This design comes from an exercise in tuning for small area on the open sky130 flow, not from production work.
Where RTL was checked, it was by simulation tests only, not by an equivalence proof against the original.
Some runs may be left out. An edit can pass the tests and still lose a function that they never use.
Function not checked in runs 8 and 9: the RTL went through the layout flow alone.
No activity file was given, so power comes from the tool's default toggle rates.

$ cat design/flow/run.sh
#!/bin/bash
# synth_recipe.tcl (not shown) runs the flow's synth.tcl, then flattens the netlist and writes it again
# the make line also repeats each setting of config.mk as NAME=value (left out here)
make -C /OpenROAD-flow-scripts/flow DESIGN_CONFIG=/design/flow/config.mk WORK_HOME=/design/flow/orfs CLKGATE_MAP_FILE= SYNTH_SCRIPT=/design/flow/synth_recipe.tcl finish
$ cat design/flow/config.mk
export PLATFORM = sky130hd
export DESIGN_NAME = FreqMod
export DESIGN_NICKNAME = FreqMod
export VERILOG_FILES = /design/flow/design.v
export SDC_FILE = /design/flow/constraint.sdc
export NUM_CORES = 4
export LEC_CHECK = 0
export ABC_AREA = 1
export CAP_MARGIN = 20
export CORE_MARGIN = 2
export CORE_UTILIZATION = 40
export SLEW_MARGIN = 20
$ cat design/flow/constraint.sdc
create_clock -name core_clock -period 20.0 [get_ports {clock}]
set_input_delay 4.0000 -clock core_clock [delete_from_list [all_inputs] [get_ports {clock}]]
set_output_delay 4.0000 -clock core_clock [all_outputs]
set_load 0.01 [all_outputs]
$ cat design/flow/design.v
`timescale 1ns / 1ps
module FreqMod(
    input signed [17:0] audio_in,
    input ready,
    input clock,
    input reset,
    input [9:0] controls,
    output wire signed [17:0] audio_out,
    output reg [7:0] freq1,
    output reg [7:0] freq2,
    output reg [7:0] freq3,
    output reg [7:0] freq4,
    output reg [7:0] freq5,
    output reg [7:0] freq6,
    output reg [7:0] freq7,
    output reg [4:0] weight1,
    output reg [4:0] weight2,
    output reg [4:0] weight3,
    output reg [4:0] weight4,
    output reg [4:0] weight5,
    output reg [4:0] weight6,
    output reg [4:0] weight7
    );
    wire [7:0] switches = controls[7:0];
    wire fup = controls[8];
    wire fdown = controls[9];
    reg old_fup, old_fdown, increment, decrement;
    always @(posedge clock) begin
        old_fup <= fup;
        old_fdown <= fdown;
        increment <= fup & ~old_fup;
        decrement <= fdown & ~old_fdown;
        if (reset) begin
            weight1 <= 5'd0; weight2 <= 5'd0; weight3 <= 5'd0; weight4 <= 5'd0;
            weight5 <= 5'd0; weight6 <= 5'd0; weight7 <= 5'd0;
        end else begin
            if (switches[0]) begin
                if (increment & weight1 != 5'd31) weight1 <= weight1 + 1;
                if (decrement & weight1 != 5'd0) weight1 <= weight1 - 1;
            end
            if (switches[1]) begin
                if (increment & weight2 != 5'd31) weight2 <= weight2 + 1;
                if (decrement & weight2 != 5'd0) weight2 <= weight2 - 1;
            end
            if (switches[2]) begin
                if (increment & weight3 != 5'd31) weight3 <= weight3 + 1;
                if (decrement & weight3 != 5'd0) weight3 <= weight3 - 1;
            end
            if (switches[3]) begin
                if (increment & weight4 != 5'd31) weight4 <= weight4 + 1;
                if (decrement & weight4 != 5'd0) weight4 <= weight4 - 1;
            end
            if (switches[4]) begin
                if (increment & weight5 != 5'd31) weight5 <= weight5 + 1;
                if (decrement & weight5 != 5'd0) weight5 <= weight5 - 1;
            end
            if (switches[5]) begin
                if (increment & weight6 != 5'd31) weight6 <= weight6 + 1;
                if (decrement & weight6 != 5'd0) weight6 <= weight6 - 1;
            end
            if (switches[6]) begin
                if (increment & weight7 != 5'd31) weight7 <= weight7 + 1;
                if (decrement & weight7 != 5'd0) weight7 <= weight7 - 1;
            end
        end
    end
    reg [575:0] ring;
    reg [4:0] m1;        
    reg pending;         
    reg [17:0] q;        
    reg [17:0] o;        
    reg [27:0] acc;
    reg [8:0] t;
    wire ins = pending & (m1 == 5'd0);
    wire [17:0] tap1 = ins ? q : ring[575:558];
    wire [17:0] tap2 = ring[287:270];
    always @(posedge clock) begin
        ring <= {ring[557:0], tap1};
        if (reset) m1 <= 5'd0;
        else if (!ready) m1 <= m1 - 5'd1;
        if (reset) pending <= 1'b0;
        else if (ready) pending <= 1'b1;
        else if (m1 == 5'd0) pending <= 1'b0;
        if (reset) t <= 9'd511;
        else if (ready) t <= 9'd1;
        else if (t != 9'd511) t <= t + 9'd1;
    end
    localparam A_HOLD = 2'd0, A_ZERO = 2'd1, A_X4 = 2'd2;
    localparam S_TAP = 2'd0, S_O = 2'd1, S_Q = 2'd2;
    localparam D_NONE = 2'd0, D_ROM = 2'd1, D_CONST = 2'd2, D_BOOTH = 2'd3;
    reg [1:0] amode;
    reg p1_on;
    reg [1:0] p2_dsrc;
    reg [1:0] p2_src;
    reg [2:0] p2_const;
    reg [3:0] pass;
    reg [2:0] wsel;         
    reg [1:0] bstep;        
    reg ld_o_y, ld_o_w, ld_q_y;
    reg [2:0] ld_f;         
    reg [2:0] o_band;       
    wire eqm = !(switches == 8'h01 || switches == 8'h02 || switches == 8'h04 ||
                 switches == 8'h08 || switches == 8'h10 || switches == 8'h20 ||
                 switches == 8'h40);
    task weigh;
        input [8:0] s;
        input [2:0] k;
        input [1:0] src;
        begin
            if (t >= s && t <= s + 9'd2) begin
                amode = (t == s) ? A_ZERO : A_X4;
                p2_dsrc = D_BOOTH; p2_src = src; wsel = k;
                bstep = (t == s) ? 2'd2 : (t == s + 9'd1) ? 2'd1 : 2'd0;
            end
            if (t == s + 9'd3) begin
                ld_f = k;
                if (k == 3'd7) begin
                    ld_o_w = 1'b1; o_band = k;
                end else begin
                    amode = A_HOLD; p2_dsrc = eqm ? D_CONST : D_NONE; p2_src = S_O; p2_const = 3'b001;
                end
            end
            if (t == s + 9'd4 && k != 3'd7) begin
                ld_o_w = 1'b1; o_band = k;
            end
        end
    endtask
    task passes;
        input [8:0] s;
        input [3:0] p0;
        input [3:0] n;
        begin
            if (t >= s && t - s < {n, 4'd0}) begin
                p1_on = 1'b1; p2_dsrc = D_ROM; p2_src = S_TAP;
                pass = p0 + ((t - s) >> 4);
                amode = (t == s) ? A_ZERO : ((t - s) & 9'd15) == 9'd0 ? A_X4 : A_HOLD;
            end
        end
    endtask
    always @(*) begin
        amode = A_HOLD; p1_on = 1'b0; p2_dsrc = D_NONE; p2_src = S_TAP; p2_const = 3'b000;
        pass = 4'd0; wsel = 3'd1; bstep = 2'd0;
        ld_o_y = 1'b0; ld_o_w = 1'b0; ld_q_y = 1'b0; ld_f = 3'd0; o_band = 3'd0;
        if (t == 9'd33) begin amode = A_ZERO; p2_dsrc = D_CONST; p2_src = S_Q; p2_const = 3'b010; end
        if (t >= 9'd34 && t <= 9'd37) amode = A_X4;
        if (t == 9'd38) begin p2_dsrc = D_CONST; p2_src = S_Q; p2_const = 3'b101; end
        if (t == 9'd39) ld_o_y = 1'b1;
        passes(9'd39, 4'd0, 4'd4);
        if (t == 9'd103) ld_q_y = 1'b1;
        weigh(9'd301, 3'd7, S_O);
        weigh(9'd304, 3'd5, S_Q);
        weigh(9'd308, 3'd6, S_Q);
        if (t >= 9'd312 && t < 9'd328) begin passes(9'd312, 4'd4, 4'd1); end
        if (t == 9'd328) amode = A_X4;
        if (t >= 9'd329 && t < 9'd345) begin passes(9'd329, 4'd5, 4'd1); amode = (t == 9'd329) ? A_X4 : A_HOLD; end
        if (t == 9'd345) ld_q_y = 1'b1;
        weigh(9'd346, 3'd1, S_Q);
        passes(9'd350, 4'd6, 4'd3);
        if (t == 9'd398) ld_q_y = 1'b1;
        weigh(9'd399, 3'd2, S_Q);
        passes(9'd403, 4'd9, 4'd2);
        if (t == 9'd435) ld_q_y = 1'b1;
        weigh(9'd436, 3'd3, S_Q);
        passes(9'd440, 4'd11, 4'd1);
        if (t == 9'd456) ld_q_y = 1'b1;
        weigh(9'd457, 3'd4, S_Q);
    end
    wire [5:0] dig;
    eq_digits digits (.pass(pass), .j(m1[3:0]), .dig(dig));
    wire [2:0] d1 = m1[4] ? dig[5:3] : dig[2:0];
    wire [2:0] d2rom = m1[4] ? dig[2:0] : dig[5:3];
    reg [4:0] wt;
    always @(*) begin
        case (wsel)
            3'd1: wt = weight1;
            3'd2: wt = weight2;
            3'd3: wt = weight3;
            3'd4: wt = weight4;
            3'd5: wt = weight5;
            3'd6: wt = weight6;
            default: wt = weight7;
        endcase
    end
    reg [2:0] dbooth;
    always @(*) begin
        case (bstep)
            2'd2: dbooth = {1'b0, wt[4] & wt[3], wt[4] ^ wt[3]};
            2'd1: dbooth = {wt[3] & ~(wt[2] & wt[1]), (wt[3] & ~wt[2] & ~wt[1]) | (~wt[3] & wt[2] & wt[1]), wt[2] ^ wt[1]};
            default: dbooth = {wt[1], wt[1] & ~wt[0], wt[0]};
        endcase
    end
    reg [2:0] d2;
    always @(*) begin
        case (p2_dsrc)
            D_ROM: d2 = d2rom;
            D_CONST: d2 = p2_const;
            D_BOOTH: d2 = dbooth;
            default: d2 = 3'b000;
        endcase
    end
    wire [2:0] d1g = p1_on ? d1 : 3'b000;
    reg [17:0] v2;
    always @(*) begin
        case (p2_src)
            S_O: v2 = o;
            S_Q: v2 = q;
            default: v2 = tap2;
        endcase
    end
    function [27:0] term;
        input [17:0] v;
        input [2:0] d;
        reg [27:0] m;
        begin
            m = d[0] ? {{10{v[17]}}, v} : d[1] ? {{9{v[17]}}, v, 1'b0} : 28'd0;
            term = d[2] ? ~m : m;
        end
    endfunction
    wire [27:0] abase = (amode == A_ZERO) ? 28'd0 : (amode == A_X4) ? {acc[25:0], 2'b00} : acc;
    wire [27:0] acc_next = abase + term(tap1, d1g) + term(v2, d2) + d1g[2] + d2[2];
    always @(posedge clock) begin
        acc <= acc_next;
        if (ready) q <= audio_in;
        else if (ld_q_y) q <= acc[27:10];
        if (ld_o_y) o <= acc[27:10];
        else if (ld_o_w && (o_band == 3'd7 ? switches == 8'h40 :
                            (eqm || switches == (8'd1 << (o_band - 3'd1))))) o <= acc[17:0];
        if (ld_f == 3'd1) freq1 <= acc[17:10];
        if (ld_f == 3'd2) freq2 <= acc[17:10];
        if (ld_f == 3'd3) freq3 <= acc[17:10];
        if (ld_f == 3'd4) freq4 <= acc[17:10];
        if (ld_f == 3'd5) freq5 <= acc[17:10];
        if (ld_f == 3'd6) freq6 <= acc[17:10];
        if (ld_f == 3'd7) freq7 <= acc[17:10];
    end
    assign audio_out = o;
endmodule
module eq_digits(input wire [3:0] pass, input wire [3:0] j, output reg [5:0] dig);
  always @(*)
    case ({pass, j})
      8'd0: dig = 6'b000000;
      8'd1: dig = 6'b000000;
      8'd2: dig = 6'b000000;
      8'd3: dig = 6'b000101;
      8'd4: dig = 6'b000101;
      8'd5: dig = 6'b000110;
      8'd6: dig = 6'b000110;
      8'd7: dig = 6'b000110;
      8'd8: dig = 6'b000110;
      8'd9: dig = 6'b000110;
      8'd10: dig = 6'b000110;
      8'd11: dig = 6'b000110;
      8'd12: dig = 6'b000101;
      8'd13: dig = 6'b000101;
      8'd14: dig = 6'b000000;
      8'd15: dig = 6'b000000;
      8'd16: dig = 6'b010010;
      8'd17: dig = 6'b010001;
      8'd18: dig = 6'b010000;
      8'd19: dig = 6'b010001;
      8'd20: dig = 6'b001101;
      8'd21: dig = 6'b000001;
      8'd22: dig = 6'b101000;
      8'd23: dig = 6'b110101;
      8'd24: dig = 6'b110110;
      8'd25: dig = 6'b110101;
      8'd26: dig = 6'b101000;
      8'd27: dig = 6'b000001;
      8'd28: dig = 6'b001101;
      8'd29: dig = 6'b010001;
      8'd30: dig = 6'b010000;
      8'd31: dig = 6'b010001;
      8'd32: dig = 6'b000000;
      8'd33: dig = 6'b010000;
      8'd34: dig = 6'b001110;
      8'd35: dig = 6'b101001;
      8'd36: dig = 6'b000000;
      8'd37: dig = 6'b101001;
      8'd38: dig = 6'b101110;
      8'd39: dig = 6'b001110;
      8'd40: dig = 6'b000000;
      8'd41: dig = 6'b001110;
      8'd42: dig = 6'b101110;
      8'd43: dig = 6'b101001;
      8'd44: dig = 6'b000000;
      8'd45: dig = 6'b101001;
      8'd46: dig = 6'b001110;
      8'd47: dig = 6'b010000;
      8'd48: dig = 6'b001001;
      8'd49: dig = 6'b101000;
      8'd50: dig = 6'b010110;
      8'd51: dig = 6'b001001;
      8'd52: dig = 6'b110010;
      8'd53: dig = 6'b000101;
      8'd54: dig = 6'b001101;
      8'd55: dig = 6'b000110;
      8'd56: dig = 6'b010000;
      8'd57: dig = 6'b000110;
      8'd58: dig = 6'b001101;
      8'd59: dig = 6'b000101;
      8'd60: dig = 6'b110010;
      8'd61: dig = 6'b001001;
      8'd62: dig = 6'b010110;
      8'd63: dig = 6'b101000;
      8'd64: dig = 6'b010010;
      8'd65: dig = 6'b010010;
      8'd66: dig = 6'b010010;
      8'd67: dig = 6'b010010;
      8'd68: dig = 6'b010010;
      8'd69: dig = 6'b010010;
      8'd70: dig = 6'b010010;
      8'd71: dig = 6'b010010;
      8'd72: dig = 6'b010010;
      8'd73: dig = 6'b010010;
      8'd74: dig = 6'b010010;
      8'd75: dig = 6'b010010;
      8'd76: dig = 6'b010010;
      8'd77: dig = 6'b010010;
      8'd78: dig = 6'b010010;
      8'd79: dig = 6'b010010;
      8'd80: dig = 6'b101101;
      8'd81: dig = 6'b001101;
      8'd82: dig = 6'b001101;
      8'd83: dig = 6'b001101;
      8'd84: dig = 6'b001101;
      8'd85: dig = 6'b000101;
      8'd86: dig = 6'b000000;
      8'd87: dig = 6'b000101;
      8'd88: dig = 6'b000000;
      8'd89: dig = 6'b000101;
      8'd90: dig = 6'b000000;
      8'd91: dig = 6'b000101;
      8'd92: dig = 6'b001101;
      8'd93: dig = 6'b001101;
      8'd94: dig = 6'b001101;
      8'd95: dig = 6'b001101;
      8'd96: dig = 6'b001001;
      8'd97: dig = 6'b001001;
      8'd98: dig = 6'b001001;
      8'd99: dig = 6'b001001;
      8'd100: dig = 6'b001001;
      8'd101: dig = 6'b001001;
      8'd102: dig = 6'b001001;
      8'd103: dig = 6'b001001;
      8'd104: dig = 6'b001001;
      8'd105: dig = 6'b001001;
      8'd106: dig = 6'b001001;
      8'd107: dig = 6'b001001;
      8'd108: dig = 6'b001001;
      8'd109: dig = 6'b001001;
      8'd110: dig = 6'b001001;
      8'd111: dig = 6'b001001;
      8'd112: dig = 6'b010010;
      8'd113: dig = 6'b010010;
      8'd114: dig = 6'b010010;
      8'd115: dig = 6'b010010;
      8'd116: dig = 6'b010010;
      8'd117: dig = 6'b010010;
      8'd118: dig = 6'b010010;
      8'd119: dig = 6'b010010;
      8'd120: dig = 6'b010010;
      8'd121: dig = 6'b010010;
      8'd122: dig = 6'b010010;
      8'd123: dig = 6'b010010;
      8'd124: dig = 6'b010010;
      8'd125: dig = 6'b010010;
      8'd126: dig = 6'b010010;
      8'd127: dig = 6'b010010;
      8'd128: dig = 6'b101101;
      8'd129: dig = 6'b000000;
      8'd130: dig = 6'b101000;
      8'd131: dig = 6'b101000;
      8'd132: dig = 6'b000000;
      8'd133: dig = 6'b001101;
      8'd134: dig = 6'b000101;
      8'd135: dig = 6'b000000;
      8'd136: dig = 6'b010000;
      8'd137: dig = 6'b000000;
      8'd138: dig = 6'b000101;
      8'd139: dig = 6'b001101;
      8'd140: dig = 6'b000000;
      8'd141: dig = 6'b101000;
      8'd142: dig = 6'b101000;
      8'd143: dig = 6'b000000;
      8'd144: dig = 6'b000000;
      8'd145: dig = 6'b000000;
      8'd146: dig = 6'b000000;
      8'd147: dig = 6'b000000;
      8'd148: dig = 6'b000000;
      8'd149: dig = 6'b000000;
      8'd150: dig = 6'b001000;
      8'd151: dig = 6'b000000;
      8'd152: dig = 6'b000000;
      8'd153: dig = 6'b000000;
      8'd154: dig = 6'b001000;
      8'd155: dig = 6'b000000;
      8'd156: dig = 6'b000000;
      8'd157: dig = 6'b000000;
      8'd158: dig = 6'b000000;
      8'd159: dig = 6'b000000;
      8'd160: dig = 6'b001001;
      8'd161: dig = 6'b001000;
      8'd162: dig = 6'b000001;
      8'd163: dig = 6'b001001;
      8'd164: dig = 6'b010000;
      8'd165: dig = 6'b010001;
      8'd166: dig = 6'b101000;
      8'd167: dig = 6'b000000;
      8'd168: dig = 6'b000010;
      8'd169: dig = 6'b000000;
      8'd170: dig = 6'b101000;
      8'd171: dig = 6'b010001;
      8'd172: dig = 6'b010000;
      8'd173: dig = 6'b001001;
      8'd174: dig = 6'b000001;
      8'd175: dig = 6'b001000;
      8'd176: dig = 6'b101101;
      8'd177: dig = 6'b101110;
      8'd178: dig = 6'b000101;
      8'd179: dig = 6'b101101;
      8'd180: dig = 6'b101101;
      8'd181: dig = 6'b000101;
      8'd182: dig = 6'b101101;
      8'd183: dig = 6'b110010;
      8'd184: dig = 6'b000000;
      8'd185: dig = 6'b110010;
      8'd186: dig = 6'b101101;
      8'd187: dig = 6'b000101;
      8'd188: dig = 6'b101101;
      8'd189: dig = 6'b101101;
      8'd190: dig = 6'b000101;
      8'd191: dig = 6'b101110;
      default: dig = 6'b000000;
    endcase
endmodule
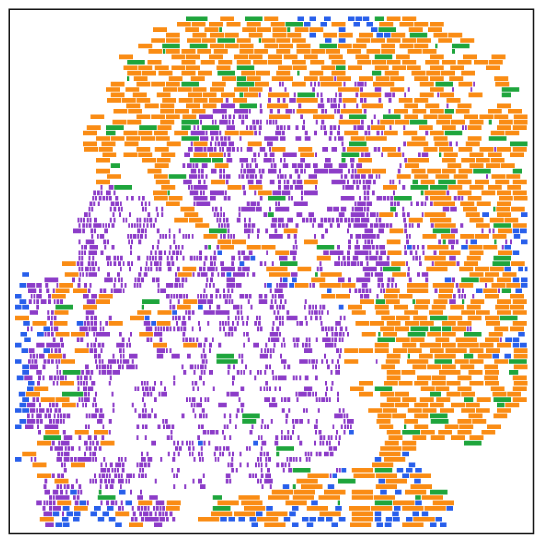
Figure 1: run 1, cells coloured by class.
(2 px per um)
[green] clock drivers and dummy loads | cells: 136 | share of their area: 8.3%
[blue] other buffers and delay cells | cells: 160 | share of their area: 5.1%
[orange] flops | cells: 750 | share of their area: 53%
[purple] combinational and other logic | cells: 1902 | share of their area: 34%

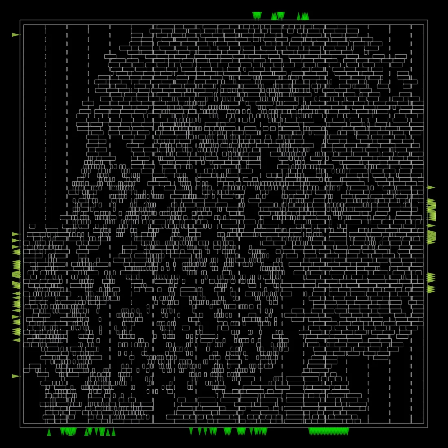
Figure 2: run 1, cell placement.
# rows: 94
Filler cells: 6140
post-layout util: 47.79%
sequential share of cell area: 50.81%
number of well taps: 864

==> impl_results.md, run 1 <==
- Min setup slack post-route: 9.047 ns
- Worst VDD drop: 136.7 uV
- Vert. Die Dim: between 200 and 300 um
- Wirelength, routed: 71100 um
- Crit Path Max Fanout: 36
- Most common cell after layout, fill and taps aside: dfxtp_1
- Initial antenna violation count: 2
- P per Cell Area: 166.2 nW/um2
- Most frequent cells in the layout: dfxtp_1, nand2_1, inv_1, o21ai_0, nor2_1
- Port Buffers: 139
- GRT Total Usage: approximately a fifth
- MaxCap Viol Count: 0
- Relative slew slack: a little over a quarter
- Synth Cell Area: around 27000 um2
- CTS Buffer Depth: 3
- Total CTS buffers: 74
- Worst path max stage delay: approximately 0.62 ns
- Placement Setup Slack: 8.467 ns
- Critical path type: input pin to flip-flop
- Cts hold-fix bufs: 0
- Chip width: 261.4 um
- Worst Hold Class: flip-flop to flip-flop
- Clock Sinks: 750
- Vias in the first global route: 18630
- WP data arrival: 11.49 ns
- Ports: 140
- Placeable Area: 65630 um2
- Worst Tran Pin Value: 1.090 ns
- Wire length per cell: 18.65 um
- Tcrit/Tclk final: a little over half
- Largest net degree at the start of global routing: 48
- Status: complete, no violations
- Ys Warns: 2
- Detail Placement HPWL: 52020 um
- CTS tree: built
- Startpoint type of the worst setup path: input pin
- PostCTS Resize Cnt: 0
- Cells after synthesis: ~2700
- Fraction of layout instances using a drive strength above 1: 6.920%
- Post-synth EDFFs: 92
- Final hold vios: 0
- Worst-skew pair later-pin latency: 0.64 ns
- Final net count: 3036
- Via density: around 5
- Syn Area/Cell: 9.756 um2
- Worst-path clk slew: 0.07 ns
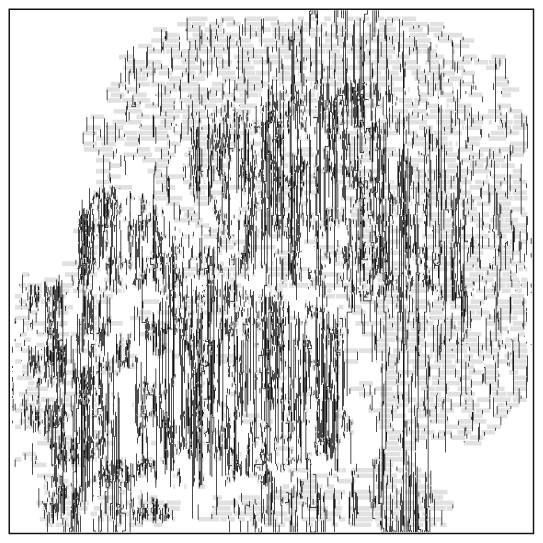
Figure 3: run 1, met2 routing.
(2 px per um) Cells faint in the background.
longest straight run: 149 um
main direction: vertical
nets with wire on the layer: 2525
share of all routed wire: 44%

-- run 1: per-layer routing --
| layer | part of all wire, % | global-route usage (%) | vias to the layer above | wire [um] |
|---|---|---|---|---|
| li1 | - | - | 9247 | - |
| met1 | 47 | 29.34 | 9126 | 33270 |
| met2 | 44 | 32.53 | 606 | 31590 |
| met3 | 6.4 | 3.649 | 105 | 4517 |
| met4 | 2.4 | 6.802 | 0 | 1716 |
| met5 | 0 | 0 | - | 0 |
-- run 1: path summary, 6_finish.rpt --
path	to	cells after the start	slack [ns]
worst max-delay path	acc[26]	41	9.05
worst min-delay path	ring[431]	0	0.31
worst max register to register	acc[26]	41	10.03
worst min register to register	ring[431]	0	0.31
-- run 1: logic make-up after synthesis --
family	Yosys count	synth area share [%]
and+or+nand+nor	878	14.17
DFF	750	60.12
AOI/OAI and AO/OA	501	10.46
buffers and inverters	378	5.612
adders and majority gates	117	6.514
xor gates and xnor gates	92	3.096
muxes	1	0.03776
-- run 1: through the flow --
step                std cells  hold WS (ns)  area, um2
finish                   3812        0.3087      31360
global route             3812        0.3204      31360
CTS                      3812        0.3093      31360
detailed placement       3676        0.3121      28830
global placement         3676        0.3098      28830
floorplan                2717        0.3096      26510
-- run 1: critical path, delay by kind of cell --
kind,cells,cell delay (ns)
adders and majority gates,2,0.96
xor gates and xnor gates,2,0.24
buffers and inverters,6,1.04
AOI/OAI and AO/OA,17,3.51
and+or+nand+nor,14,1.70
-- run 1: power breakdown --
part           switching [mW]  internal (mW)
logic                    1.24          0.742
clock network           0.582          0.818
registers               0.101           1.73
-- run 1: Yosys cell counts (39+ instances only) --
| cell | number | share of area [%] |
|---|---|---|
| a21oi_1 | 152 | 2.9 |
| dfxtp_1 | 658 | 50 |
| edfxtp_1 | 92 | 10 |
| ha_1 | 82 | 3.9 |
| inv_1 | 298 | 4.2 |
| nand2_1 | 503 | 7.1 |
| nand3_1 | 113 | 2.1 |
| nand4_1 | 39 | 0.92 |
| nor2_1 | 157 | 2.2 |
| o21ai_0 | 225 | 4.2 |
| o21ai_1 | 43 | 0.81 |
| xor2_1 | 69 | 2.3 |
-- run 1: registers in the layout (all words and copies together), names as in the netlist, 8 cells and up --
register  cells
freq4         8
o            18
freq5         8
ring        576
freq7         8
freq3         8
q            18
freq2         8
acc          28
freq6         8
t             9
freq1         8
-- run 1: cell type report --
cell class	instances	area (um2)
Clock buffer	109	2217
Timing Repair Buffer	160	1544
Tap cell	864	1081
Clock inverter	27	307.8
Sequential cell	750	15940
Inverter	313	1177
Multi-Input combinational cell	1589	9100
Fill cell	6140	34270
Figure 4. Met4 routing (run 1).
(1.5 px per um) Supply wires on this layer in grey.
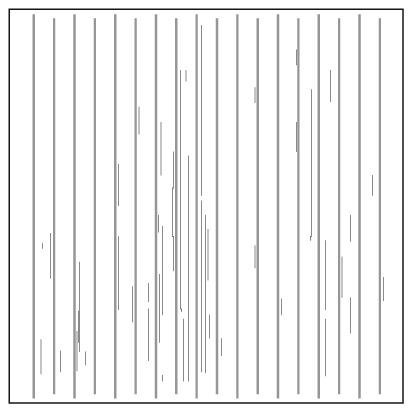

## Run 2: what changed since run 1
--- a/design/flow/config.mk
+++ b/design/flow/config.mk
@@ -11,2 +11,3 @@
 export CORE_UTILIZATION = 40
+export CTS_BUF_LIST = sky130_fd_sc_hd__clkbuf_4
 export SLEW_MARGIN = 20
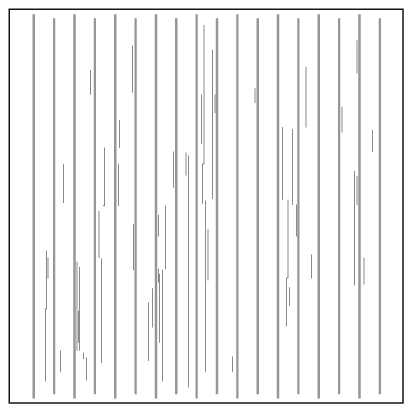
Figure 5: run 2, met4 routing.
(1.5 px per um) Supply wires on this layer in grey.
longest straight run: 154 um
wire length on this layer: 1880 um

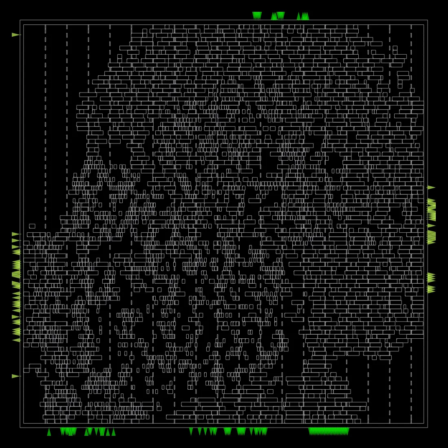
Figure 6: run 2, cell placement.
Seq cells: 750
Placeable Area: 65630 um2
sequential share of cell area: 51.10%

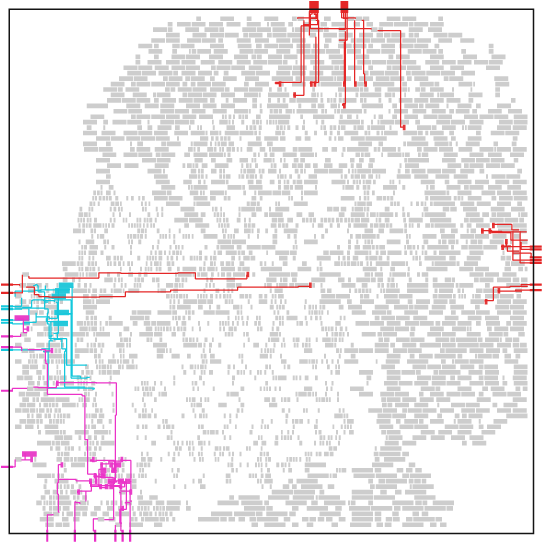
Figure 7: run 2, nets reached from selected ports.
(2 px per um)
[magenta] `controls` | bits: 10 | direction: input | end cells: 31 | buffers: 10 | wire: 596 um
[red] `audio_in` | bits: 18 | direction: input | end cells: 18 | buffers: 18 | wire: 983 um
[cyan] `weight1` | bits: 5 | direction: output | end cells: 5 | buffers: 5 | wire: 503 um

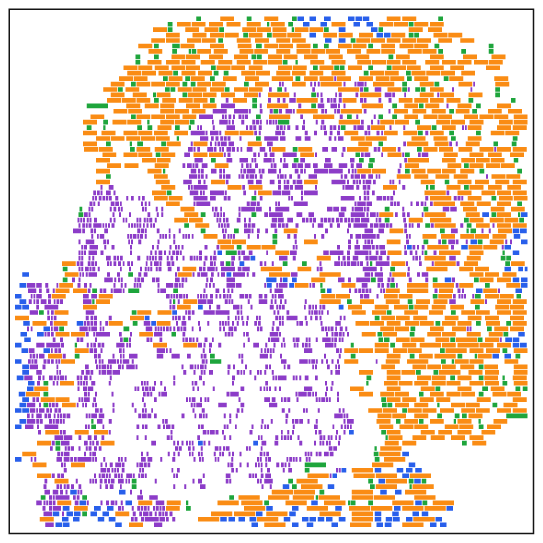
Figure 8: run 2, cells coloured by class.
(2 px per um)
[orange] flops | cells: 750 | share of their area: 53%
[green] clock drivers and dummy loads | cells: 312 | share of their area: 7.7%
[blue] other buffers and delay cells | cells: 161 | share of their area: 5.2%
[purple] combinational and other logic | cells: 1902 | share of their area: 34%

==> run 2 against run 1 <==
Effect of this change:
- largest power group unchanged
- non-clock buffer count is 1 higher
- utilization down 0.27 points
- hold slack worse by 0.025 ns
==> impl_results.md, run 2 <==
- WP data arrival: ~12 ns
- Chip width: 261.4 um
- Cell type group with the largest total delay on the critical path: compound AO/OA/AOI/OAI gates
- Total CTS buffers: 182
- Startpoint type of the worst setup path: input pin
- Status: complete, no violations
- Tcrit/Tclk final: 53.13%
- Worst-path clk slew: about 0.070 ns
- CTS tree: built
- Clock Sinks: 750
- Wire length per cell: 18.04 um
- Min setup slack post-route: 9.373 ns
- Filler cells: between 6000 and 7000
- Hold-critical path endpoint: ring[537]
- R2R Path End: acc[26]
- Port Buffers: 139
- Post-synth EDFFs: 92
- Busiest layer in global routing: met2
- R2R depth: 41
- Hold Path Stages: 0
- Worst path max stage delay: 0.62 ns
- Crit path buf inv count: 6
- Syn Area/Cell: ~9.8 um2
- Met1 usage: 29.12%
- Largest register by flop count: ring
- GRT Total Usage: 21.35%
[run 2: cell counts after synthesis]
No cell type changed its count.
[run 2: kinds of logic (layout without fill, tap and decap cells)]
family                   count (synthesis)  after routing  share of synthesized area (%)
flip-flops                             750            750                          60.12
adder cells (fa/ha/maj)                117            117                          6.514
other                                    0              3                              0
buffers and inverters                  378            786                          5.612
AND/OR/NAND/NOR                        878            878                          14.17
multiplexers                             1              1                        0.03776
AO/OA/AOI/OAI                          501            501                          10.46
XOR/XNOR                                92             92                          3.096
[run 2: where the power goes]
group / internal [mW] / leakage, nW / switching (mW) / total (mW)
combinational: 0.741 / 6.29 / 1.24 / 1.98
sequential: 1.73 / 6.24 / 0.101 / 1.83
clock: 0.641 / 1.36 / 0.601 / 1.24
[run 2: layout make-up]
class	count	area (um2)	share of cell area [%]
diodes	3	7.507	0.02407
clock buffers	257	1929	6.187
clock inverters	55	395.4	1.268
inverters	313	1177	3.775
well taps	864	1081	3.467
multi-input cells	1589	9100	29.18
repair buffers	161	1559	4.999
flip-flops and latches	750	15940	51.10
[run 2: worst max-delay path by stage]
| stage | start | end | depth (start not counted) |
|---|---|---|---|
| final | controls[0] | acc[26] | 41 |
| after CTS | controls[0] | acc[26] | 41 |
| after global routing | controls[0] | acc[26] | 41 |
| after detailed placement | controls[0] | acc[26] | 41 |
| after floorplan | controls[0] | acc[26] | 41 |
| after global placement | controls[0] | acc[26] | 41 |
[run 2: stage by stage]
stage | utilization (%) | power [mW] | instances | hold WS, ns
3_5_place_dp | 43.93 | 3.819 | 3676 | 0.3121
6_report | 47.52 | 5.049 | 3992 | 0.2839
3_3_place_gp | 43.93 | 3.792 | 3676 | 0.3098
4_1_cts | 47.47 | 5.092 | 3988 | 0.2783
2_1_floorplan | - | 3.312 | 2717 | 0.3096
5_1_grt | 47.51 | 5.457 | 3991 | 0.2923
[run 2: layer usage]
layer  up-vias  part of all wire, %
met2       610                   45
li1       9574                    -
met4         0                  2.6
met3       115                  5.7
met5         -                    0
met1      9414                   47
Figure 9. Congestion heat map (run 2).
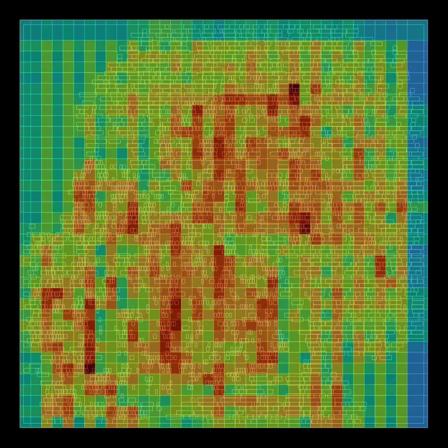

## Run 3: what changed since run 2
--- a/design/flow/config.mk
+++ b/design/flow/config.mk
@@ -10,4 +10,4 @@
 export CORE_MARGIN = 2
-export CORE_UTILIZATION = 40
-export CTS_BUF_LIST = sky130_fd_sc_hd__clkbuf_4
+export CORE_UTILIZATION = 60
+export CTS_BUF_LIST = sky130_fd_sc_hd__clkbuf_8
 export SLEW_MARGIN = 20
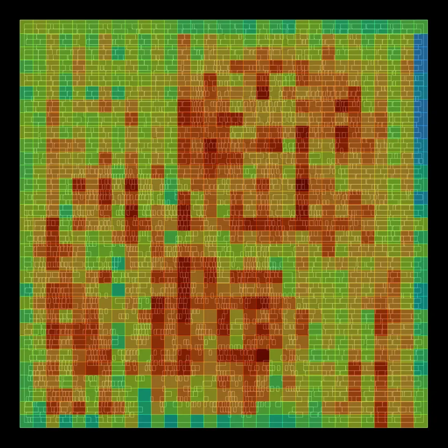
Figure 10: run 3, congestion heat map.
busiest layer in global routing: met2
GR Layer Usage met3: 6.170%
GRT Total Usage: 30.61%

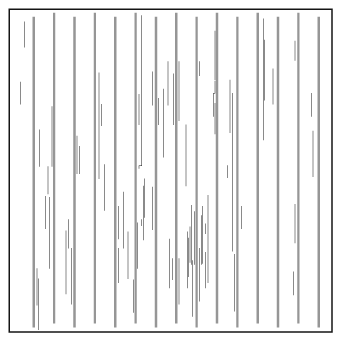
Figure 11: run 3, met4 routing.
(1.5 px per um) Supply wires on this layer in grey.
share of all routed wire: 3.0%
wire length on this layer: 2120 um
main direction: vertical
longest straight run: 105 um

==> run 3 against run 2 <==
Effect of this change:
- still clean
- flip-flop and latch count unchanged
- first-iteration DRC count grew 29%
- synthesized area stayed put
- synthesized cell count unchanged
- largest cell class unchanged
==> impl_results.md, run 3 <==
- Crit Path Max Fanout: 36
- Met1 usage: approximately two fifths
- WP data arrival: about 11 ns
- Wire length per cell: 19.58 um
- Multi-input combinational cell area: 9101 um2
- Synth Area in Adders: 6.514%
- Top cells by count, synth: dfxtp_1, nand2_1, inv_1, o21ai_0, nor2_1
- Status: complete, no violations
- Post-Synth Simple-Gate Area: 14.17%
- Most common cell after layout, fill and taps aside: dfxtp_1
- Fraction of layout instances using a drive strength above 1: roughly 8.3%
- Relative slew slack: 32.00%
- Placeable Area: 43930 um2
- Yosys top cell by area: dfxtp_1
- Worst-path clk slew: ~0.070 ns
- Chip width: between 200 and 250 um
- Vias in the first global route: 19380
- Startpoint type of the worst setup path: input pin
- Met2 Usage GRT: around 49%
- Mux contribution to synthesized area: 0.03776%
- MaxCap Viol Count: 0
- Total power draw: ~5 mW
- Cells after synthesis: 2717
- Worst-skew pair later-pin latency: 0.70 ns
- Total CTS buffers: 105
- Compound-Gate Fraction of Synth Area: between 10% and 20%
- Wirelength, routed: between 70000 and 80000 um
- Largest family of logic cells by synthesized area: simple AND/OR/NAND/NOR gates
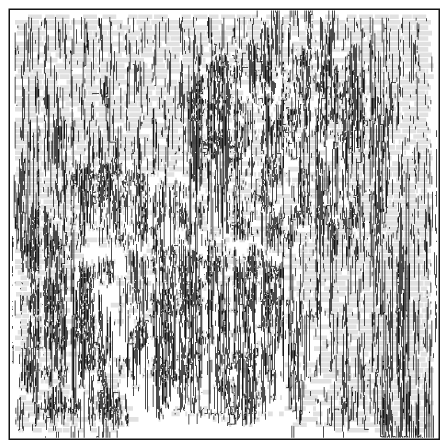
Figure 12: run 3, met2 routing.
(2 px per um) Cells faint in the background.
longest straight run: 99.6 um
wire length on this layer: 32.2 mm
main direction: vertical
share of all routed wire: 46%

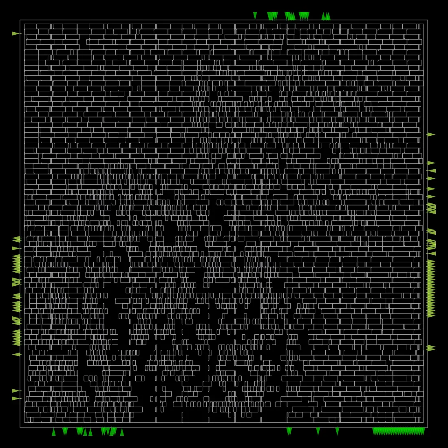
Figure 13: run 3, cell placement.
# rows: 77
Non-Filler Instances: 3599
sequential share of cell area: 51.66%

## run 3: final timing paths
path | startpoint | to | slack (ns) | cells past startpoint
hold reg to reg | ring[131] | ring[149] | 0.30 | 0
hold / removal | ring[131] | ring[149] | 0.30 | 0
setup / recovery | controls[0] | acc[26] | 9.26 | 42
setup reg to reg | t[6] | acc[26] | 9.92 | 35
## run 3: layout make-up
cell class              count  area share [%]
diodes                      1        0.008112
clock buffers             142           6.335
clock inverters            58           1.420
inverters                 313           3.817
multi-input cells        1589           29.50
flip-flops and latches    750           51.66
well taps                 592           2.401
repair buffers            154           4.859
## run 3: cell families (layout without fill, tap and decap cells)
logic type / count (synthesis) / after routing
AO/OA/AOI/OAI: 501 / 501
other: 0 / 1
buffers and inverters: 378 / 667
XOR/XNOR: 92 / 92
adder cells (fa/ha/maj): 117 / 117
multiplexers: 1 / 1
AND/OR/NAND/NOR: 878 / 878
flip-flops: 750 / 750
## run 3: through the flow
stage	utilization, %	cell area (um2)	worst slack, ns
finish	70.22	30850	9.258
detailed placement	64.77	28450	8.689
CTS	70.21	30850	9.404
floorplan	-	26510	10.52
global placement	64.77	28450	8.959
global route	70.21	30850	8.659
## run 3: power by group
part           switching, mW  total, mW  internal (mW)
sequential             0.106       1.83           1.73
clock                  0.569       1.28          0.706
combinational           1.25       1.99          0.742
total                   1.92       5.10           3.18
## run 3: worst reg2reg max path, delay by kind of cell (launching register included)
| family | cells | cell delay [ns] |
|---|---|---|
| compound gates | 16 | 4.35 |
| xor+xnor | 2 | 0.24 |
| fa+ha+maj | 3 | 1.65 |
| buf+inv | 7 | 1.62 |
| flops | 1 | 0.58 |
| simple gates | 7 | 1.60 |
## run 3: metal layers
layer  wire [um]  up-vias
li1            -     9311
met1       29850     9264
met2       32220      962
met3        6277      157
met4        2120        0
met5           0        -
Figure 14. Cells coloured by class (run 3).
(2 px per um)
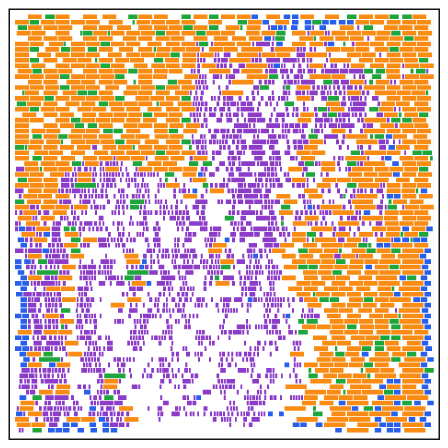

--- run 4 (changed files replaced; the others as in run 3) ---
==> design/flow/design.v <==
`timescale 1ns / 1ps
module FreqMod(
    input signed [17:0] audio_in,
    input ready,
    input clock,
    input reset,
    input [9:0] controls,
    output wire signed [17:0] audio_out,
    output reg [7:0] freq1,
    output reg [7:0] freq2,
    output reg [7:0] freq3,
    output reg [7:0] freq4,
    output reg [7:0] freq5,
    output reg [7:0] freq6,
    output reg [7:0] freq7,
    output reg [4:0] weight1,
    output reg [4:0] weight2,
    output reg [4:0] weight3,
    output reg [4:0] weight4,
    output reg [4:0] weight5,
    output reg [4:0] weight6,
    output reg [4:0] weight7
    );
    wire [7:0] switches = controls[7:0];
    wire fup = controls[8];
    wire fdown = controls[9];
    reg old_fup, old_fdown, increment, decrement;
    always @(posedge clock) begin
        old_fup <= fup;
        old_fdown <= fdown;
        increment <= fup & ~old_fup;
        decrement <= fdown & ~old_fdown;
    end
    wire [34:0] wts = {weight7, weight6, weight5, weight4, weight3, weight2, weight1};
    reg [34:0] wts_next;
    integer k;
    reg [4:0] w, tg;
    reg dn, up;
    always @(*) begin
        for (k = 0; k < 7; k = k + 1) begin
            w = wts[5*k +: 5];
            dn = switches[k] & decrement & (w != 5'd0);
            up = switches[k] & increment & (w != 5'd31) & ~dn;
            tg[0] = up | dn;
            tg[1] = (up & w[0]) | (dn & ~w[0]);
            tg[2] = (up & (&w[1:0])) | (dn & ~(|w[1:0]));
            tg[3] = (up & (&w[2:0])) | (dn & ~(|w[2:0]));
            tg[4] = (up & (&w[3:0])) | (dn & ~(|w[3:0]));
            wts_next[5*k +: 5] = reset ? 5'd0 : (w ^ tg);
        end
    end
    always @(posedge clock)
        {weight7, weight6, weight5, weight4, weight3, weight2, weight1} <= wts_next;
    reg [575:0] ring;
    reg [4:0] m1;        
    reg pending;         
    reg [17:0] q;        
    reg [17:0] o;        
    reg [27:0] acc;
    reg [8:0] t;
    wire ins = pending & (m1 == 5'd0);
    wire [17:0] tap1 = ins ? q : ring[575:558];
    wire [17:0] tap2 = ring[287:270];
    always @(posedge clock) begin
        ring <= {ring[557:0], tap1};
        if (reset) m1 <= 5'd0;
        else if (!ready) m1 <= m1 - 5'd1;
        if (reset) pending <= 1'b0;
        else if (ready) pending <= 1'b1;
        else if (m1 == 5'd0) pending <= 1'b0;
        if (reset) t <= 9'd511;
        else if (ready) t <= 9'd1;
        else if (t != 9'd511) t <= t + 9'd1;
    end
    localparam A_HOLD = 2'd0, A_ZERO = 2'd1, A_X4 = 2'd2, A_X16 = 2'd3;
    localparam S_TAP = 2'd0, S_O = 2'd1, S_Q = 2'd2;
    localparam D_NONE = 2'd0, D_ROM = 2'd1, D_CONST = 2'd2, D_BOOTH = 2'd3;
    wire [4:0] blk = t[8:4];
    wire [3:0] c = t[3:0];
    reg [1:0] amode;
    reg p1_on;
    reg [1:0] p2_dsrc;
    reg [1:0] p2_src;
    reg [2:0] p2_const;
    reg [3:0] pass;
    reg [2:0] wsel;         
    reg [1:0] bstep;        
    reg ld_o_y, ld_o_w, ld_q_y;
    reg [2:0] ld_f;         
    reg [2:0] o_band;       
    wire eqm = !(switches == 8'h01 || switches == 8'h02 || switches == 8'h04 ||
                 switches == 8'h08 || switches == 8'h10 || switches == 8'h20 ||
                 switches == 8'h40);
    reg is_pass, first_zero, first_x16, is_w;
    reg [2:0] wk;
    always @(*) begin
        is_pass = 1'b0; first_zero = 1'b0; first_x16 = 1'b0; is_w = 1'b0; wk = 3'd1; pass = 4'd0;
        case (blk)
            5'd3:  begin is_pass = 1'b1; pass = 4'd0; first_zero = 1'b1; end    
            5'd4:  begin is_pass = 1'b1; pass = 4'd1; end
            5'd5:  begin is_pass = 1'b1; pass = 4'd2; end
            5'd6:  begin is_pass = 1'b1; pass = 4'd3; end
            5'd20: begin is_pass = 1'b1; pass = 4'd4; first_zero = 1'b1; end   
            5'd21: begin is_pass = 1'b1; pass = 4'd5; first_x16 = 1'b1; end
            5'd22: begin is_w = 1'b1; wk = 3'd1; end
            5'd23: begin is_pass = 1'b1; pass = 4'd6; first_zero = 1'b1; end   
            5'd24: begin is_pass = 1'b1; pass = 4'd7; end
            5'd25: begin is_pass = 1'b1; pass = 4'd8; end
            5'd26: begin is_w = 1'b1; wk = 3'd2; end
            5'd27: begin is_pass = 1'b1; pass = 4'd9; first_zero = 1'b1; end   
            5'd28: begin is_pass = 1'b1; pass = 4'd10; end
            5'd29: begin is_w = 1'b1; wk = 3'd3; end
            5'd30: begin is_pass = 1'b1; pass = 4'd11; first_zero = 1'b1; end  
            5'd31: begin is_w = 1'b1; wk = 3'd4; end
            default: ;
        endcase
    end
    always @(*) begin
        amode = A_HOLD; p1_on = 1'b0; p2_dsrc = D_NONE; p2_src = S_TAP; p2_const = 3'b000;
        wsel = wk; bstep = 2'd0;
        ld_o_y = 1'b0; ld_o_w = 1'b0; ld_q_y = 1'b0; ld_f = 3'd0; o_band = wk;
        if (is_pass) begin
            p1_on = 1'b1; p2_dsrc = D_ROM;
            if (c == 4'd0) amode = first_zero ? A_ZERO : first_x16 ? A_X16 : A_X4;
        end
        if (blk == 5'd2) begin
            if (c == 4'd1) begin amode = A_ZERO; p2_dsrc = D_CONST; p2_src = S_Q; p2_const = 3'b010; end
            if (c == 4'd2 || c == 4'd3) amode = A_X16;
            if (c == 4'd4) begin p2_dsrc = D_CONST; p2_src = S_Q; p2_const = 3'b101; end
        end
        if (blk == 5'd3 && c == 4'd0) ld_o_y = 1'b1;
        if (blk == 5'd7 && c == 4'd0) ld_q_y = 1'b1;
        if (is_w) begin
            if (c == 4'd0) ld_q_y = 1'b1;
            if (c >= 4'd1 && c <= 4'd3) begin
                amode = (c == 4'd1) ? A_ZERO : A_X4;
                p2_dsrc = D_BOOTH; p2_src = S_Q;
                bstep = (c == 4'd1) ? 2'd2 : (c == 4'd2) ? 2'd1 : 2'd0;
            end
            if (c == 4'd4) begin
                ld_f = wk; p2_dsrc = eqm ? D_CONST : D_NONE; p2_src = S_O; p2_const = 3'b001;
            end
            if (c == 4'd5) ld_o_w = 1'b1;
        end
        if (blk == 5'd19) begin
            if (c <= 4'd2) begin
                amode = (c == 4'd0) ? A_ZERO : A_X4;
                p2_dsrc = D_BOOTH; p2_src = S_O; wsel = 3'd7;
                bstep = (c == 4'd0) ? 2'd2 : (c == 4'd1) ? 2'd1 : 2'd0;
            end
            if (c == 4'd3) begin ld_f = 3'd7; ld_o_w = 1'b1; o_band = 3'd7; end
            if ((c >= 4'd3 && c <= 4'd5) || (c >= 4'd7 && c <= 4'd9)) begin
                amode = (c == 4'd3 || c == 4'd7) ? A_ZERO : A_X4;
                p2_dsrc = D_BOOTH; p2_src = S_Q; wsel = (c <= 4'd5) ? 3'd5 : 3'd6;
                bstep = (c == 4'd3 || c == 4'd7) ? 2'd2 : (c == 4'd4 || c == 4'd8) ? 2'd1 : 2'd0;
            end
            if (c == 4'd6 || c == 4'd10) begin
                ld_f = (c == 4'd6) ? 3'd5 : 3'd6;
                p2_dsrc = eqm ? D_CONST : D_NONE; p2_src = S_O; p2_const = 3'b001;
            end
            if (c == 4'd7 || c == 4'd11) begin ld_o_w = 1'b1; o_band = (c == 4'd7) ? 3'd5 : 3'd6; end
        end
    end
    wire [5:0] dig;
    eq_digits digits (.pass(pass), .j(m1[3:0]), .dig(dig));
    wire [2:0] d1 = m1[4] ? dig[5:3] : dig[2:0];
    wire [2:0] d2rom = m1[4] ? dig[2:0] : dig[5:3];
    reg [4:0] wt;
    always @(*) begin
        case (wsel)
            3'd1: wt = weight1;
            3'd2: wt = weight2;
            3'd3: wt = weight3;
            3'd4: wt = weight4;
            3'd5: wt = weight5;
            3'd6: wt = weight6;
            default: wt = weight7;
        endcase
    end
    reg [2:0] dbooth;
    always @(*) begin
        case (bstep)
            2'd2: dbooth = {1'b0, wt[4] & wt[3], wt[4] ^ wt[3]};
            2'd1: dbooth = {wt[3] & ~(wt[2] & wt[1]), (wt[3] & ~wt[2] & ~wt[1]) | (~wt[3] & wt[2] & wt[1]), wt[2] ^ wt[1]};
            default: dbooth = {wt[1], wt[1] & ~wt[0], wt[0]};
        endcase
    end
    reg [2:0] d2;
    always @(*) begin
        case (p2_dsrc)
            D_ROM: d2 = d2rom;
            D_CONST: d2 = p2_const;
            D_BOOTH: d2 = dbooth;
            default: d2 = 3'b000;
        endcase
    end
    wire [2:0] d1g = p1_on ? d1 : 3'b000;
    reg [17:0] v2;
    always @(*) begin
        case (p2_src)
            S_O: v2 = o;
            S_Q: v2 = q;
            default: v2 = tap2;
        endcase
    end
    function [27:0] term;
        input [17:0] v;
        input [2:0] d;
        reg [27:0] m;
        begin
            m = d[0] ? {{10{v[17]}}, v} : d[1] ? {{9{v[17]}}, v, 1'b0} : 28'd0;
            term = d[2] ? ~m : m;
        end
    endfunction
    wire [27:0] abase = (amode == A_ZERO) ? 28'd0 : (amode == A_X4) ? {acc[25:0], 2'b00} :
                        (amode == A_X16) ? {acc[23:0], 4'b0000} : acc;
    wire [27:0] t1 = term(tap1, d1g);
    wire [27:0] t2 = term(v2, d2);
    wire [27:0] cs_s = abase ^ t1 ^ t2;
    wire [27:0] cs_c = {(abase[26:0] & t1[26:0]) | (abase[26:0] & t2[26:0]) | (t1[26:0] & t2[26:0]), d1g[2]};
    wire [28:0] rc;
    wire [27:0] acc_next;
    assign rc[0] = d2[2];
    genvar gi;
    generate for (gi = 0; gi < 28; gi = gi + 1) begin : ripple
        assign acc_next[gi] = cs_s[gi] ^ cs_c[gi] ^ rc[gi];
        assign rc[gi+1] = (cs_s[gi] & cs_c[gi]) | (cs_s[gi] & rc[gi]) | (cs_c[gi] & rc[gi]);
    end endgenerate
    always @(posedge clock) begin
        acc <= acc_next;
        if (ready) q <= audio_in;
        else if (ld_q_y) q <= acc[27:10];
        if (ld_o_y) o <= acc[27:10];
        else if (ld_o_w && (o_band == 3'd7 ? switches == 8'h40 :
                            (eqm || switches == (8'd1 << (o_band - 3'd1))))) o <= acc[17:0];
        if (ld_f == 3'd1) freq1 <= acc[17:10];
        if (ld_f == 3'd2) freq2 <= acc[17:10];
        if (ld_f == 3'd3) freq3 <= acc[17:10];
        if (ld_f == 3'd4) freq4 <= acc[17:10];
        if (ld_f == 3'd5) freq5 <= acc[17:10];
        if (ld_f == 3'd6) freq6 <= acc[17:10];
        if (ld_f == 3'd7) freq7 <= acc[17:10];
    end
    assign audio_out = o;
endmodule
module eq_digits(input wire [3:0] pass, input wire [3:0] j, output reg [5:0] dig);
  always @(*)
    case ({pass, j})
      8'd0: dig = 6'b000000;
      8'd1: dig = 6'b000000;
      8'd2: dig = 6'b000000;
      8'd3: dig = 6'b000101;
      8'd4: dig = 6'b000101;
      8'd5: dig = 6'b000110;
      8'd6: dig = 6'b000110;
      8'd7: dig = 6'b000110;
      8'd8: dig = 6'b000110;
      8'd9: dig = 6'b000110;
      8'd10: dig = 6'b000110;
      8'd11: dig = 6'b000110;
      8'd12: dig = 6'b000101;
      8'd13: dig = 6'b000101;
      8'd14: dig = 6'b000000;
      8'd15: dig = 6'b000000;
      8'd16: dig = 6'b010010;
      8'd17: dig = 6'b010001;
      8'd18: dig = 6'b010000;
      8'd19: dig = 6'b010001;
      8'd20: dig = 6'b001101;
      8'd21: dig = 6'b000001;
      8'd22: dig = 6'b101000;
      8'd23: dig = 6'b110101;
      8'd24: dig = 6'b110110;
      8'd25: dig = 6'b110101;
      8'd26: dig = 6'b101000;
      8'd27: dig = 6'b000001;
      8'd28: dig = 6'b001101;
      8'd29: dig = 6'b010001;
      8'd30: dig = 6'b010000;
      8'd31: dig = 6'b010001;
      8'd32: dig = 6'b000000;
      8'd33: dig = 6'b010000;
      8'd34: dig = 6'b001110;
      8'd35: dig = 6'b101001;
      8'd36: dig = 6'b000000;
      8'd37: dig = 6'b101001;
      8'd38: dig = 6'b101110;
      8'd39: dig = 6'b001110;
      8'd40: dig = 6'b000000;
      8'd41: dig = 6'b001110;
      8'd42: dig = 6'b101110;
      8'd43: dig = 6'b101001;
      8'd44: dig = 6'b000000;
      8'd45: dig = 6'b101001;
      8'd46: dig = 6'b001110;
      8'd47: dig = 6'b010000;
      8'd48: dig = 6'b001001;
      8'd49: dig = 6'b101000;
      8'd50: dig = 6'b010110;
      8'd51: dig = 6'b001001;
      8'd52: dig = 6'b110010;
      8'd53: dig = 6'b000101;
      8'd54: dig = 6'b001101;
      8'd55: dig = 6'b000110;
      8'd56: dig = 6'b010000;
      8'd57: dig = 6'b000110;
      8'd58: dig = 6'b001101;
      8'd59: dig = 6'b000101;
      8'd60: dig = 6'b110010;
      8'd61: dig = 6'b001001;
      8'd62: dig = 6'b010110;
      8'd63: dig = 6'b101000;
      8'd64: dig = 6'b010010;
      8'd65: dig = 6'b010010;
      8'd66: dig = 6'b010010;
      8'd67: dig = 6'b010010;
      8'd68: dig = 6'b010010;
      8'd69: dig = 6'b010010;
      8'd70: dig = 6'b010010;
      8'd71: dig = 6'b010010;
      8'd72: dig = 6'b010010;
      8'd73: dig = 6'b010010;
      8'd74: dig = 6'b010010;
      8'd75: dig = 6'b010010;
      8'd76: dig = 6'b010010;
      8'd77: dig = 6'b010010;
      8'd78: dig = 6'b010010;
      8'd79: dig = 6'b010010;
      8'd80: dig = 6'b101101;
      8'd81: dig = 6'b001101;
      8'd82: dig = 6'b001101;
      8'd83: dig = 6'b001101;
      8'd84: dig = 6'b001101;
      8'd85: dig = 6'b000101;
      8'd86: dig = 6'b000000;
      8'd87: dig = 6'b000101;
      8'd88: dig = 6'b000000;
      8'd89: dig = 6'b000101;
      8'd90: dig = 6'b000000;
      8'd91: dig = 6'b000101;
      8'd92: dig = 6'b001101;
      8'd93: dig = 6'b001101;
      8'd94: dig = 6'b001101;
      8'd95: dig = 6'b001101;
      8'd96: dig = 6'b001001;
      8'd97: dig = 6'b001001;
      8'd98: dig = 6'b001001;
      8'd99: dig = 6'b001001;
      8'd100: dig = 6'b001001;
      8'd101: dig = 6'b001001;
      8'd102: dig = 6'b001001;
      8'd103: dig = 6'b001001;
      8'd104: dig = 6'b001001;
      8'd105: dig = 6'b001001;
      8'd106: dig = 6'b001001;
      8'd107: dig = 6'b001001;
      8'd108: dig = 6'b001001;
      8'd109: dig = 6'b001001;
      8'd110: dig = 6'b001001;
      8'd111: dig = 6'b001001;
      8'd112: dig = 6'b010010;
      8'd113: dig = 6'b010010;
      8'd114: dig = 6'b010010;
      8'd115: dig = 6'b010010;
      8'd116: dig = 6'b010010;
      8'd117: dig = 6'b010010;
      8'd118: dig = 6'b010010;
      8'd119: dig = 6'b010010;
      8'd120: dig = 6'b010010;
      8'd121: dig = 6'b010010;
      8'd122: dig = 6'b010010;
      8'd123: dig = 6'b010010;
      8'd124: dig = 6'b010010;
      8'd125: dig = 6'b010010;
      8'd126: dig = 6'b010010;
      8'd127: dig = 6'b010010;
      8'd128: dig = 6'b101101;
      8'd129: dig = 6'b000000;
      8'd130: dig = 6'b101000;
      8'd131: dig = 6'b101000;
      8'd132: dig = 6'b000000;
      8'd133: dig = 6'b001101;
      8'd134: dig = 6'b000101;
      8'd135: dig = 6'b000000;
      8'd136: dig = 6'b010000;
      8'd137: dig = 6'b000000;
      8'd138: dig = 6'b000101;
      8'd139: dig = 6'b001101;
      8'd140: dig = 6'b000000;
      8'd141: dig = 6'b101000;
      8'd142: dig = 6'b101000;
      8'd143: dig = 6'b000000;
      8'd144: dig = 6'b000000;
      8'd145: dig = 6'b000000;
      8'd146: dig = 6'b000000;
      8'd147: dig = 6'b000000;
      8'd148: dig = 6'b000000;
      8'd149: dig = 6'b000000;
      8'd150: dig = 6'b001000;
      8'd151: dig = 6'b000000;
      8'd152: dig = 6'b000000;
      8'd153: dig = 6'b000000;
      8'd154: dig = 6'b001000;
      8'd155: dig = 6'b000000;
      8'd156: dig = 6'b000000;
      8'd157: dig = 6'b000000;
      8'd158: dig = 6'b000000;
      8'd159: dig = 6'b000000;
      8'd160: dig = 6'b001001;
      8'd161: dig = 6'b001000;
      8'd162: dig = 6'b000001;
      8'd163: dig = 6'b001001;
      8'd164: dig = 6'b010000;
      8'd165: dig = 6'b010001;
      8'd166: dig = 6'b101000;
      8'd167: dig = 6'b000000;
      8'd168: dig = 6'b000010;
      8'd169: dig = 6'b000000;
      8'd170: dig = 6'b101000;
      8'd171: dig = 6'b010001;
      8'd172: dig = 6'b010000;
      8'd173: dig = 6'b001001;
      8'd174: dig = 6'b000001;
      8'd175: dig = 6'b001000;
      8'd176: dig = 6'b101101;
      8'd177: dig = 6'b101110;
      8'd178: dig = 6'b000101;
      8'd179: dig = 6'b101101;
      8'd180: dig = 6'b101101;
      8'd181: dig = 6'b000101;
      8'd182: dig = 6'b101101;
      8'd183: dig = 6'b110010;
      8'd184: dig = 6'b000000;
      8'd185: dig = 6'b110010;
      8'd186: dig = 6'b101101;
      8'd187: dig = 6'b000101;
      8'd188: dig = 6'b101101;
      8'd189: dig = 6'b101101;
      8'd190: dig = 6'b000101;
      8'd191: dig = 6'b101110;
      default: dig = 6'b000000;
    endcase
endmodule
==> design/flow/config.mk <==
export PLATFORM = sky130hd
export DESIGN_NAME = FreqMod
export DESIGN_NICKNAME = FreqMod
export VERILOG_FILES = /design/flow/design.v
export SDC_FILE = /design/flow/constraint.sdc
export NUM_CORES = 4
export LEC_CHECK = 0
export ABC_AREA = 1
export CAP_MARGIN = 20
export CORE_MARGIN = 2
export CORE_UTILIZATION = 40
export CTS_CLUSTER_DIAMETER = 150
export CTS_CLUSTER_SIZE = 24
export SLEW_MARGIN = 20
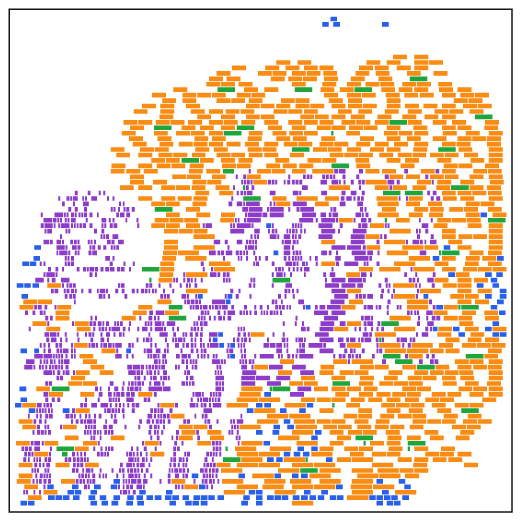
Figure 15: run 4, cells coloured by class.
(2 px per um)
[orange] flops | cells: 761 | share of their area: 61%
[green] clock drivers and dummy loads | cells: 54 | share of their area: 3.9%
[blue] other buffers and delay cells | cells: 154 | share of their area: 5.7%
[purple] combinational and other logic | cells: 1437 | share of their area: 30%

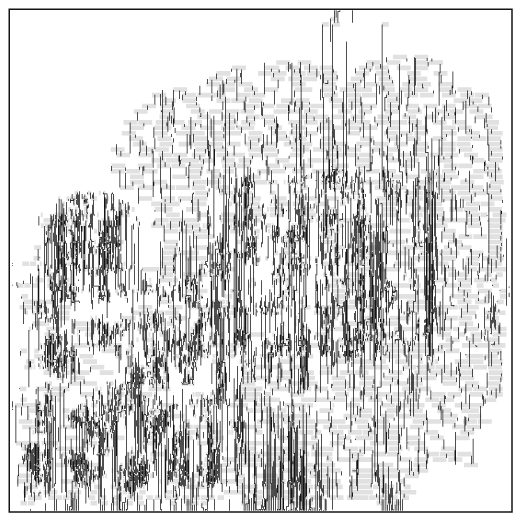
Figure 16: run 4, met2 routing.
(2 px per um) Cells faint in the background.
nets with wire on the layer: 2124
share of all routed wire: 45%
main direction: vertical
wire length on this layer: 24.8 mm

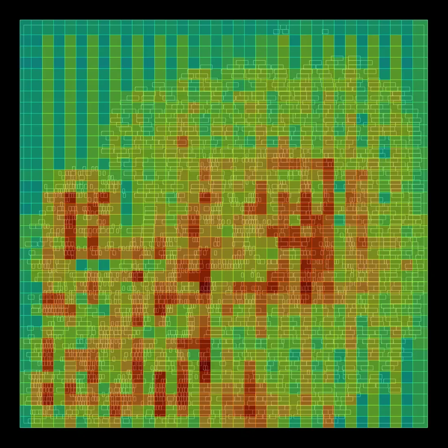
Figure 17: run 4, congestion heat map.
met2 Usage GRT: 26.94%
GRT Total Usage: 17.45%

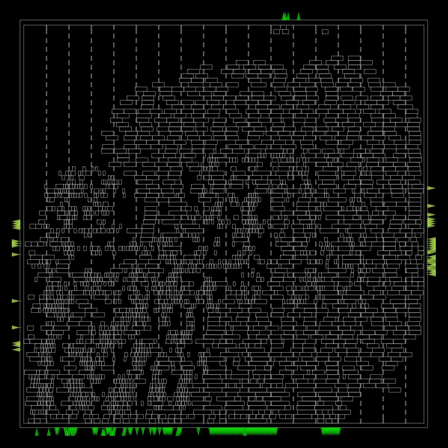
Figure 18: run 4, cell placement.
Seq cells: 761
number of well taps: 782

==> run 4 against run 3 <==
Effect of this change:
- routed wire length is 21% lower
- first-iteration DRC count decreased by 31%
- power decreased by 36%
- critical path depth is 13 higher
- utilization down 24 points
- synthesized cell count is 17% lower
- via count down 20%
- critical endpoint is now acc[27]
- clock power shrank 37%
- hold slack better by 0.0070 ns
- still clean
- worst setup slack worse by 7.5 ns
- maximum frequency decreased by 41%
- global-route usage decreased by 13 points
==> impl_results.md, run 4 <==
- Tcrit/Tclk final: 91.29%
- Largest regs: ring x576, acc x28
- Largest register by flop count: ring
- Crit Path Max Fanout: 18
- Largest family of logic cells by synthesized area: simple AND/OR/NAND/NOR gates
- Synth Area in Adders: around 5.7%
- Syn Area/Cell: 10.81 um2
- Detail Placement HPWL: 40390 um
- Worst-path clk slew: about 0.10 ns
- Vias in the first global route: between 15000 and 20000
- Clock Sinks: 761
- Port Buffers: ~140
- Synth Cell Area: 24330 um2
- Worst path max stage delay: 0.60 ns
- Mux contribution to synthesized area: less than 1%
- Post-Synth XOR/XNOR Area: 0.9358%
- Hold-critical path endpoint: ring[23]
- Compound-Gate Fraction of Synth Area: 9.394%
- Final net count: between 2000 and 3000
- P per Cell Area: 118.6 nW/um2
- Status: complete, no violations
- Cts hold-fix bufs: 0
- Chip width: 250.6 um
- Hold path startpoint: ring[5]
- Startpoint type of the worst setup path: input pin
- Hold Path Stages: 0
==> run 4: how the worst max path moves through the flow <==
stage | from | endpoint | slack (ns) | depth (start not counted)
after detailed placement | controls[3] | acc[27] | 1.14 | 55
after floorplan | controls[1] | acc[27] | 2.77 | 56
final | controls[3] | acc[27] | 1.74 | 55
after global placement | controls[3] | acc[27] | 1.29 | 52
after global routing | controls[3] | acc[27] | 1.12 | 54
after CTS | controls[3] | acc[27] | 1.78 | 55
==> run 4: final cells by class <==
cell class / instances / area, um2 / area share, %
clock buffers: 51 / 999.7 / 3.623
clock inverters: 3 / 45.04 / 0.1632
inverters: 245 / 919.6 / 3.332
multi-input cells: 1192 / 6994 / 25.34
flip-flops and latches: 761 / 16160 / 58.54
well taps: 782 / 978.4 / 3.546
repair buffers: 154 / 1504 / 5.450
==> run 4: per-layer routing <==
metal	wire length (um)	up-vias
met5	0	-
met4	917	0
met3	3783	69
met2	24790	534
met1	26100	7589
li1	-	7622
==> run 4: worst register-to-register path, delay by kind of cell (launching register included) <==
kind,cells,cell delay (ns)
xor gates and xnor gates,2,0.37
DFF,1,0.43
AOI/OAI and AO/OA,3,0.51
buffers and inverters,6,0.63
and+or+nand+nor,18,2.16
adders and majority gates,30,11.80
==> run 4: cell families (layout without fill, tap and decap cells) <==
logic type / Yosys count / in the layout
DFF: 761 / 761
and+or+nand+nor: 702 / 702
AOI/OAI and AO/OA: 384 / 384
buffers and inverters: 298 / 453
adders and majority gates: 79 / 79
xor gates and xnor gates: 26 / 26
muxes: 1 / 1
==> run 4: power by group <==
group	leakage (nW)	switching (mW)	internal, mW
Sequential	6.34	0.120	1.75
Combinational	4.84	0.368	0.226
Clock	0.505	0.450	0.356
==> run 4: metrics by stage <==
step | hold WS [ns] | worst slack, ns | instances | util (%)
2_1_floorplan | 0.3096 | 2.773 | 2251 | -
3_3_place_gp | 0.3098 | 1.287 | 3134 | 44.06
3_5_place_dp | 0.3121 | 1.141 | 3134 | 44.06
4_1_cts | 0.3123 | 1.782 | 3188 | 45.80
5_1_grt | 0.3103 | 1.125 | 3188 | 45.81
6_report | 0.3120 | 1.741 | 3188 | 45.81
Figure 19. Nets reached from selected ports (run 4).
(3 px per um)
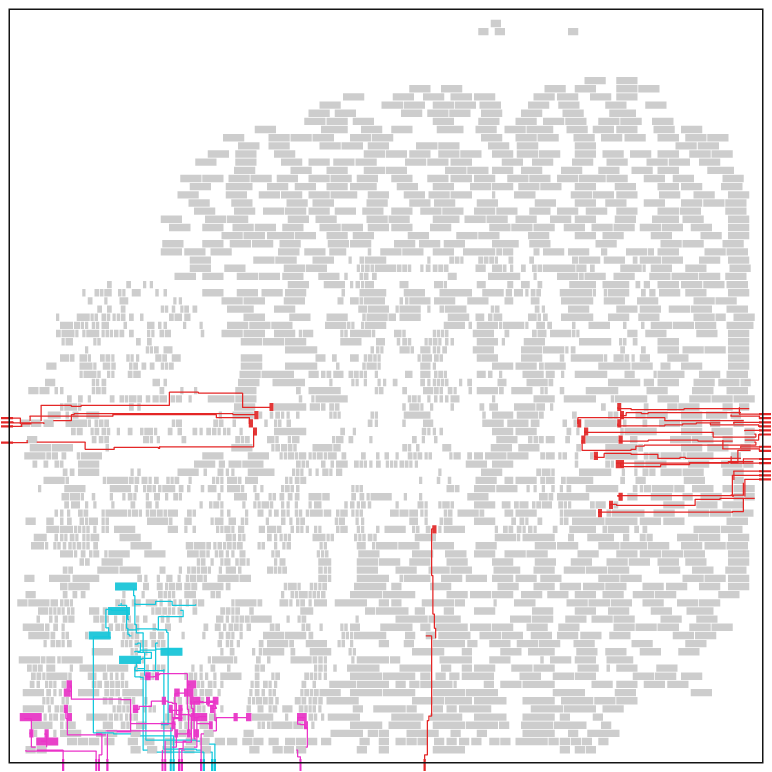

## Run 5: what changed since run 4
--- a/design/flow/config.mk
+++ b/design/flow/config.mk
@@ -11,4 +11,4 @@
 export CORE_UTILIZATION = 40
-export CTS_CLUSTER_DIAMETER = 150
-export CTS_CLUSTER_SIZE = 24
+export CTS_CLUSTER_DIAMETER = 100
+export CTS_CLUSTER_SIZE = 30
 export SLEW_MARGIN = 20
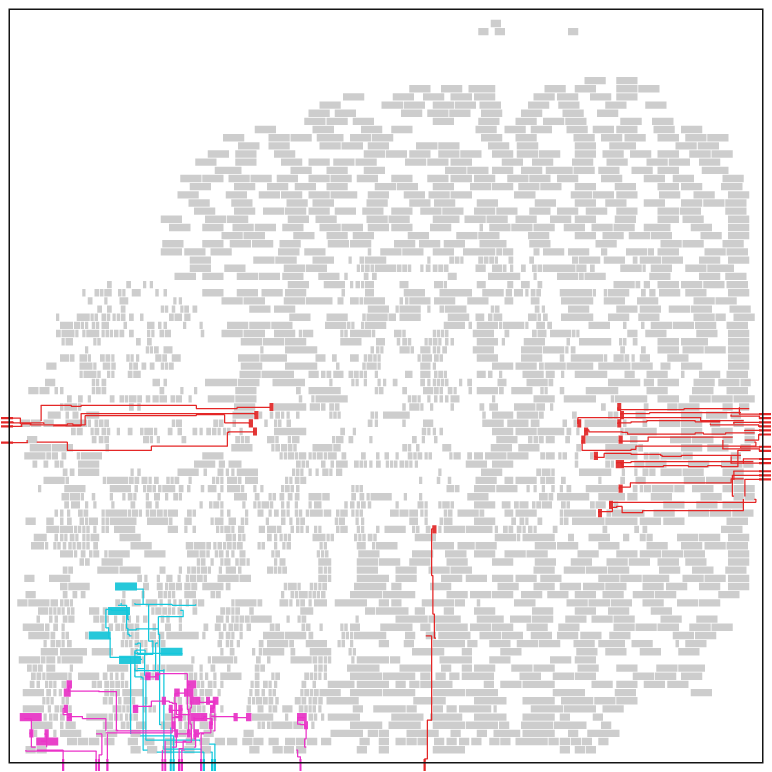
Figure 20: run 5, nets reached from selected ports.
(3 px per um)
[cyan] `weight1` | bits: 5 | direction: output | end cells: 5 | buffers: 5 | wire: 423 um
[magenta] `controls` | bits: 10 | direction: input | end cells: 35 | buffers: 10 | wire: 430 um
[red] `audio_in` | bits: 18 | direction: input | end cells: 18 | buffers: 18 | wire: 1220 um

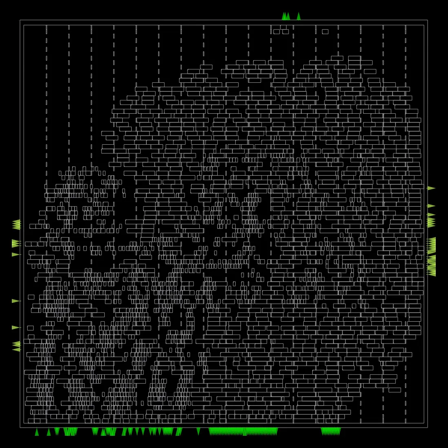
Figure 21: run 5, cell placement.
post-layout util: 45.53%
sequential share of cell area: 58.90%

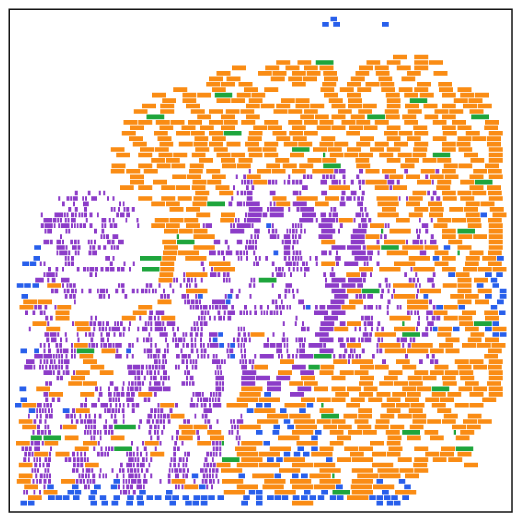
Figure 22: run 5, cells coloured by class.
(2 px per um)
[orange] flops | cells: 761 | share of their area: 61%
[blue] other buffers and delay cells | cells: 154 | share of their area: 5.7%
[green] clock drivers and dummy loads | cells: 43 | share of their area: 3.3%
[purple] combinational and other logic | cells: 1437 | share of their area: 30%

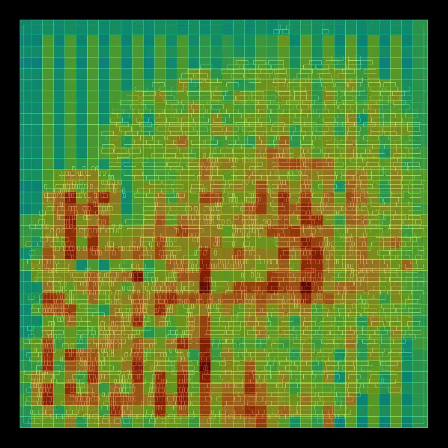
Figure 23: run 5, congestion heat map.
GR Layer Usage met3: 2.993%
GRT Total Usage: 17.33%
wire length per cell: 17.42 um

==> run 5 against run 4 <==
Effect of this change:
- maximum frequency grew 0.36%
- routed wire length shrank 0.46%
- first-iteration DRC count grew 1.1%
- via count shrank 0.87%
- utilization shrank 0.28 points
- register-to-register slack is essentially flat
- largest cell class unchanged
- largest power group unchanged
- critical path type unchanged
- global-route usage shrank 0.12 points
- synthesized cell count is the same
- non-clock buffer count is the same
- synthesized area is the same
- flip-flop and latch count is the same
==> impl_results.md, run 5 <==
- Placeable Area: 60250 um2
- Met1 usage: 25.50%
- Fraction of layout instances using a drive strength above 1: 5.052%
- Tcrit/Tclk final: 90.97%
- Crit Path Max Fanout: 18
- Cts hold-fix bufs: 0
- Gate power share: between 10% and 20%
- Initial antenna violation count: 0
- Syn Area/Cell: 10.81 um2
- Via density: 4.934
- Largest cells by area after synthesis: dfxtp_1, edfxtp_1, nand2_1
- Cell type group with the largest total delay on the critical path: adder cells
- Final net count: 2494
- Internal: approximately 2.3 mW
- Port Buffers: 139
- Critical path type: input pin to flip-flop
- Clock Sinks: 761
- Largest family of logic cells by synthesized area: simple AND/OR/NAND/NOR gates
- WP data arrival: 18.73 ns
- CTS Buffer Depth: 3
- Worst path max stage delay: around 0.60 ns
- Detail Placement HPWL: 40390 um
- Hold path startpoint: ring[65]
- Total power draw: 3.199 mW
- Largest register FFs: 576
- Largest net degree at the start of global routing: 41
- Largest register by flop count: ring
- Vert. Die Dim: 250.6 um
- Most common cell after layout, fill and taps aside: dfxtp_1
- Sw Ratio: 29.22%
- Synth Cell Area: approximately 24000 um2
- Crit path buf inv count: 7
- Flop pwr share: 58.5%
- Ports: 140
- MaxCap Viol Count: 0
- Met2 Usage GRT: a little over a quarter
- Worst Tran Pin Value: 1.097 ns
- Final hold vios: 0
- Cells after synthesis: approximately 2300
- Status: complete, no violations
- Yosys top cell by area: dfxtp_1
- Most frequent cells in the layout: dfxtp_1, nand2_1, inv_1, o21ai_0, clkdlybuf4s50_1
- Worst VDD drop: around 80 uV
run 5: worst register-to-register path: cells and delay by family, from the launching register on:
kind	cells	cell delay, ns
adders and majority gates	30	11.77
and+or+nand+nor	18	2.17
buffers and inverters	6	0.62
AOI/OAI and AO/OA	3	0.51
DFF	1	0.43
xor gates and xnor gates	2	0.36
run 5: layout make-up:
| type | count | area, um2 |
|---|---|---|
| tap | 782 | 978.4 |
| multi-input combinational | 1192 | 6994 |
| inverter | 245 | 919.6 |
| fill | 5526 | 32820 |
| timing repair buffer | 154 | 1504 |
| clock inverter | 4 | 92.59 |
| sequential | 761 | 16160 |
| clock buffer | 39 | 784.5 |
run 5: cells by family (layout without fill, tap and decap cells):
| kind of cell | count (synthesis) | in the layout |
|---|---|---|
| DFF | 761 | 761 |
| and+or+nand+nor | 702 | 702 |
| AOI/OAI and AO/OA | 384 | 384 |
| buffers and inverters | 298 | 442 |
| adders and majority gates | 79 | 79 |
| xor gates and xnor gates | 26 | 26 |
| muxes | 1 | 1 |
run 5: routing by layer:
layer | vias to the layer above | part of all wire (%)
met5 | - | 0
met4 | 0 | 1.6
met3 | 68 | 6.3
met2 | 481 | 44
met1 | 7530 | 48
li1 | 7597 | -
run 5: worst max-delay path by stage:
stage	from	end	slack, ns	cells after the start
2_1_floorplan	controls[1]	acc[27]	2.77	56
3_3_place_gp	controls[3]	acc[27]	1.29	52
3_5_place_dp	controls[3]	acc[27]	1.14	55
4_1_cts	controls[3]	acc[27]	1.82	55
5_1_grt	controls[3]	acc[27]	1.17	57
6_report	controls[3]	acc[27]	1.81	55
run 5: power groups by stage:
stage	logic (mW)	clock network [mW]	registers, mW
after floorplan	0.427	0	1.84
after global placement	0.578	0	1.91
after detailed placement	0.590	0	1.91
after CTS	0.594	0.757	1.88
after global routing	0.684	0.809	1.89
final	0.595	0.731	1.87
run 5: through the flow:
stage / worst slack (ns) / std cells / instance area [um2]
after floorplan: 2.773 / 2251 / 24330
after global placement: 1.287 / 3134 / 26550
after detailed placement: 1.141 / 3134 / 26550
after CTS: 1.818 / 3177 / 27420
after global routing: 1.170 / 3177 / 27430
final: 1.807 / 3177 / 27430
Figure 24. Met4 routing (run 5).
(1.5 px per um) Supply wires on this layer in grey.
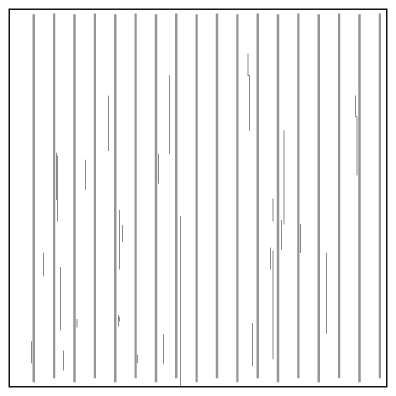

## Run 6: what changed since run 5
==> design/flow/flow/run.sh (new file) <==
#!/bin/bash
# The standard layout (standard.sh), except that the input and output port
# buffers use the smallest buffer cell (buf_1) instead of the default choice.
set -euo pipefail
export BUFFER_PORTS_ARGS="-buffer_cell sky130_fd_sc_hd__buf_1"
bash standard.sh > standard.log 2>&1
==> design/flow/standard.sh (new file) <==
#!/bin/bash
# synth_recipe.tcl (not shown) runs the flow's synth.tcl, then flattens the netlist and writes it again
# the make line also repeats each setting of config.mk as NAME=value (left out here)
make -C /OpenROAD-flow-scripts/flow DESIGN_CONFIG=/design/flow/config.mk WORK_HOME=/design/flow/orfs CLKGATE_MAP_FILE= SYNTH_SCRIPT=/design/flow/synth_recipe.tcl "${@:-finish}"
--- a/design/flow/config.mk
+++ b/design/flow/config.mk
@@ -11,4 +11,4 @@
 export CORE_UTILIZATION = 40
-export CTS_CLUSTER_DIAMETER = 100
-export CTS_CLUSTER_SIZE = 30
+export CTS_CLUSTER_DIAMETER = 150
+export CTS_CLUSTER_SIZE = 24
 export SLEW_MARGIN = 20
removed: design/flow/run.sh
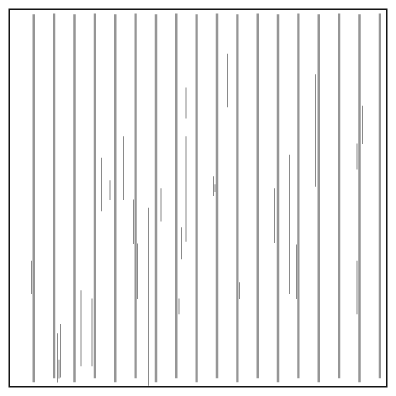
Figure 25: run 6, met4 routing.
(1.5 px per um) Supply wires on this layer in grey.
longest straight run: 118 um
share of all routed wire: 1.8%

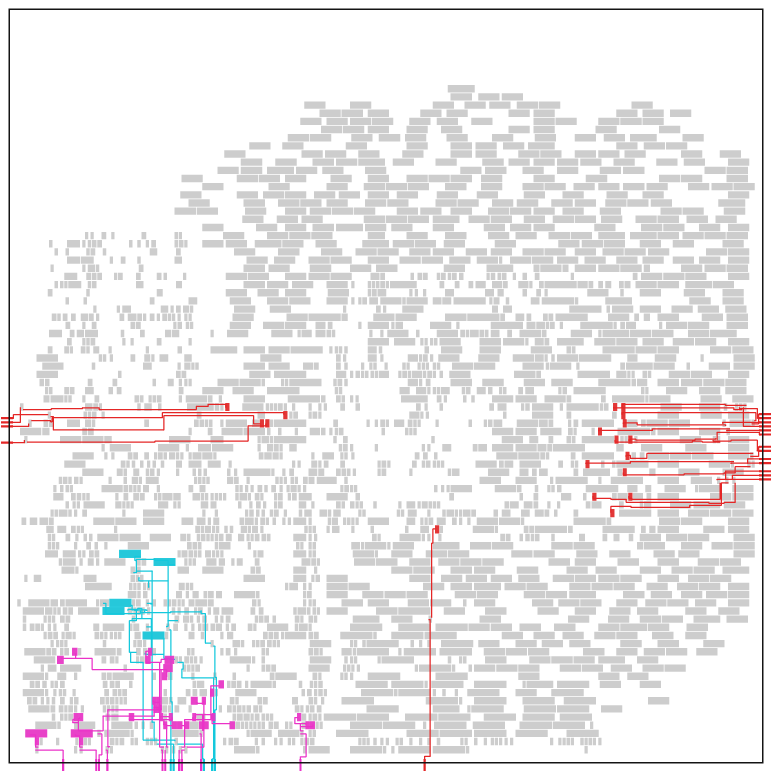
Figure 26: run 6, nets reached from selected ports.
(3 px per um)
[cyan] `weight1` | bits: 5 | direction: output | end cells: 5 | buffers: 5 | wire: 452 um
[magenta] `controls` | bits: 10 | direction: input | end cells: 35 | buffers: 10 | wire: 397 um
[red] `audio_in` | bits: 18 | direction: input | end cells: 18 | buffers: 18 | wire: 1160 um

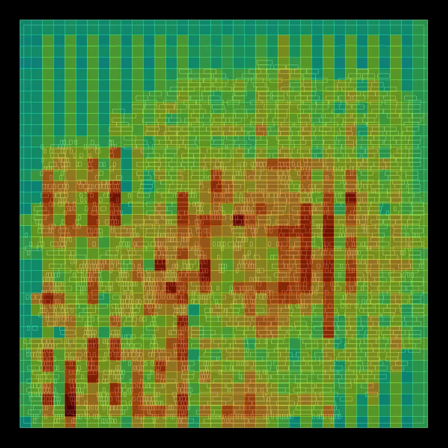
Figure 27: run 6, congestion heat map.
wire length per cell: 17.62 um
met1 usage: 25.71%

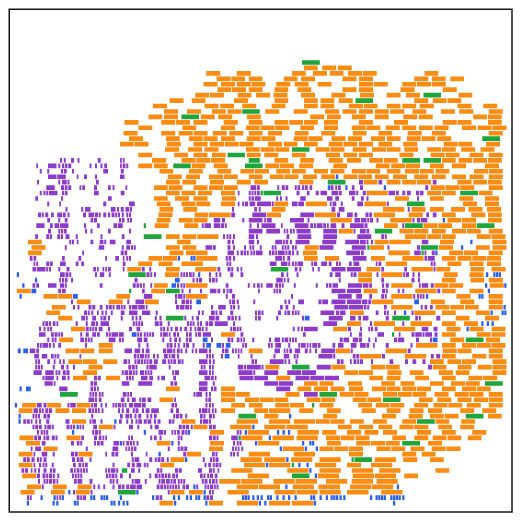
Figure 28: run 6, cells coloured by class.
(2 px per um)
[orange] flops | cells: 761 | share of their area: 63%
[blue] other buffers and delay cells | cells: 155 | share of their area: 2.5%
[purple] combinational and other logic | cells: 1437 | share of their area: 31%
[green] clock drivers and dummy loads | cells: 51 | share of their area: 4.0%

==> run 6 against run 5 <==
Effect of this change:
- flip-flop and latch count is the same
- routed wire length grew 1.5%
- first-iteration DRC count shrank 9.4%
- register-to-register slack lost 0.13 ns
- clock skew grew 0.018 ns
- largest power group unchanged
- critical path depth shrank 4
- cell count grew 0.31%
- combinational power is essentially flat
- synthesized cell count is the same
- sequential power is essentially flat
- hold slack lost 0.020 ns
- worst setup slack lost 0.078 ns
==> impl_results.md, run 6 <==
- Largest register by flop count: ring
- Cts hold-fix bufs: 0
- Placeable Area: 60250 um2
- Largest net degree at the start of global routing: 41
- PostCTS Resize Cnt: 0
- Critical path type: input pin to flip-flop
- Synth Cell Area: 24330 um2
- Top cells by count, synth: dfxtp_1, nand2_1, inv_1, o21ai_0, nor2_1
- Worst path max stage delay: 0.76 ns
- Worst VDD drop: 57.40 uV
- Most common cell after layout, fill and taps aside: dfxtp_1
- Cells after synthesis: 2251
- Status: complete, no violations
- Worst Hold Class: flip-flop to flip-flop
- CTS tree: built
- Most numerous cell in the Yosys netlist: dfxtp_1
- Final hold vios: 0
- Top cell type's share of synthesized area: 55.04%
- Largest regs: ring x576, acc x28
- Largest cells by area after synthesis: dfxtp_1, edfxtp_1, nand2_1
- Detail Placement HPWL: 40520 um
- Yosys top cell by area: dfxtp_1
- Startpoint type of the worst setup path: input pin
- Most frequent cells in the layout: dfxtp_1, nand2_1, inv_1, o21ai_0, buf_1
- P per Cell Area: 122.3 nW/um2
[run 6: path summary, 6_finish.rpt]
kind	from	slack [ns]	end	cells past startpoint
setup / recovery	controls[3]	1.73	acc[27]	51
hold reg to reg	ring[377]	0.30	ring[395]	0
hold / removal	ring[377]	0.30	ring[395]	0
setup reg to reg	t[0]	3.86	acc[27]	60
[run 6: routing by layer]
metal / vias up / wire, um / GRT usage, %
met5: - / 0 / 0
met4: 0 / 996 / 4.534
met3: 68 / 3591 / 2.972
met2: 477 / 24810 / 27.33
met1: 7608 / 26770 / 25.71
li1: 7625 / - / -
[run 6: cell type report]
type	instances	area (um2)
diodes	1	2.502
fillers	5612	33520
repair buffers	155	643.1
clock buffers	48	988.4
well taps	782	978.4
inverters	245	919.6
clock inverters	3	45.04
multi-input cells	1192	6994
flip-flops and latches	761	16160
[run 6: per-stage QoR]
step	cell area, um2	std cells	utilization (%)	worst slack [ns]	hold WS (ns)
2_1_floorplan	24330	2251	-	2.773	0.3096
3_3_place_gp	25690	3135	42.64	1.303	0.3101
3_5_place_dp	25690	3135	42.64	1.129	0.3121
4_1_cts	26720	3186	44.35	1.766	0.3028
5_1_grt	26720	3186	44.36	1.061	0.3189
6_report	26730	3187	44.36	1.728	0.3008
[run 6: kinds of logic after synthesis]
group | after synthesis | synth area share (%)
buf+inv | 298 | 4.905
simple gates | 702 | 12.60
mux | 1 | 0.04114
xor+xnor | 26 | 0.9358
flops | 761 | 66.39
fa+ha+maj | 79 | 5.728
compound gates | 384 | 9.394
[run 6: power by group]
| part | internal (mW) | switching (mW) | leakage [nW] | total (mW) |
|---|---|---|---|---|
| sequential | 1.75 | 0.115 | 6.34 | 1.87 |
| clock | 0.354 | 0.455 | 0.501 | 0.808 |
| combinational | 0.217 | 0.376 | 4.48 | 0.593 |
| total | 2.32 | 0.946 | 11.3 | 3.27 |
[run 6: worst max-delay path: cells and delay by family]
family / cells / cell delay [ns]
fa+ha+maj: 27 / 10.89
compound gates: 5 / 1.55
simple gates: 10 / 1.01
buf+inv: 7 / 0.87
xor+xnor: 2 / 0.47
Figure 29. Cell placement (run 6).
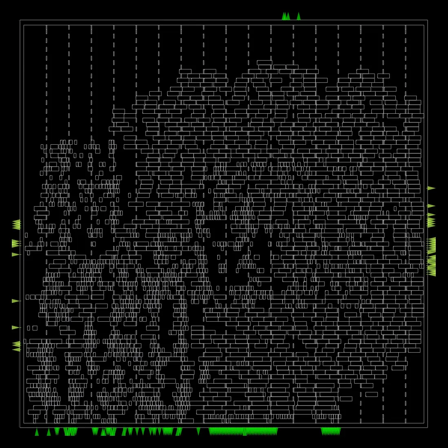

## Run 7: what changed since run 6
--- a/design/flow/config.mk
+++ b/design/flow/config.mk
@@ -11,4 +11,4 @@
 export CORE_UTILIZATION = 40
-export CTS_CLUSTER_DIAMETER = 150
-export CTS_CLUSTER_SIZE = 24
+export CTS_CLUSTER_DIAMETER = 100
+export CTS_CLUSTER_SIZE = 28
 export SLEW_MARGIN = 20
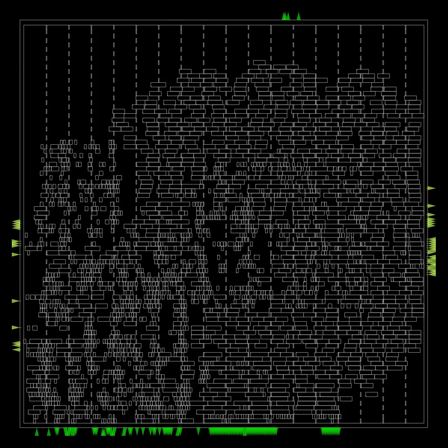
Figure 30: run 7, cell placement.
Placeable Area: 60250 um2
Filler cells: 5627
post-layout util: 44.09%

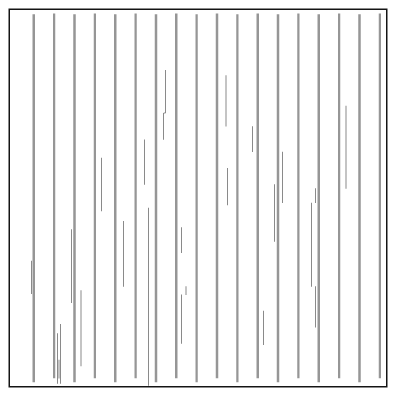
Figure 31: run 7, met4 routing.
(1.5 px per um) Supply wires on this layer in grey.
longest straight run: 118 um
nets with wire on the layer: 12
wire length on this layer: 853 um
share of all routed wire: 1.5%

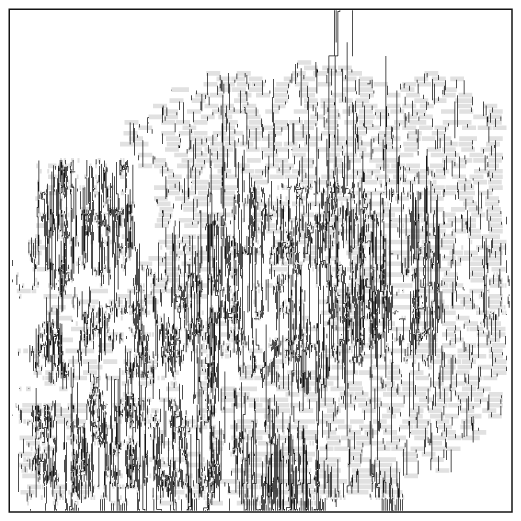
Figure 32: run 7, met2 routing.
(2 px per um) Cells faint in the background.
main direction: vertical
wire length on this layer: 24.8 mm
longest straight run: 71.7 um

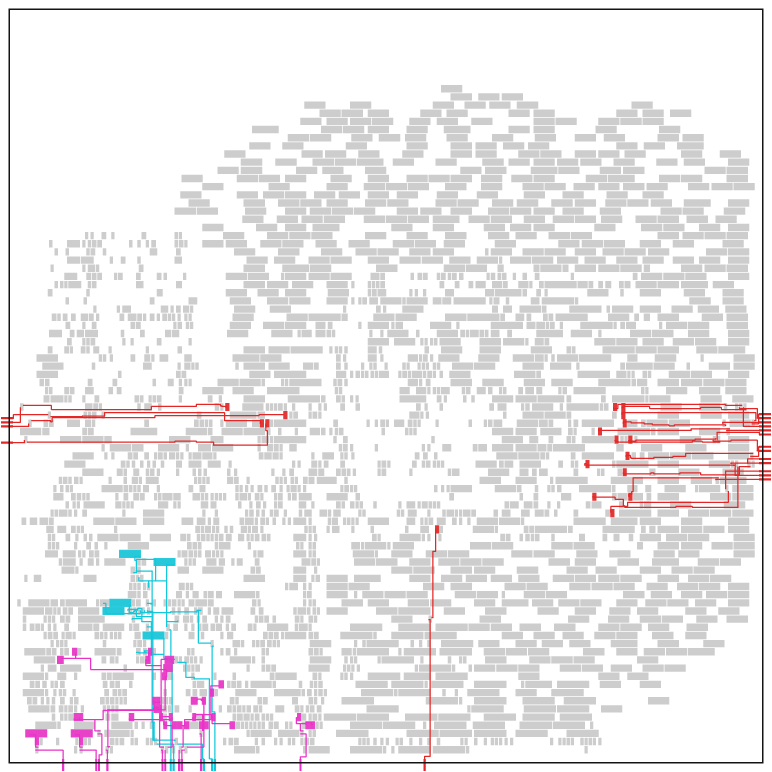
Figure 33: run 7, nets reached from selected ports.
(3 px per um)
[cyan] `weight1` | bits: 5 | direction: output | end cells: 5 | buffers: 5 | wire: 455 um
[red] `audio_in` | bits: 18 | direction: input | end cells: 18 | buffers: 18 | wire: 1170 um
[magenta] `controls` | bits: 10 | direction: input | end cells: 35 | buffers: 10 | wire: 394 um

==> run 7 against run 6 <==
Effect of this change:
- final area shrank 0.62%
- worst setup slack improved by 0.062 ns
- still clean
- largest cell class unchanged
- synthesized cell count unchanged
- die area stayed put
- cell count decreased by 0.22%
- register-to-register slack is essentially flat
- clock-buffer cell count is 7 lower
==> impl_results.md, run 7 <==
- Status: complete, no violations
- Crit Path Max Fanout: 20
- Synth Cell Area: 24330 um2
- Worst Hold Class: flip-flop to flip-flop
- Critical path type: input pin to flip-flop
- Most common cell after layout, fill and taps aside: dfxtp_1
- Min setup slack post-route: 1.790 ns
- Ys Warns: 2
- Relative slew slack: 31.41%
- Largest regs: ring x576, acc x28
- Top cell type's share of synthesized area: 55.04%
- Final net count: 2496
- Chip width: 250.6 um
- Top cells by count, synth: dfxtp_1, nand2_1, inv_1, o21ai_0, nor2_1
- PostCTS Resize Cnt: 0
- Post-synth EDFFs: a little over 90
- Cells after synthesis: 2251
- Most numerous cell in the Yosys netlist: dfxtp_1
- Largest register FFs: 576
- Cts hold-fix bufs: 0
- WP data arrival: 18.76 ns
- Via density: between 4 and 5
- # rows: 90
- Largest net degree at the start of global routing: slightly above 40
- CTS Buffer Depth: 3
- P per Cell Area: roughly 120 nW/um2
- Worst-path clk slew: 0.11 ns
- Ports: 140
run 7: cell counts after synthesis:
Identical to the previous run, type by type.
run 7: logic make-up (layout without fill, tap and decap cells):
| family | after synthesis | count (layout) | share of synthesized area [%] |
|---|---|---|---|
| AOI/OAI and AO/OA | 384 | 384 | 9.394 |
| xor gates and xnor gates | 26 | 26 | 0.9358 |
| adders and majority gates | 79 | 79 | 5.728 |
| buffers and inverters | 298 | 445 | 4.905 |
| DFF | 761 | 761 | 66.39 |
| muxes | 1 | 1 | 0.04114 |
| and+or+nand+nor | 702 | 702 | 12.60 |
run 7: area by class of cell:
type                       count  share of cell area (%)
clock inverter                 4                  0.1743
inverter                     245                   3.462
tap                          782                   3.684
multi-input combinational   1192                   26.33
sequential                   761                   60.83
clock buffer                  41                   3.100
timing repair buffer         155                   2.421
run 7: path summary, 6_finish.rpt:
| path | from | endpoint | slack, ns | cells past startpoint |
|---|---|---|---|---|
| worst max-delay path | controls[3] | acc[27] | 1.79 | 51 |
| worst min-delay path | ring[176] | ring[194] | 0.33 | 0 |
| worst max register to register | t[0] | acc[27] | 3.86 | 60 |
| worst min register to register | ring[176] | ring[194] | 0.33 | 0 |
run 7: power by group:
part / leakage [nW] / switching, mW / total [mW] / internal (mW)
Clock: 0.424 / 0.441 / 0.734 / 0.294
Combinational: 4.48 / 0.378 / 0.596 / 0.218
Sequential: 6.34 / 0.114 / 1.87 / 1.75
run 7: per-layer routing:
layer / part of all wire, % / track usage, %
met1: 48 / 25.59
met2: 44 / 27.17
met3: 6.6 / 3.201
met5: 0 / 0
met4: 1.5 / 3.559
run 7: per-stage QoR:
step                hold slack [ns]  instances  util [%]  power [mW]
global route                 0.3321       3180     44.09       3.373
CTS                          0.3288       3180     44.08       3.224
global placement             0.3101       3135     42.64       2.479
detailed placement           0.3121       3135     42.64       2.492
floorplan                    0.3096       2251         -       2.270
finish                       0.3256       3180     44.09       3.197
Figure 34. Congestion heat map (run 7).
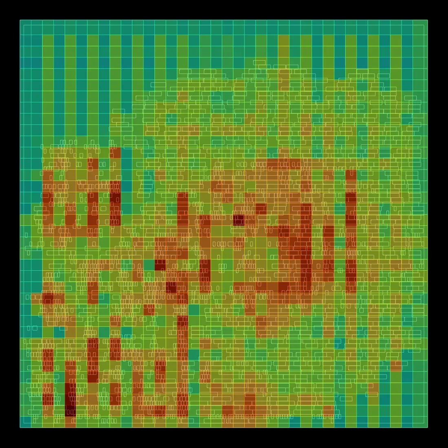

## Run 8: what changed since run 7
--- a/design/flow/design.v
+++ b/design/flow/design.v
@@ -197,10 +197,4 @@
     wire [2:0] d1g = p1_on ? d1 : 3'b000;
-    reg [17:0] v2;
-    always @(*) begin
-        case (p2_src)
-            S_O: v2 = o;
-            S_Q: v2 = q;
-            default: v2 = tap2;
-        endcase
-    end
+    wire s_o = (p2_src == S_O), s_q = (p2_src == S_Q), s_t = (p2_src == S_TAP);
+    wire [17:0] v2 = ({18{s_o}} & o) | ({18{s_q}} & q) | ({18{s_t}} & tap2);
     function [27:0] term;
@@ -208,10 +202,10 @@
         input [2:0] d;
-        reg [27:0] m;
+        reg [18:0] m;
         begin
-            m = d[0] ? {{10{v[17]}}, v} : d[1] ? {{9{v[17]}}, v, 1'b0} : 28'd0;
-            term = d[2] ? ~m : m;
+            m = ({19{d[0]}} & {v[17], v}) | ({19{d[1]}} & {v, 1'b0});
+            term = {{9{m[18] ^ d[2]}}, m ^ {19{d[2]}}};
         end
     endfunction
-    wire [27:0] abase = (amode == A_ZERO) ? 28'd0 : (amode == A_X4) ? {acc[25:0], 2'b00} :
-                        (amode == A_X16) ? {acc[23:0], 4'b0000} : acc;
+    wire a_h = (amode == A_HOLD), a_4 = (amode == A_X4), a_16 = (amode == A_X16);
+    wire [27:0] abase = ({28{a_h}} & acc) | ({28{a_4}} & {acc[25:0], 2'b00}) | ({28{a_16}} & {acc[23:0], 4'b0000});
     wire [27:0] t1 = term(tap1, d1g);
@@ -257,3 +251,3 @@
       8'd8: dig = 6'b000110;
-      8'd9: dig = 6'b000110;
+      8'd9: dig = 6'b101110;
       8'd10: dig = 6'b000110;
@@ -273,3 +267,3 @@
       8'd24: dig = 6'b110110;
-      8'd25: dig = 6'b110101;
+      8'd25: dig = 6'b010101;
       8'd26: dig = 6'b101000;
@@ -351,3 +345,3 @@
       8'd102: dig = 6'b001001;
-      8'd103: dig = 6'b001001;
+      8'd103: dig = 6'b010001;
       8'd104: dig = 6'b001001;
@@ -367,3 +361,3 @@
       8'd118: dig = 6'b010010;
-      8'd119: dig = 6'b010010;
+      8'd119: dig = 6'b110010;
       8'd120: dig = 6'b010010;
@@ -397,3 +391,3 @@
       8'd148: dig = 6'b000000;
-      8'd149: dig = 6'b000000;
+      8'd149: dig = 6'b001000;
       8'd150: dig = 6'b001000;
@@ -413,3 +407,3 @@
       8'd164: dig = 6'b010000;
-      8'd165: dig = 6'b010001;
+      8'd165: dig = 6'b110001;
       8'd166: dig = 6'b101000;
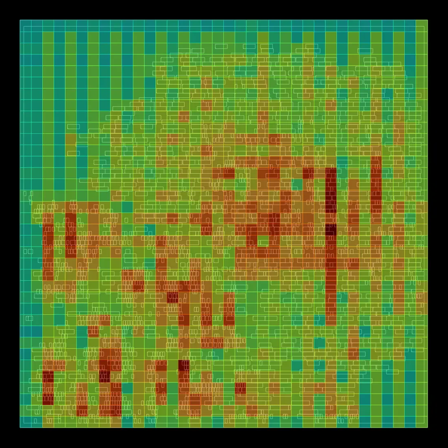
Figure 35: run 8, congestion heat map.
wire length per cell: 17.33 um
post-layout util: 44.66%
met2 Usage GRT: 26.52%
GR Layer Usage met3: 3.161%
GRT Total Usage: 17.38%

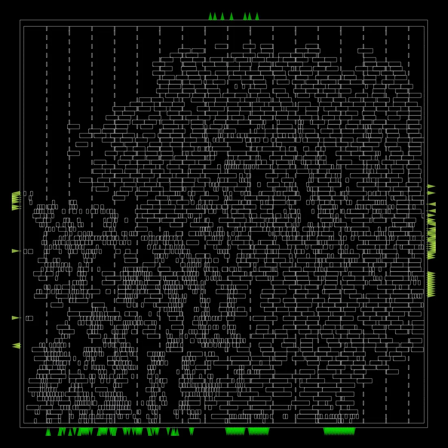
Figure 36: run 8, cell placement.
# rows: 89
Filler cells: 5549
Non-Filler Instances: 3141
number of well taps: 773
sequential share of cell area: 61.18%

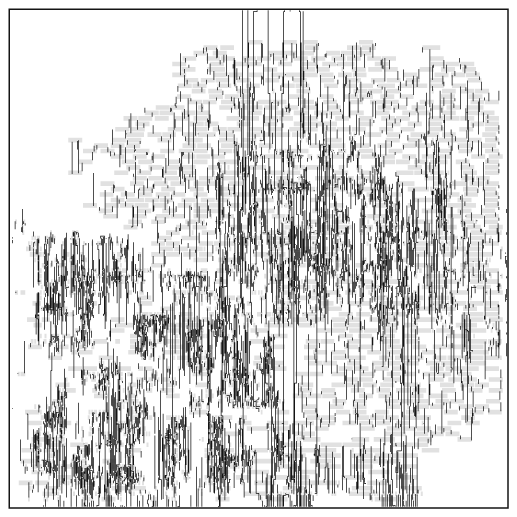
Figure 37: run 8, met2 routing.
(2 px per um) Cells faint in the background.
wire length on this layer: 23.8 mm
nets with wire on the layer: 2100
longest straight run: 106 um
share of all routed wire: 44%
main direction: vertical

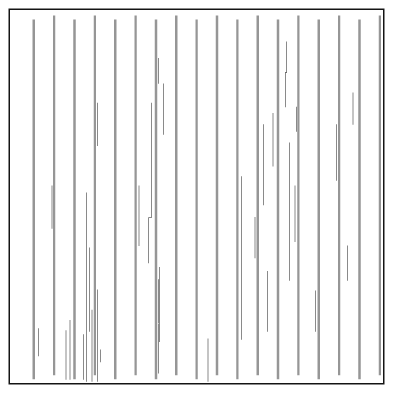
Figure 38: run 8, met4 routing.
(1.5 px per um) Supply wires on this layer in grey.
main direction: vertical
wire length on this layer: 1380 um

==> run 8 against run 7 <==
Effect of this change:
- first-iteration DRC count barely moved
- power decreased by 0.94%
- critical endpoint unchanged
- global-route usage shrank 0.14 points
- critical path depth increased by 3
- hold slack worse by 0.022 ns
- still clean on timing, DRC and antenna
- utilization is 0.57 points higher
- largest cell class unchanged
- via count shrank 2.8%
- clock power is 9.3% higher
==> impl_results.md, run 8 <==
- Psw: 0.9169 mW
- Placed Cells: 3087
- Clock power frac: 25.3%
- Gate power share: between 15 and 20%
- Synth Cell Area: 23940 um2
- Flop pwr share: 57.3%
- Most numerous cell in the Yosys netlist: dfxtp_1
- Largest regs: ring x576, acc x28
- Final hold vios: 0
- Via density: around 4.9
- Startpoint type of the worst setup path: input pin
- Syn Area/Cell: 10.89 um2
- Relative slew slack: a little over a third
- Crit path buf inv count: 9
- CTS Buffer Depth: 3
- Worst Hold Class: flip-flop to flip-flop
- Cts hold-fix bufs: 0
- Flop2flop setup slack: between 3 and 4 ns
- Crit Path Max Fanout: 7
- Vert. Die Dim: 248.7 um
- Detail Placement HPWL: ~40000 um
- Post-synth EDFFs: between 90 and 100
- Hold Path Stages: 0
- Clock Sinks: 761
- WP data arrival: 18.63 ns
- Ys Warns: 2
- Initial antenna violation count: 0
- Placeable Area: between 50000 and 60000 um2
- Status: complete, no violations
- Final net count: around 2500
- Worst path max stage delay: 0.57 ns
- Total power draw: 3.167 mW
- Cells after synthesis: 2199
## run 8: per-layer routing
metal / GRT usage, % / vias to the layer above / share of wire (%)
met4: 5.506 / 0 / 2.5
met5: 0 / - / 0
met1: 25.03 / 7321 / 47
li1: - / 7426 / -
met3: 3.161 / 73 / 6.3
met2: 26.52 / 485 / 44
## run 8: power by group through the flow
stage / clock (mW) / sequential, mW / combinational (mW)
after floorplan: 0 / 1.80 / 0.384
after global placement: 0 / 1.85 / 0.539
after detailed placement: 0 / 1.85 / 0.544
after CTS: 0.831 / 1.82 / 0.550
after global routing: 0.885 / 1.83 / 0.628
final: 0.802 / 1.81 / 0.550
## run 8: worst paths after layout
kind	start	to
setup reg to reg	t[0]	acc[27]
hold reg to reg	ring[160]	ring[178]
setup / recovery	controls[3]	acc[27]
hold / removal	ring[160]	ring[178]
## run 8: worst reg2reg max path, delay by kind of cell, from the launching register on
| family | cells | cell delay (ns) |
|---|---|---|
| AOI/OAI and AO/OA | 4 | 0.74 |
| xor gates and xnor gates | 3 | 0.55 |
| adders and majority gates | 29 | 11.90 |
| buffers and inverters | 9 | 0.94 |
| DFF | 1 | 0.40 |
| and+or+nand+nor | 18 | 1.98 |
## run 8: cells by family after synthesis
group                      Yosys count  share of synthesized area (%)
AOI/OAI and AO/OA                  353                          8.721
xor gates and xnor gates            41                          1.500
adders and majority gates           77                          5.717
buffers and inverters              296                          4.828
DFF                                761                          67.47
and+or+nand+nor                    671                          11.76
## run 8: area by class of cell
| class | count | area, um2 |
|---|---|---|
| repair buffers | 157 | 665.6 |
| flip-flops and latches | 761 | 16160 |
| multi-input cells | 1142 | 6643 |
| clock buffers | 46 | 927.1 |
| fillers | 5549 | 32720 |
| clock inverters | 7 | 85.08 |
| inverters | 255 | 964.7 |
| well taps | 773 | 967.2 |
## run 8: stage by stage
step | util [%] | setup slack [ns] | hold WS [ns] | instance area, um2
after floorplan | - | 2.247 | 0.3096 | 23940
after global placement | 42.92 | 1.359 | 0.3101 | 25380
after detailed placement | 42.92 | 1.217 | 0.3121 | 25380
after CTS | 44.63 | 1.852 | 0.3096 | 26390
after global routing | 44.66 | 1.137 | 0.3219 | 26410
final | 44.66 | 1.865 | 0.3039 | 26410
Figure 39. Cells coloured by class (run 8).
(2 px per um)
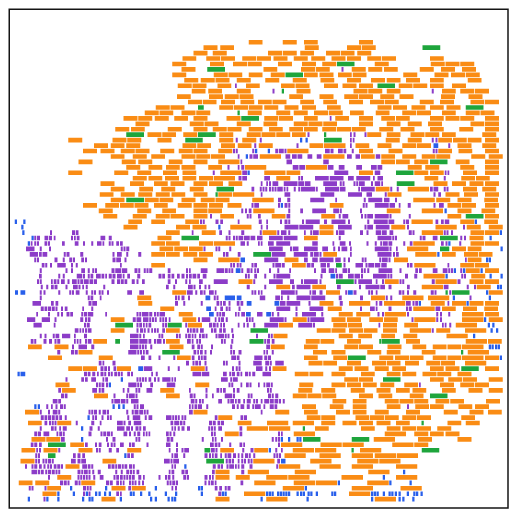

## Run 9: what changed since run 8
==> design/flow/flow/run.sh (replaced) <==
#!/bin/bash
# The standard layout (standard.sh), except that the input and output port
# buffers use the smallest buffer cell (buf_1) instead of the default choice, and
# clock tree synthesis inserts no dummy loads.
set -euo pipefail
export BUFFER_PORTS_ARGS="-buffer_cell sky130_fd_sc_hd__buf_1"
export CTS_ARGS="-sink_clustering_enable -repair_clock_nets -sink_clustering_size 28 -sink_clustering_max_diameter 100 -dont_use_dummy_load"
bash standard.sh > standard.log 2>&1
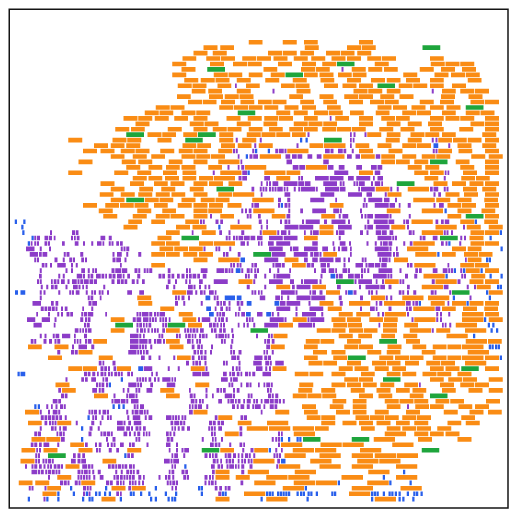
Figure 40: run 9, cells coloured by class.
(2 px per um)
[green] clock drivers | cells: 34 | share of their area: 3.4%
[purple] combinational and other logic | cells: 1397 | share of their area: 30%
[blue] other buffers and delay cells | cells: 157 | share of their area: 2.6%
[orange] flops | cells: 761 | share of their area: 64%

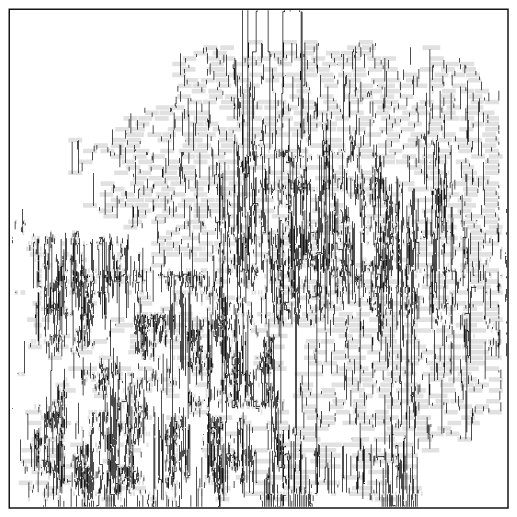
Figure 41: run 9, met2 routing.
(2 px per um) Cells faint in the background.
longest straight run: 93.0 um
wire length on this layer: 23.7 mm

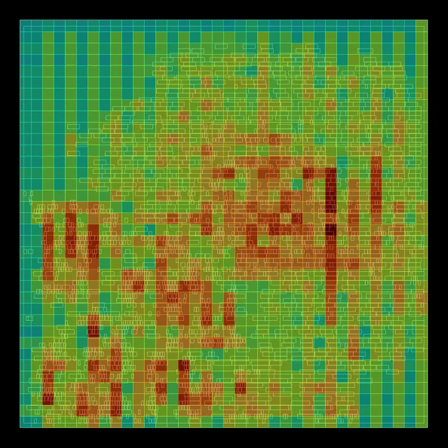
Figure 42: run 9, congestion heat map.
GRT Total Usage: 17.34%
post-layout util: 44.39%
met2 Usage GRT: 26.47%

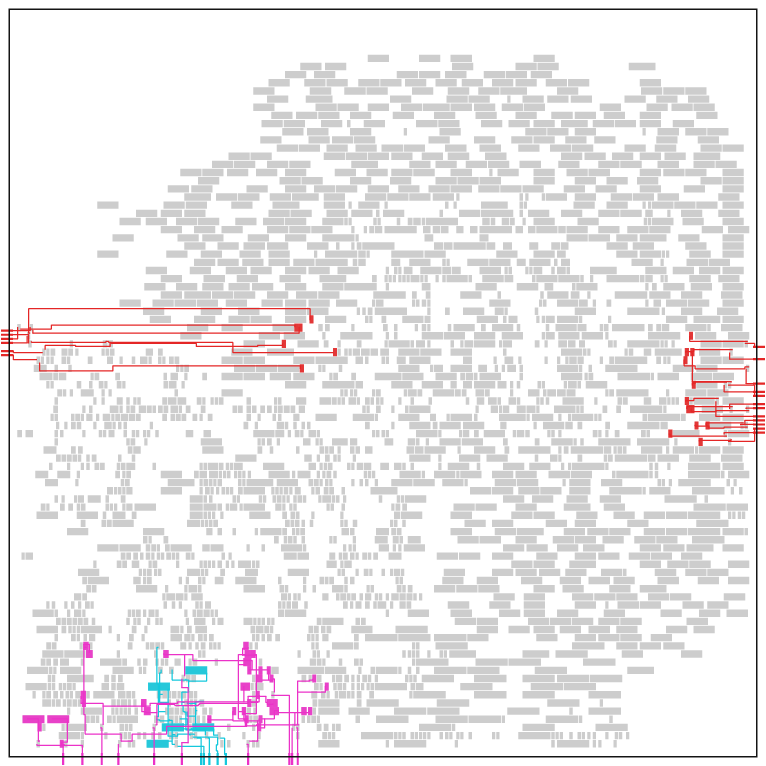
Figure 43: run 9, nets reached from selected ports.
(3 px per um)
[cyan] `weight1` | bits: 5 | direction: output | end cells: 5 | buffers: 5 | wire: 222 um
[red] `audio_in` | bits: 18 | direction: input | end cells: 18 | buffers: 18 | wire: 945 um
[magenta] `controls` | bits: 10 | direction: input | end cells: 37 | buffers: 10 | wire: 632 um

==> run 9 against run 8 <==
Effect of this change:
- combinational power hardly changed
- cell count is 0.60% lower
- synthesized area unchanged
- critical path depth stayed put
- synthesized cell count did not move
- clock-buffer cell count down 12
- worst setup slack worse by 0.10 ns
- still clean
- flip-flop and latch count is the same
- hold slack improved by 0.0019 ns
- first-iteration DRC count grew 3.0%
==> impl_results.md, run 9 <==
- Wire length per cell: 17.39 um
- Via density: 4.906
- Initial antenna violation count: 0
- Total CTS buffers: 34
- Final hold vios: 0
- Largest net degree at the start of global routing: 45
- Synth Cell Area: 23940 um2
- Final net count: 2459
- Worst-skew pair later-pin latency: roughly 0.58 ns
- Port Buffers: 139
- Startpoint type of the worst setup path: input pin
- Cts hold-fix bufs: 0
- Worst-path clk slew: 0.10 ns
- Placement Setup Slack: 1.217 ns
- Cell type group with the largest total delay on the critical path: adder cells
- Most frequent cells in the layout: dfxtp_1, nand2_1, inv_1, o21ai_0, buf_1
- Placeable Area: 59130 um2
- # rows: 89
- Crit Path Max Fanout: 7
- Most common cell after layout, fill and taps aside: dfxtp_1
- Vert. Die Dim: around 250 um
- Worst Hold Class: flip-flop to flip-flop
- Fraction of layout instances using a drive strength above 1: under 10%
- Crit path buf inv count: 9
- Vias in the first global route: roughly 15000
- Clock Sinks: between 700 and 800
- Crit path top cell by count: fa_1
- Largest cells by area after synthesis: dfxtp_1, edfxtp_1, nand2_1
- Worst Tran Pin Value: 0.9229 ns
- Most numerous cell in the Yosys netlist: dfxtp_1
- P per Cell Area: ~120 nW/um2
- PostCTS Resize Cnt: 0
- Min setup slack post-route: 1.764 ns
- Yosys top cell by area: dfxtp_1
- Cells after synthesis: 2199
- MaxCap Viol Count: 0
- Relative slew slack: around two fifths
- Ys Warns: 2
- Chip width: around 250 um
- Antenna Cells: 0
- Lkg Pwr: 10.92 nW
- Syn Area/Cell: 10.89 um2
- Detail Placement HPWL: 38960 um
- Wirelength, routed: around 54000 um
- Largest regs: ring x576, acc x28
- Top cell type's share of synthesized area: 55.93%
- Largest register FFs: between 500 and 600
- CTS tree: built
- Largest register by flop count: ring
- Top cells by count, synth: dfxtp_1, nand2_1, inv_1, o21ai_0, nor2_1
- Status: complete, no violations
- Filler cells: 5555
- Post-synth EDFFs: 92
- Post-synth net total: 2307
- Worst VDD drop: 70.73 uV
==> run 9: changes by cell type in the layout (fill, tap and decap cells not counted), sizes merged <==
cell / delta
inv: -6
clkbuf: -12
clkinvlp: -1
==> run 9: final timing paths <==
kind	startpoint	endpoint	slack [ns]	cells past startpoint
hold / removal	ring[123]	ring[141]	0.31	0
setup / recovery	controls[3]	acc[27]	1.76	54
setup reg to reg	t[0]	acc[27]	3.45	63
hold reg to reg	ring[123]	ring[141]	0.31	0
==> run 9: layout make-up <==
class,instances,area (um2),area share (%)
Tap cell,773,967.2,3.685
Multi-Input combinational cell,1142,6643,25.31
Sequential cell,761,16160,61.55
Clock buffer,34,850.8,3.242
Timing Repair Buffer,157,665.6,2.536
Inverter,255,964.7,3.675
==> run 9: stage by stage <==
stage,hold WS (ns),util (%),cell area (um2),power [mW],instances
after floorplan,0.3096,-,23940,2.182,2199
after global placement,0.3101,42.92,25380,2.388,3087
after detailed placement,0.3121,42.92,25380,2.397,3087
after CTS,0.3081,44.36,26230,3.138,3121
after global routing,0.3204,44.39,26250,3.281,3122
final,0.3057,44.39,26250,3.105,3122
==> run 9: cell families after synthesis <==
group	share of synthesized area, %
flops	67.47
simple gates	11.76
buf+inv	4.828
fa+ha+maj	5.717
compound gates	8.721
xor+xnor	1.500
==> run 9: metal layers <==
metal / wire (um) / part of all wire (%) / vias up / global-route usage, %
met4: 1289 / 2.4 / 0 / 5.264
met5: 0 / 0 / - / 0
met1: 25660 / 47 / 7314 / 24.99
met2: 23740 / 44 / 511 / 26.47
met3: 3589 / 6.6 / 73 / 3.245
li1: - / - / 7417 / -
==> run 9: worst reg2reg max path, delay by kind of cell (launching register included) <==
| kind | cells | cell delay [ns] |
|---|---|---|
| AO/OA/AOI/OAI | 4 | 0.74 |
| XOR/XNOR | 3 | 0.56 |
| adder cells (fa/ha/maj) | 29 | 11.89 |
| buffers and inverters | 9 | 0.93 |
| flip-flops | 1 | 0.38 |
| AND/OR/NAND/NOR | 18 | 1.96 |
==> run 9: power by group <==
part,internal [mW],switching (mW)
clock,0.307,0.431
sequential,1.72,0.0998
combinational,0.197,0.355
total,2.22,0.886
Figure 44. Met4 routing (run 9).
(1.5 px per um) Supply wires on this layer in grey.
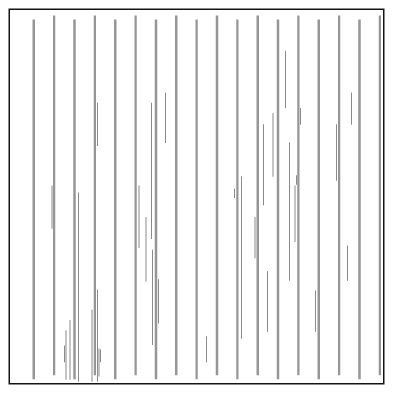

## Run 10: what changed since run 9
--- a/design/flow/design.v
+++ b/design/flow/design.v
@@ -227,4 +227,4 @@
         if (ld_o_y) o <= acc[27:10];
-        else if (ld_o_w && (o_band == 3'd7 ? switches == 8'h40 :
-                            (eqm || switches == (8'd1 << (o_band - 3'd1))))) o <= acc[17:0];
+        else if (ld_o_w && (o_band == 3'd7 ? (!eqm && switches[6]) :
+                            (eqm || switches[o_band - 3'd1]))) o <= acc[17:0];
         if (ld_f == 3'd1) freq1 <= acc[17:10];
--- a/design/flow/config.mk
+++ b/design/flow/config.mk
@@ -11,4 +11,2 @@
 export CORE_UTILIZATION = 40
-export CTS_CLUSTER_DIAMETER = 100
-export CTS_CLUSTER_SIZE = 28
 export SLEW_MARGIN = 20
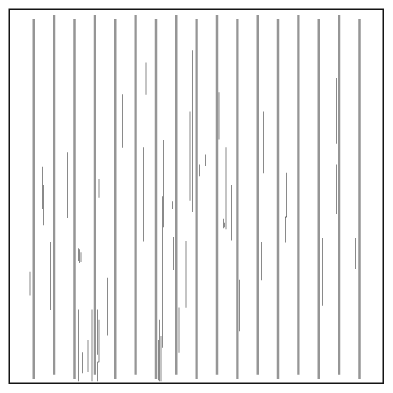
Figure 45: run 10, met4 routing.
(1.5 px per um) Supply wires on this layer in grey.
wire length on this layer: 1510 um
longest straight run: 107 um
nets with wire on the layer: 32

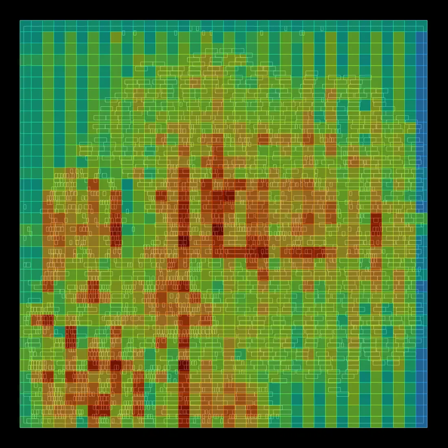
Figure 46: run 10, congestion heat map.
GRT Total Usage: 17.06%
met1 usage: 23.91%
met2 Usage GRT: 27.07%
GR Layer Usage met3: 3.130%
wire length per cell: 17.43 um

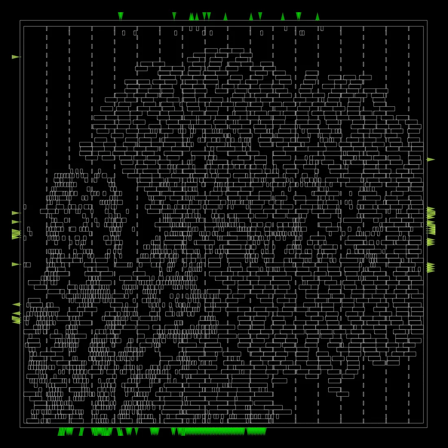
Figure 47: run 10, cell placement.
Non-Filler Instances: 3092
Placeable Area: 59020 um2
post-layout util: 44.24%
Filler cells: 5566
sequential share of cell area: 61.87%

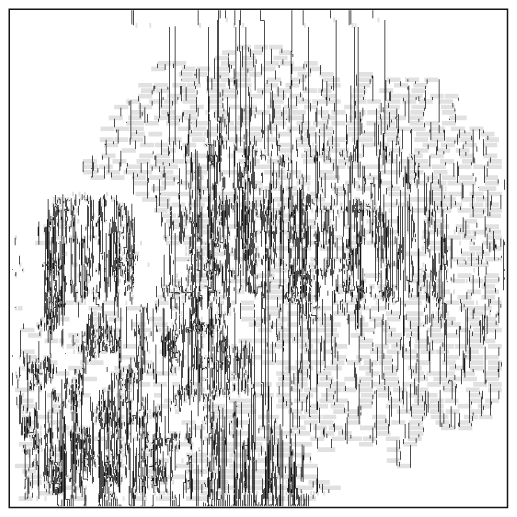
Figure 48: run 10, met2 routing.
(2 px per um) Cells faint in the background.
nets with wire on the layer: 2083
share of all routed wire: 45%
wire length on this layer: 24.4 mm

==> run 10 against run 9 <==
Effect of this change:
- still clean
- via count fell by 1.0%
- register-to-register slack improved by 0.48 ns
- routed wire length fell by 0.73%
- maximum frequency rose by 0.35%
- cell count fell by 0.96%
- highest routed layer unchanged
==> impl_results.md, run 10 <==
- Hold Path Stages: 0
- Worst-path clk slew: 0.09 ns
- Worst VDD drop: 117.4 uV
- Hold path startpoint: ring[408]
- Ys Warns: 2
- MaxCap Viol Count: 0
- Vert. Die Dim: between 200 and 250 um
- Top cells by count, synth: dfxtp_1, nand2_1, inv_1, o21ai_0, nor2_1
- Crit path launch: controls[6]
- Most numerous cell in the Yosys netlist: dfxtp_1
- Chip width: roughly 250 um
- Post-synth EDFFs: 92
- CTS tree: built
- Placed Area: 25290 um2
- Final hold vios: 0
- Placement Setup Slack: about 1.3 ns
- Worst path max stage delay: 0.58 ns
- Tcrit/Tclk final: 90.86%
- Port Buffers: 139
- Max layer used: met4
- Cells after synthesis: 2177
- Post-synth net total: 2287
- Worst Tran Pin Value: 0.9916 ns
- Placed Cells: 3059
- Total CTS buffers: 31
- R2R Path End: acc[27]
- Most frequent cells in the layout: dfxtp_1, nand2_1, inv_1, o21ai_0, buf_1
- Worst Hold Class: flip-flop to flip-flop
- PostCTS Resize Cnt: 0
- Reg2Reg Launch Point: t[1]
- Via density: 4.903
- Antenna Cells: 0
- # rows: 89
- Top cell type's share of synthesized area: roughly 56%
- Final net count: 2431
- R2R depth: 65
- Detail Placement HPWL: 39080 um
- Vias in the first global route: 14840
- Initial antenna violation count: 0
- Status: complete, no violations
- Critical path type: input pin to flip-flop
- Met1 wire length: around 25000 um
==> run 10: changes by cell type in the layout (fill, tap and decap cells not counted), sizes merged, moves of 4 or more <==
cell and change:
inv -18, o21ai -15, nand4 +9, nand3 -16, nor2 -12, a21oi +17, nor3 +4, nand2 +8
==> run 10: layout make-up <==
class	count	area [um2]
clock buffers	31	775.7
fillers	5566	32910
inverters	239	899.6
multi-input cells	1134	6649
flip-flops and latches	761	16160
well taps	773	967.2
repair buffers	154	663.1
==> run 10: power breakdown <==
part,switching [mW],internal [mW]
sequential,0.0962,1.72
clock,0.422,0.277
combinational,0.347,0.192
==> run 10: routing by layer <==
layer,global-route usage (%),vias up
li1,-,7334
met3,3.130,98
met4,4.773,0
met1,23.91,7292
met2,27.07,437
met5,0,-
==> run 10: how the worst max path moves through the flow <==
stage,end,cells after the start
after floorplan,acc[27],54
after global routing,acc[27],52
final,acc[27],54
after detailed placement,acc[27],52
after CTS,acc[27],52
after global placement,acc[27],51
==> run 10: critical path, delay by kind of cell <==
kind | cells | cell delay, ns
simple gates | 11 | 1.03
buf+inv | 10 | 0.87
compound gates | 2 | 0.76
fa+ha+maj | 28 | 11.44
xor+xnor | 3 | 0.58
==> run 10: cells by family after synthesis <==
group	synth area share, %
AOI/OAI and AO/OA	8.855
xor gates and xnor gates	1.430
adders and majority gates	5.834
buffers and inverters	4.577
DFF	67.62
and+or+nand+nor	11.69
==> run 10: metrics by stage <==
stage | total power, mW | hold WS (ns) | util (%)
floorplan | 2.178 | 0.3096 | -
global placement | 2.379 | 0.3101 | 42.85
detailed placement | 2.389 | 0.3121 | 42.85
CTS | 3.087 | 0.3023 | 44.16
global route | 3.223 | 0.3232 | 44.24
finish | 3.051 | 0.3064 | 44.24

-- what the ideal ports hide --
The results above use ideal ports. As a check the final layouts listed here were re-extracted and re-timed, cells and wires unchanged. Step 1 assumes that a clkbuf_16 drives the clock port and a buf_2 every other input. Step 2 also shifts input and output timing later by t, the mid clock arrival at the registers, as if the neighbouring blocks saw the same clock. a / b / c = no drivers / after step 1 / after step 2; a / b = the first two.
run | t (ns) | setup slack, ns | worst hold slack (ns) | pins driven straight from the clock port
run 1 | 0.682 | 9.047 / 9.086 / 8.404 | 0.309 / 0.309 / 0.309 | 1
run 2 | 1.084 | 9.373 / 9.409 / 8.325 | 0.284 / 0.284 / 0.284 | 1
run 3 | 0.738 | 9.258 / 9.295 / 8.556 | 0.305 / 0.305 / 0.305 | 1
run 4 | 0.635 | 1.741 / 1.779 / 1.144 | 0.312 / 0.312 / 0.312 | 1
run 5 | 0.689 | 1.807 / 1.843 / 1.154 | 0.320 / 0.320 / 0.320 | 1
run 6 | 0.639 | 1.728 / 1.768 / 1.129 | 0.301 / 0.301 / 0.301 | 1
run 7 | 0.692 | 1.790 / 1.830 / 1.138 | 0.326 / 0.326 / 0.326 | 1
run 8 | 0.641 | 1.865 / 1.909 / 1.268 | 0.304 / 0.304 / 0.304 | 1
run 9 | 0.612 | 1.764 / 1.809 / 1.197 | 0.306 / 0.306 / 0.306 | 1
run 10 | 0.659 | 1.827 / 1.858 / 1.199 | 0.306 / 0.306 / 0.306 | 1
After both steps every run listed still meets setup and hold. The setup slack of run 2, which loses most, moves by +0.036 ns with the drivers and by -1.048 ns with both steps.
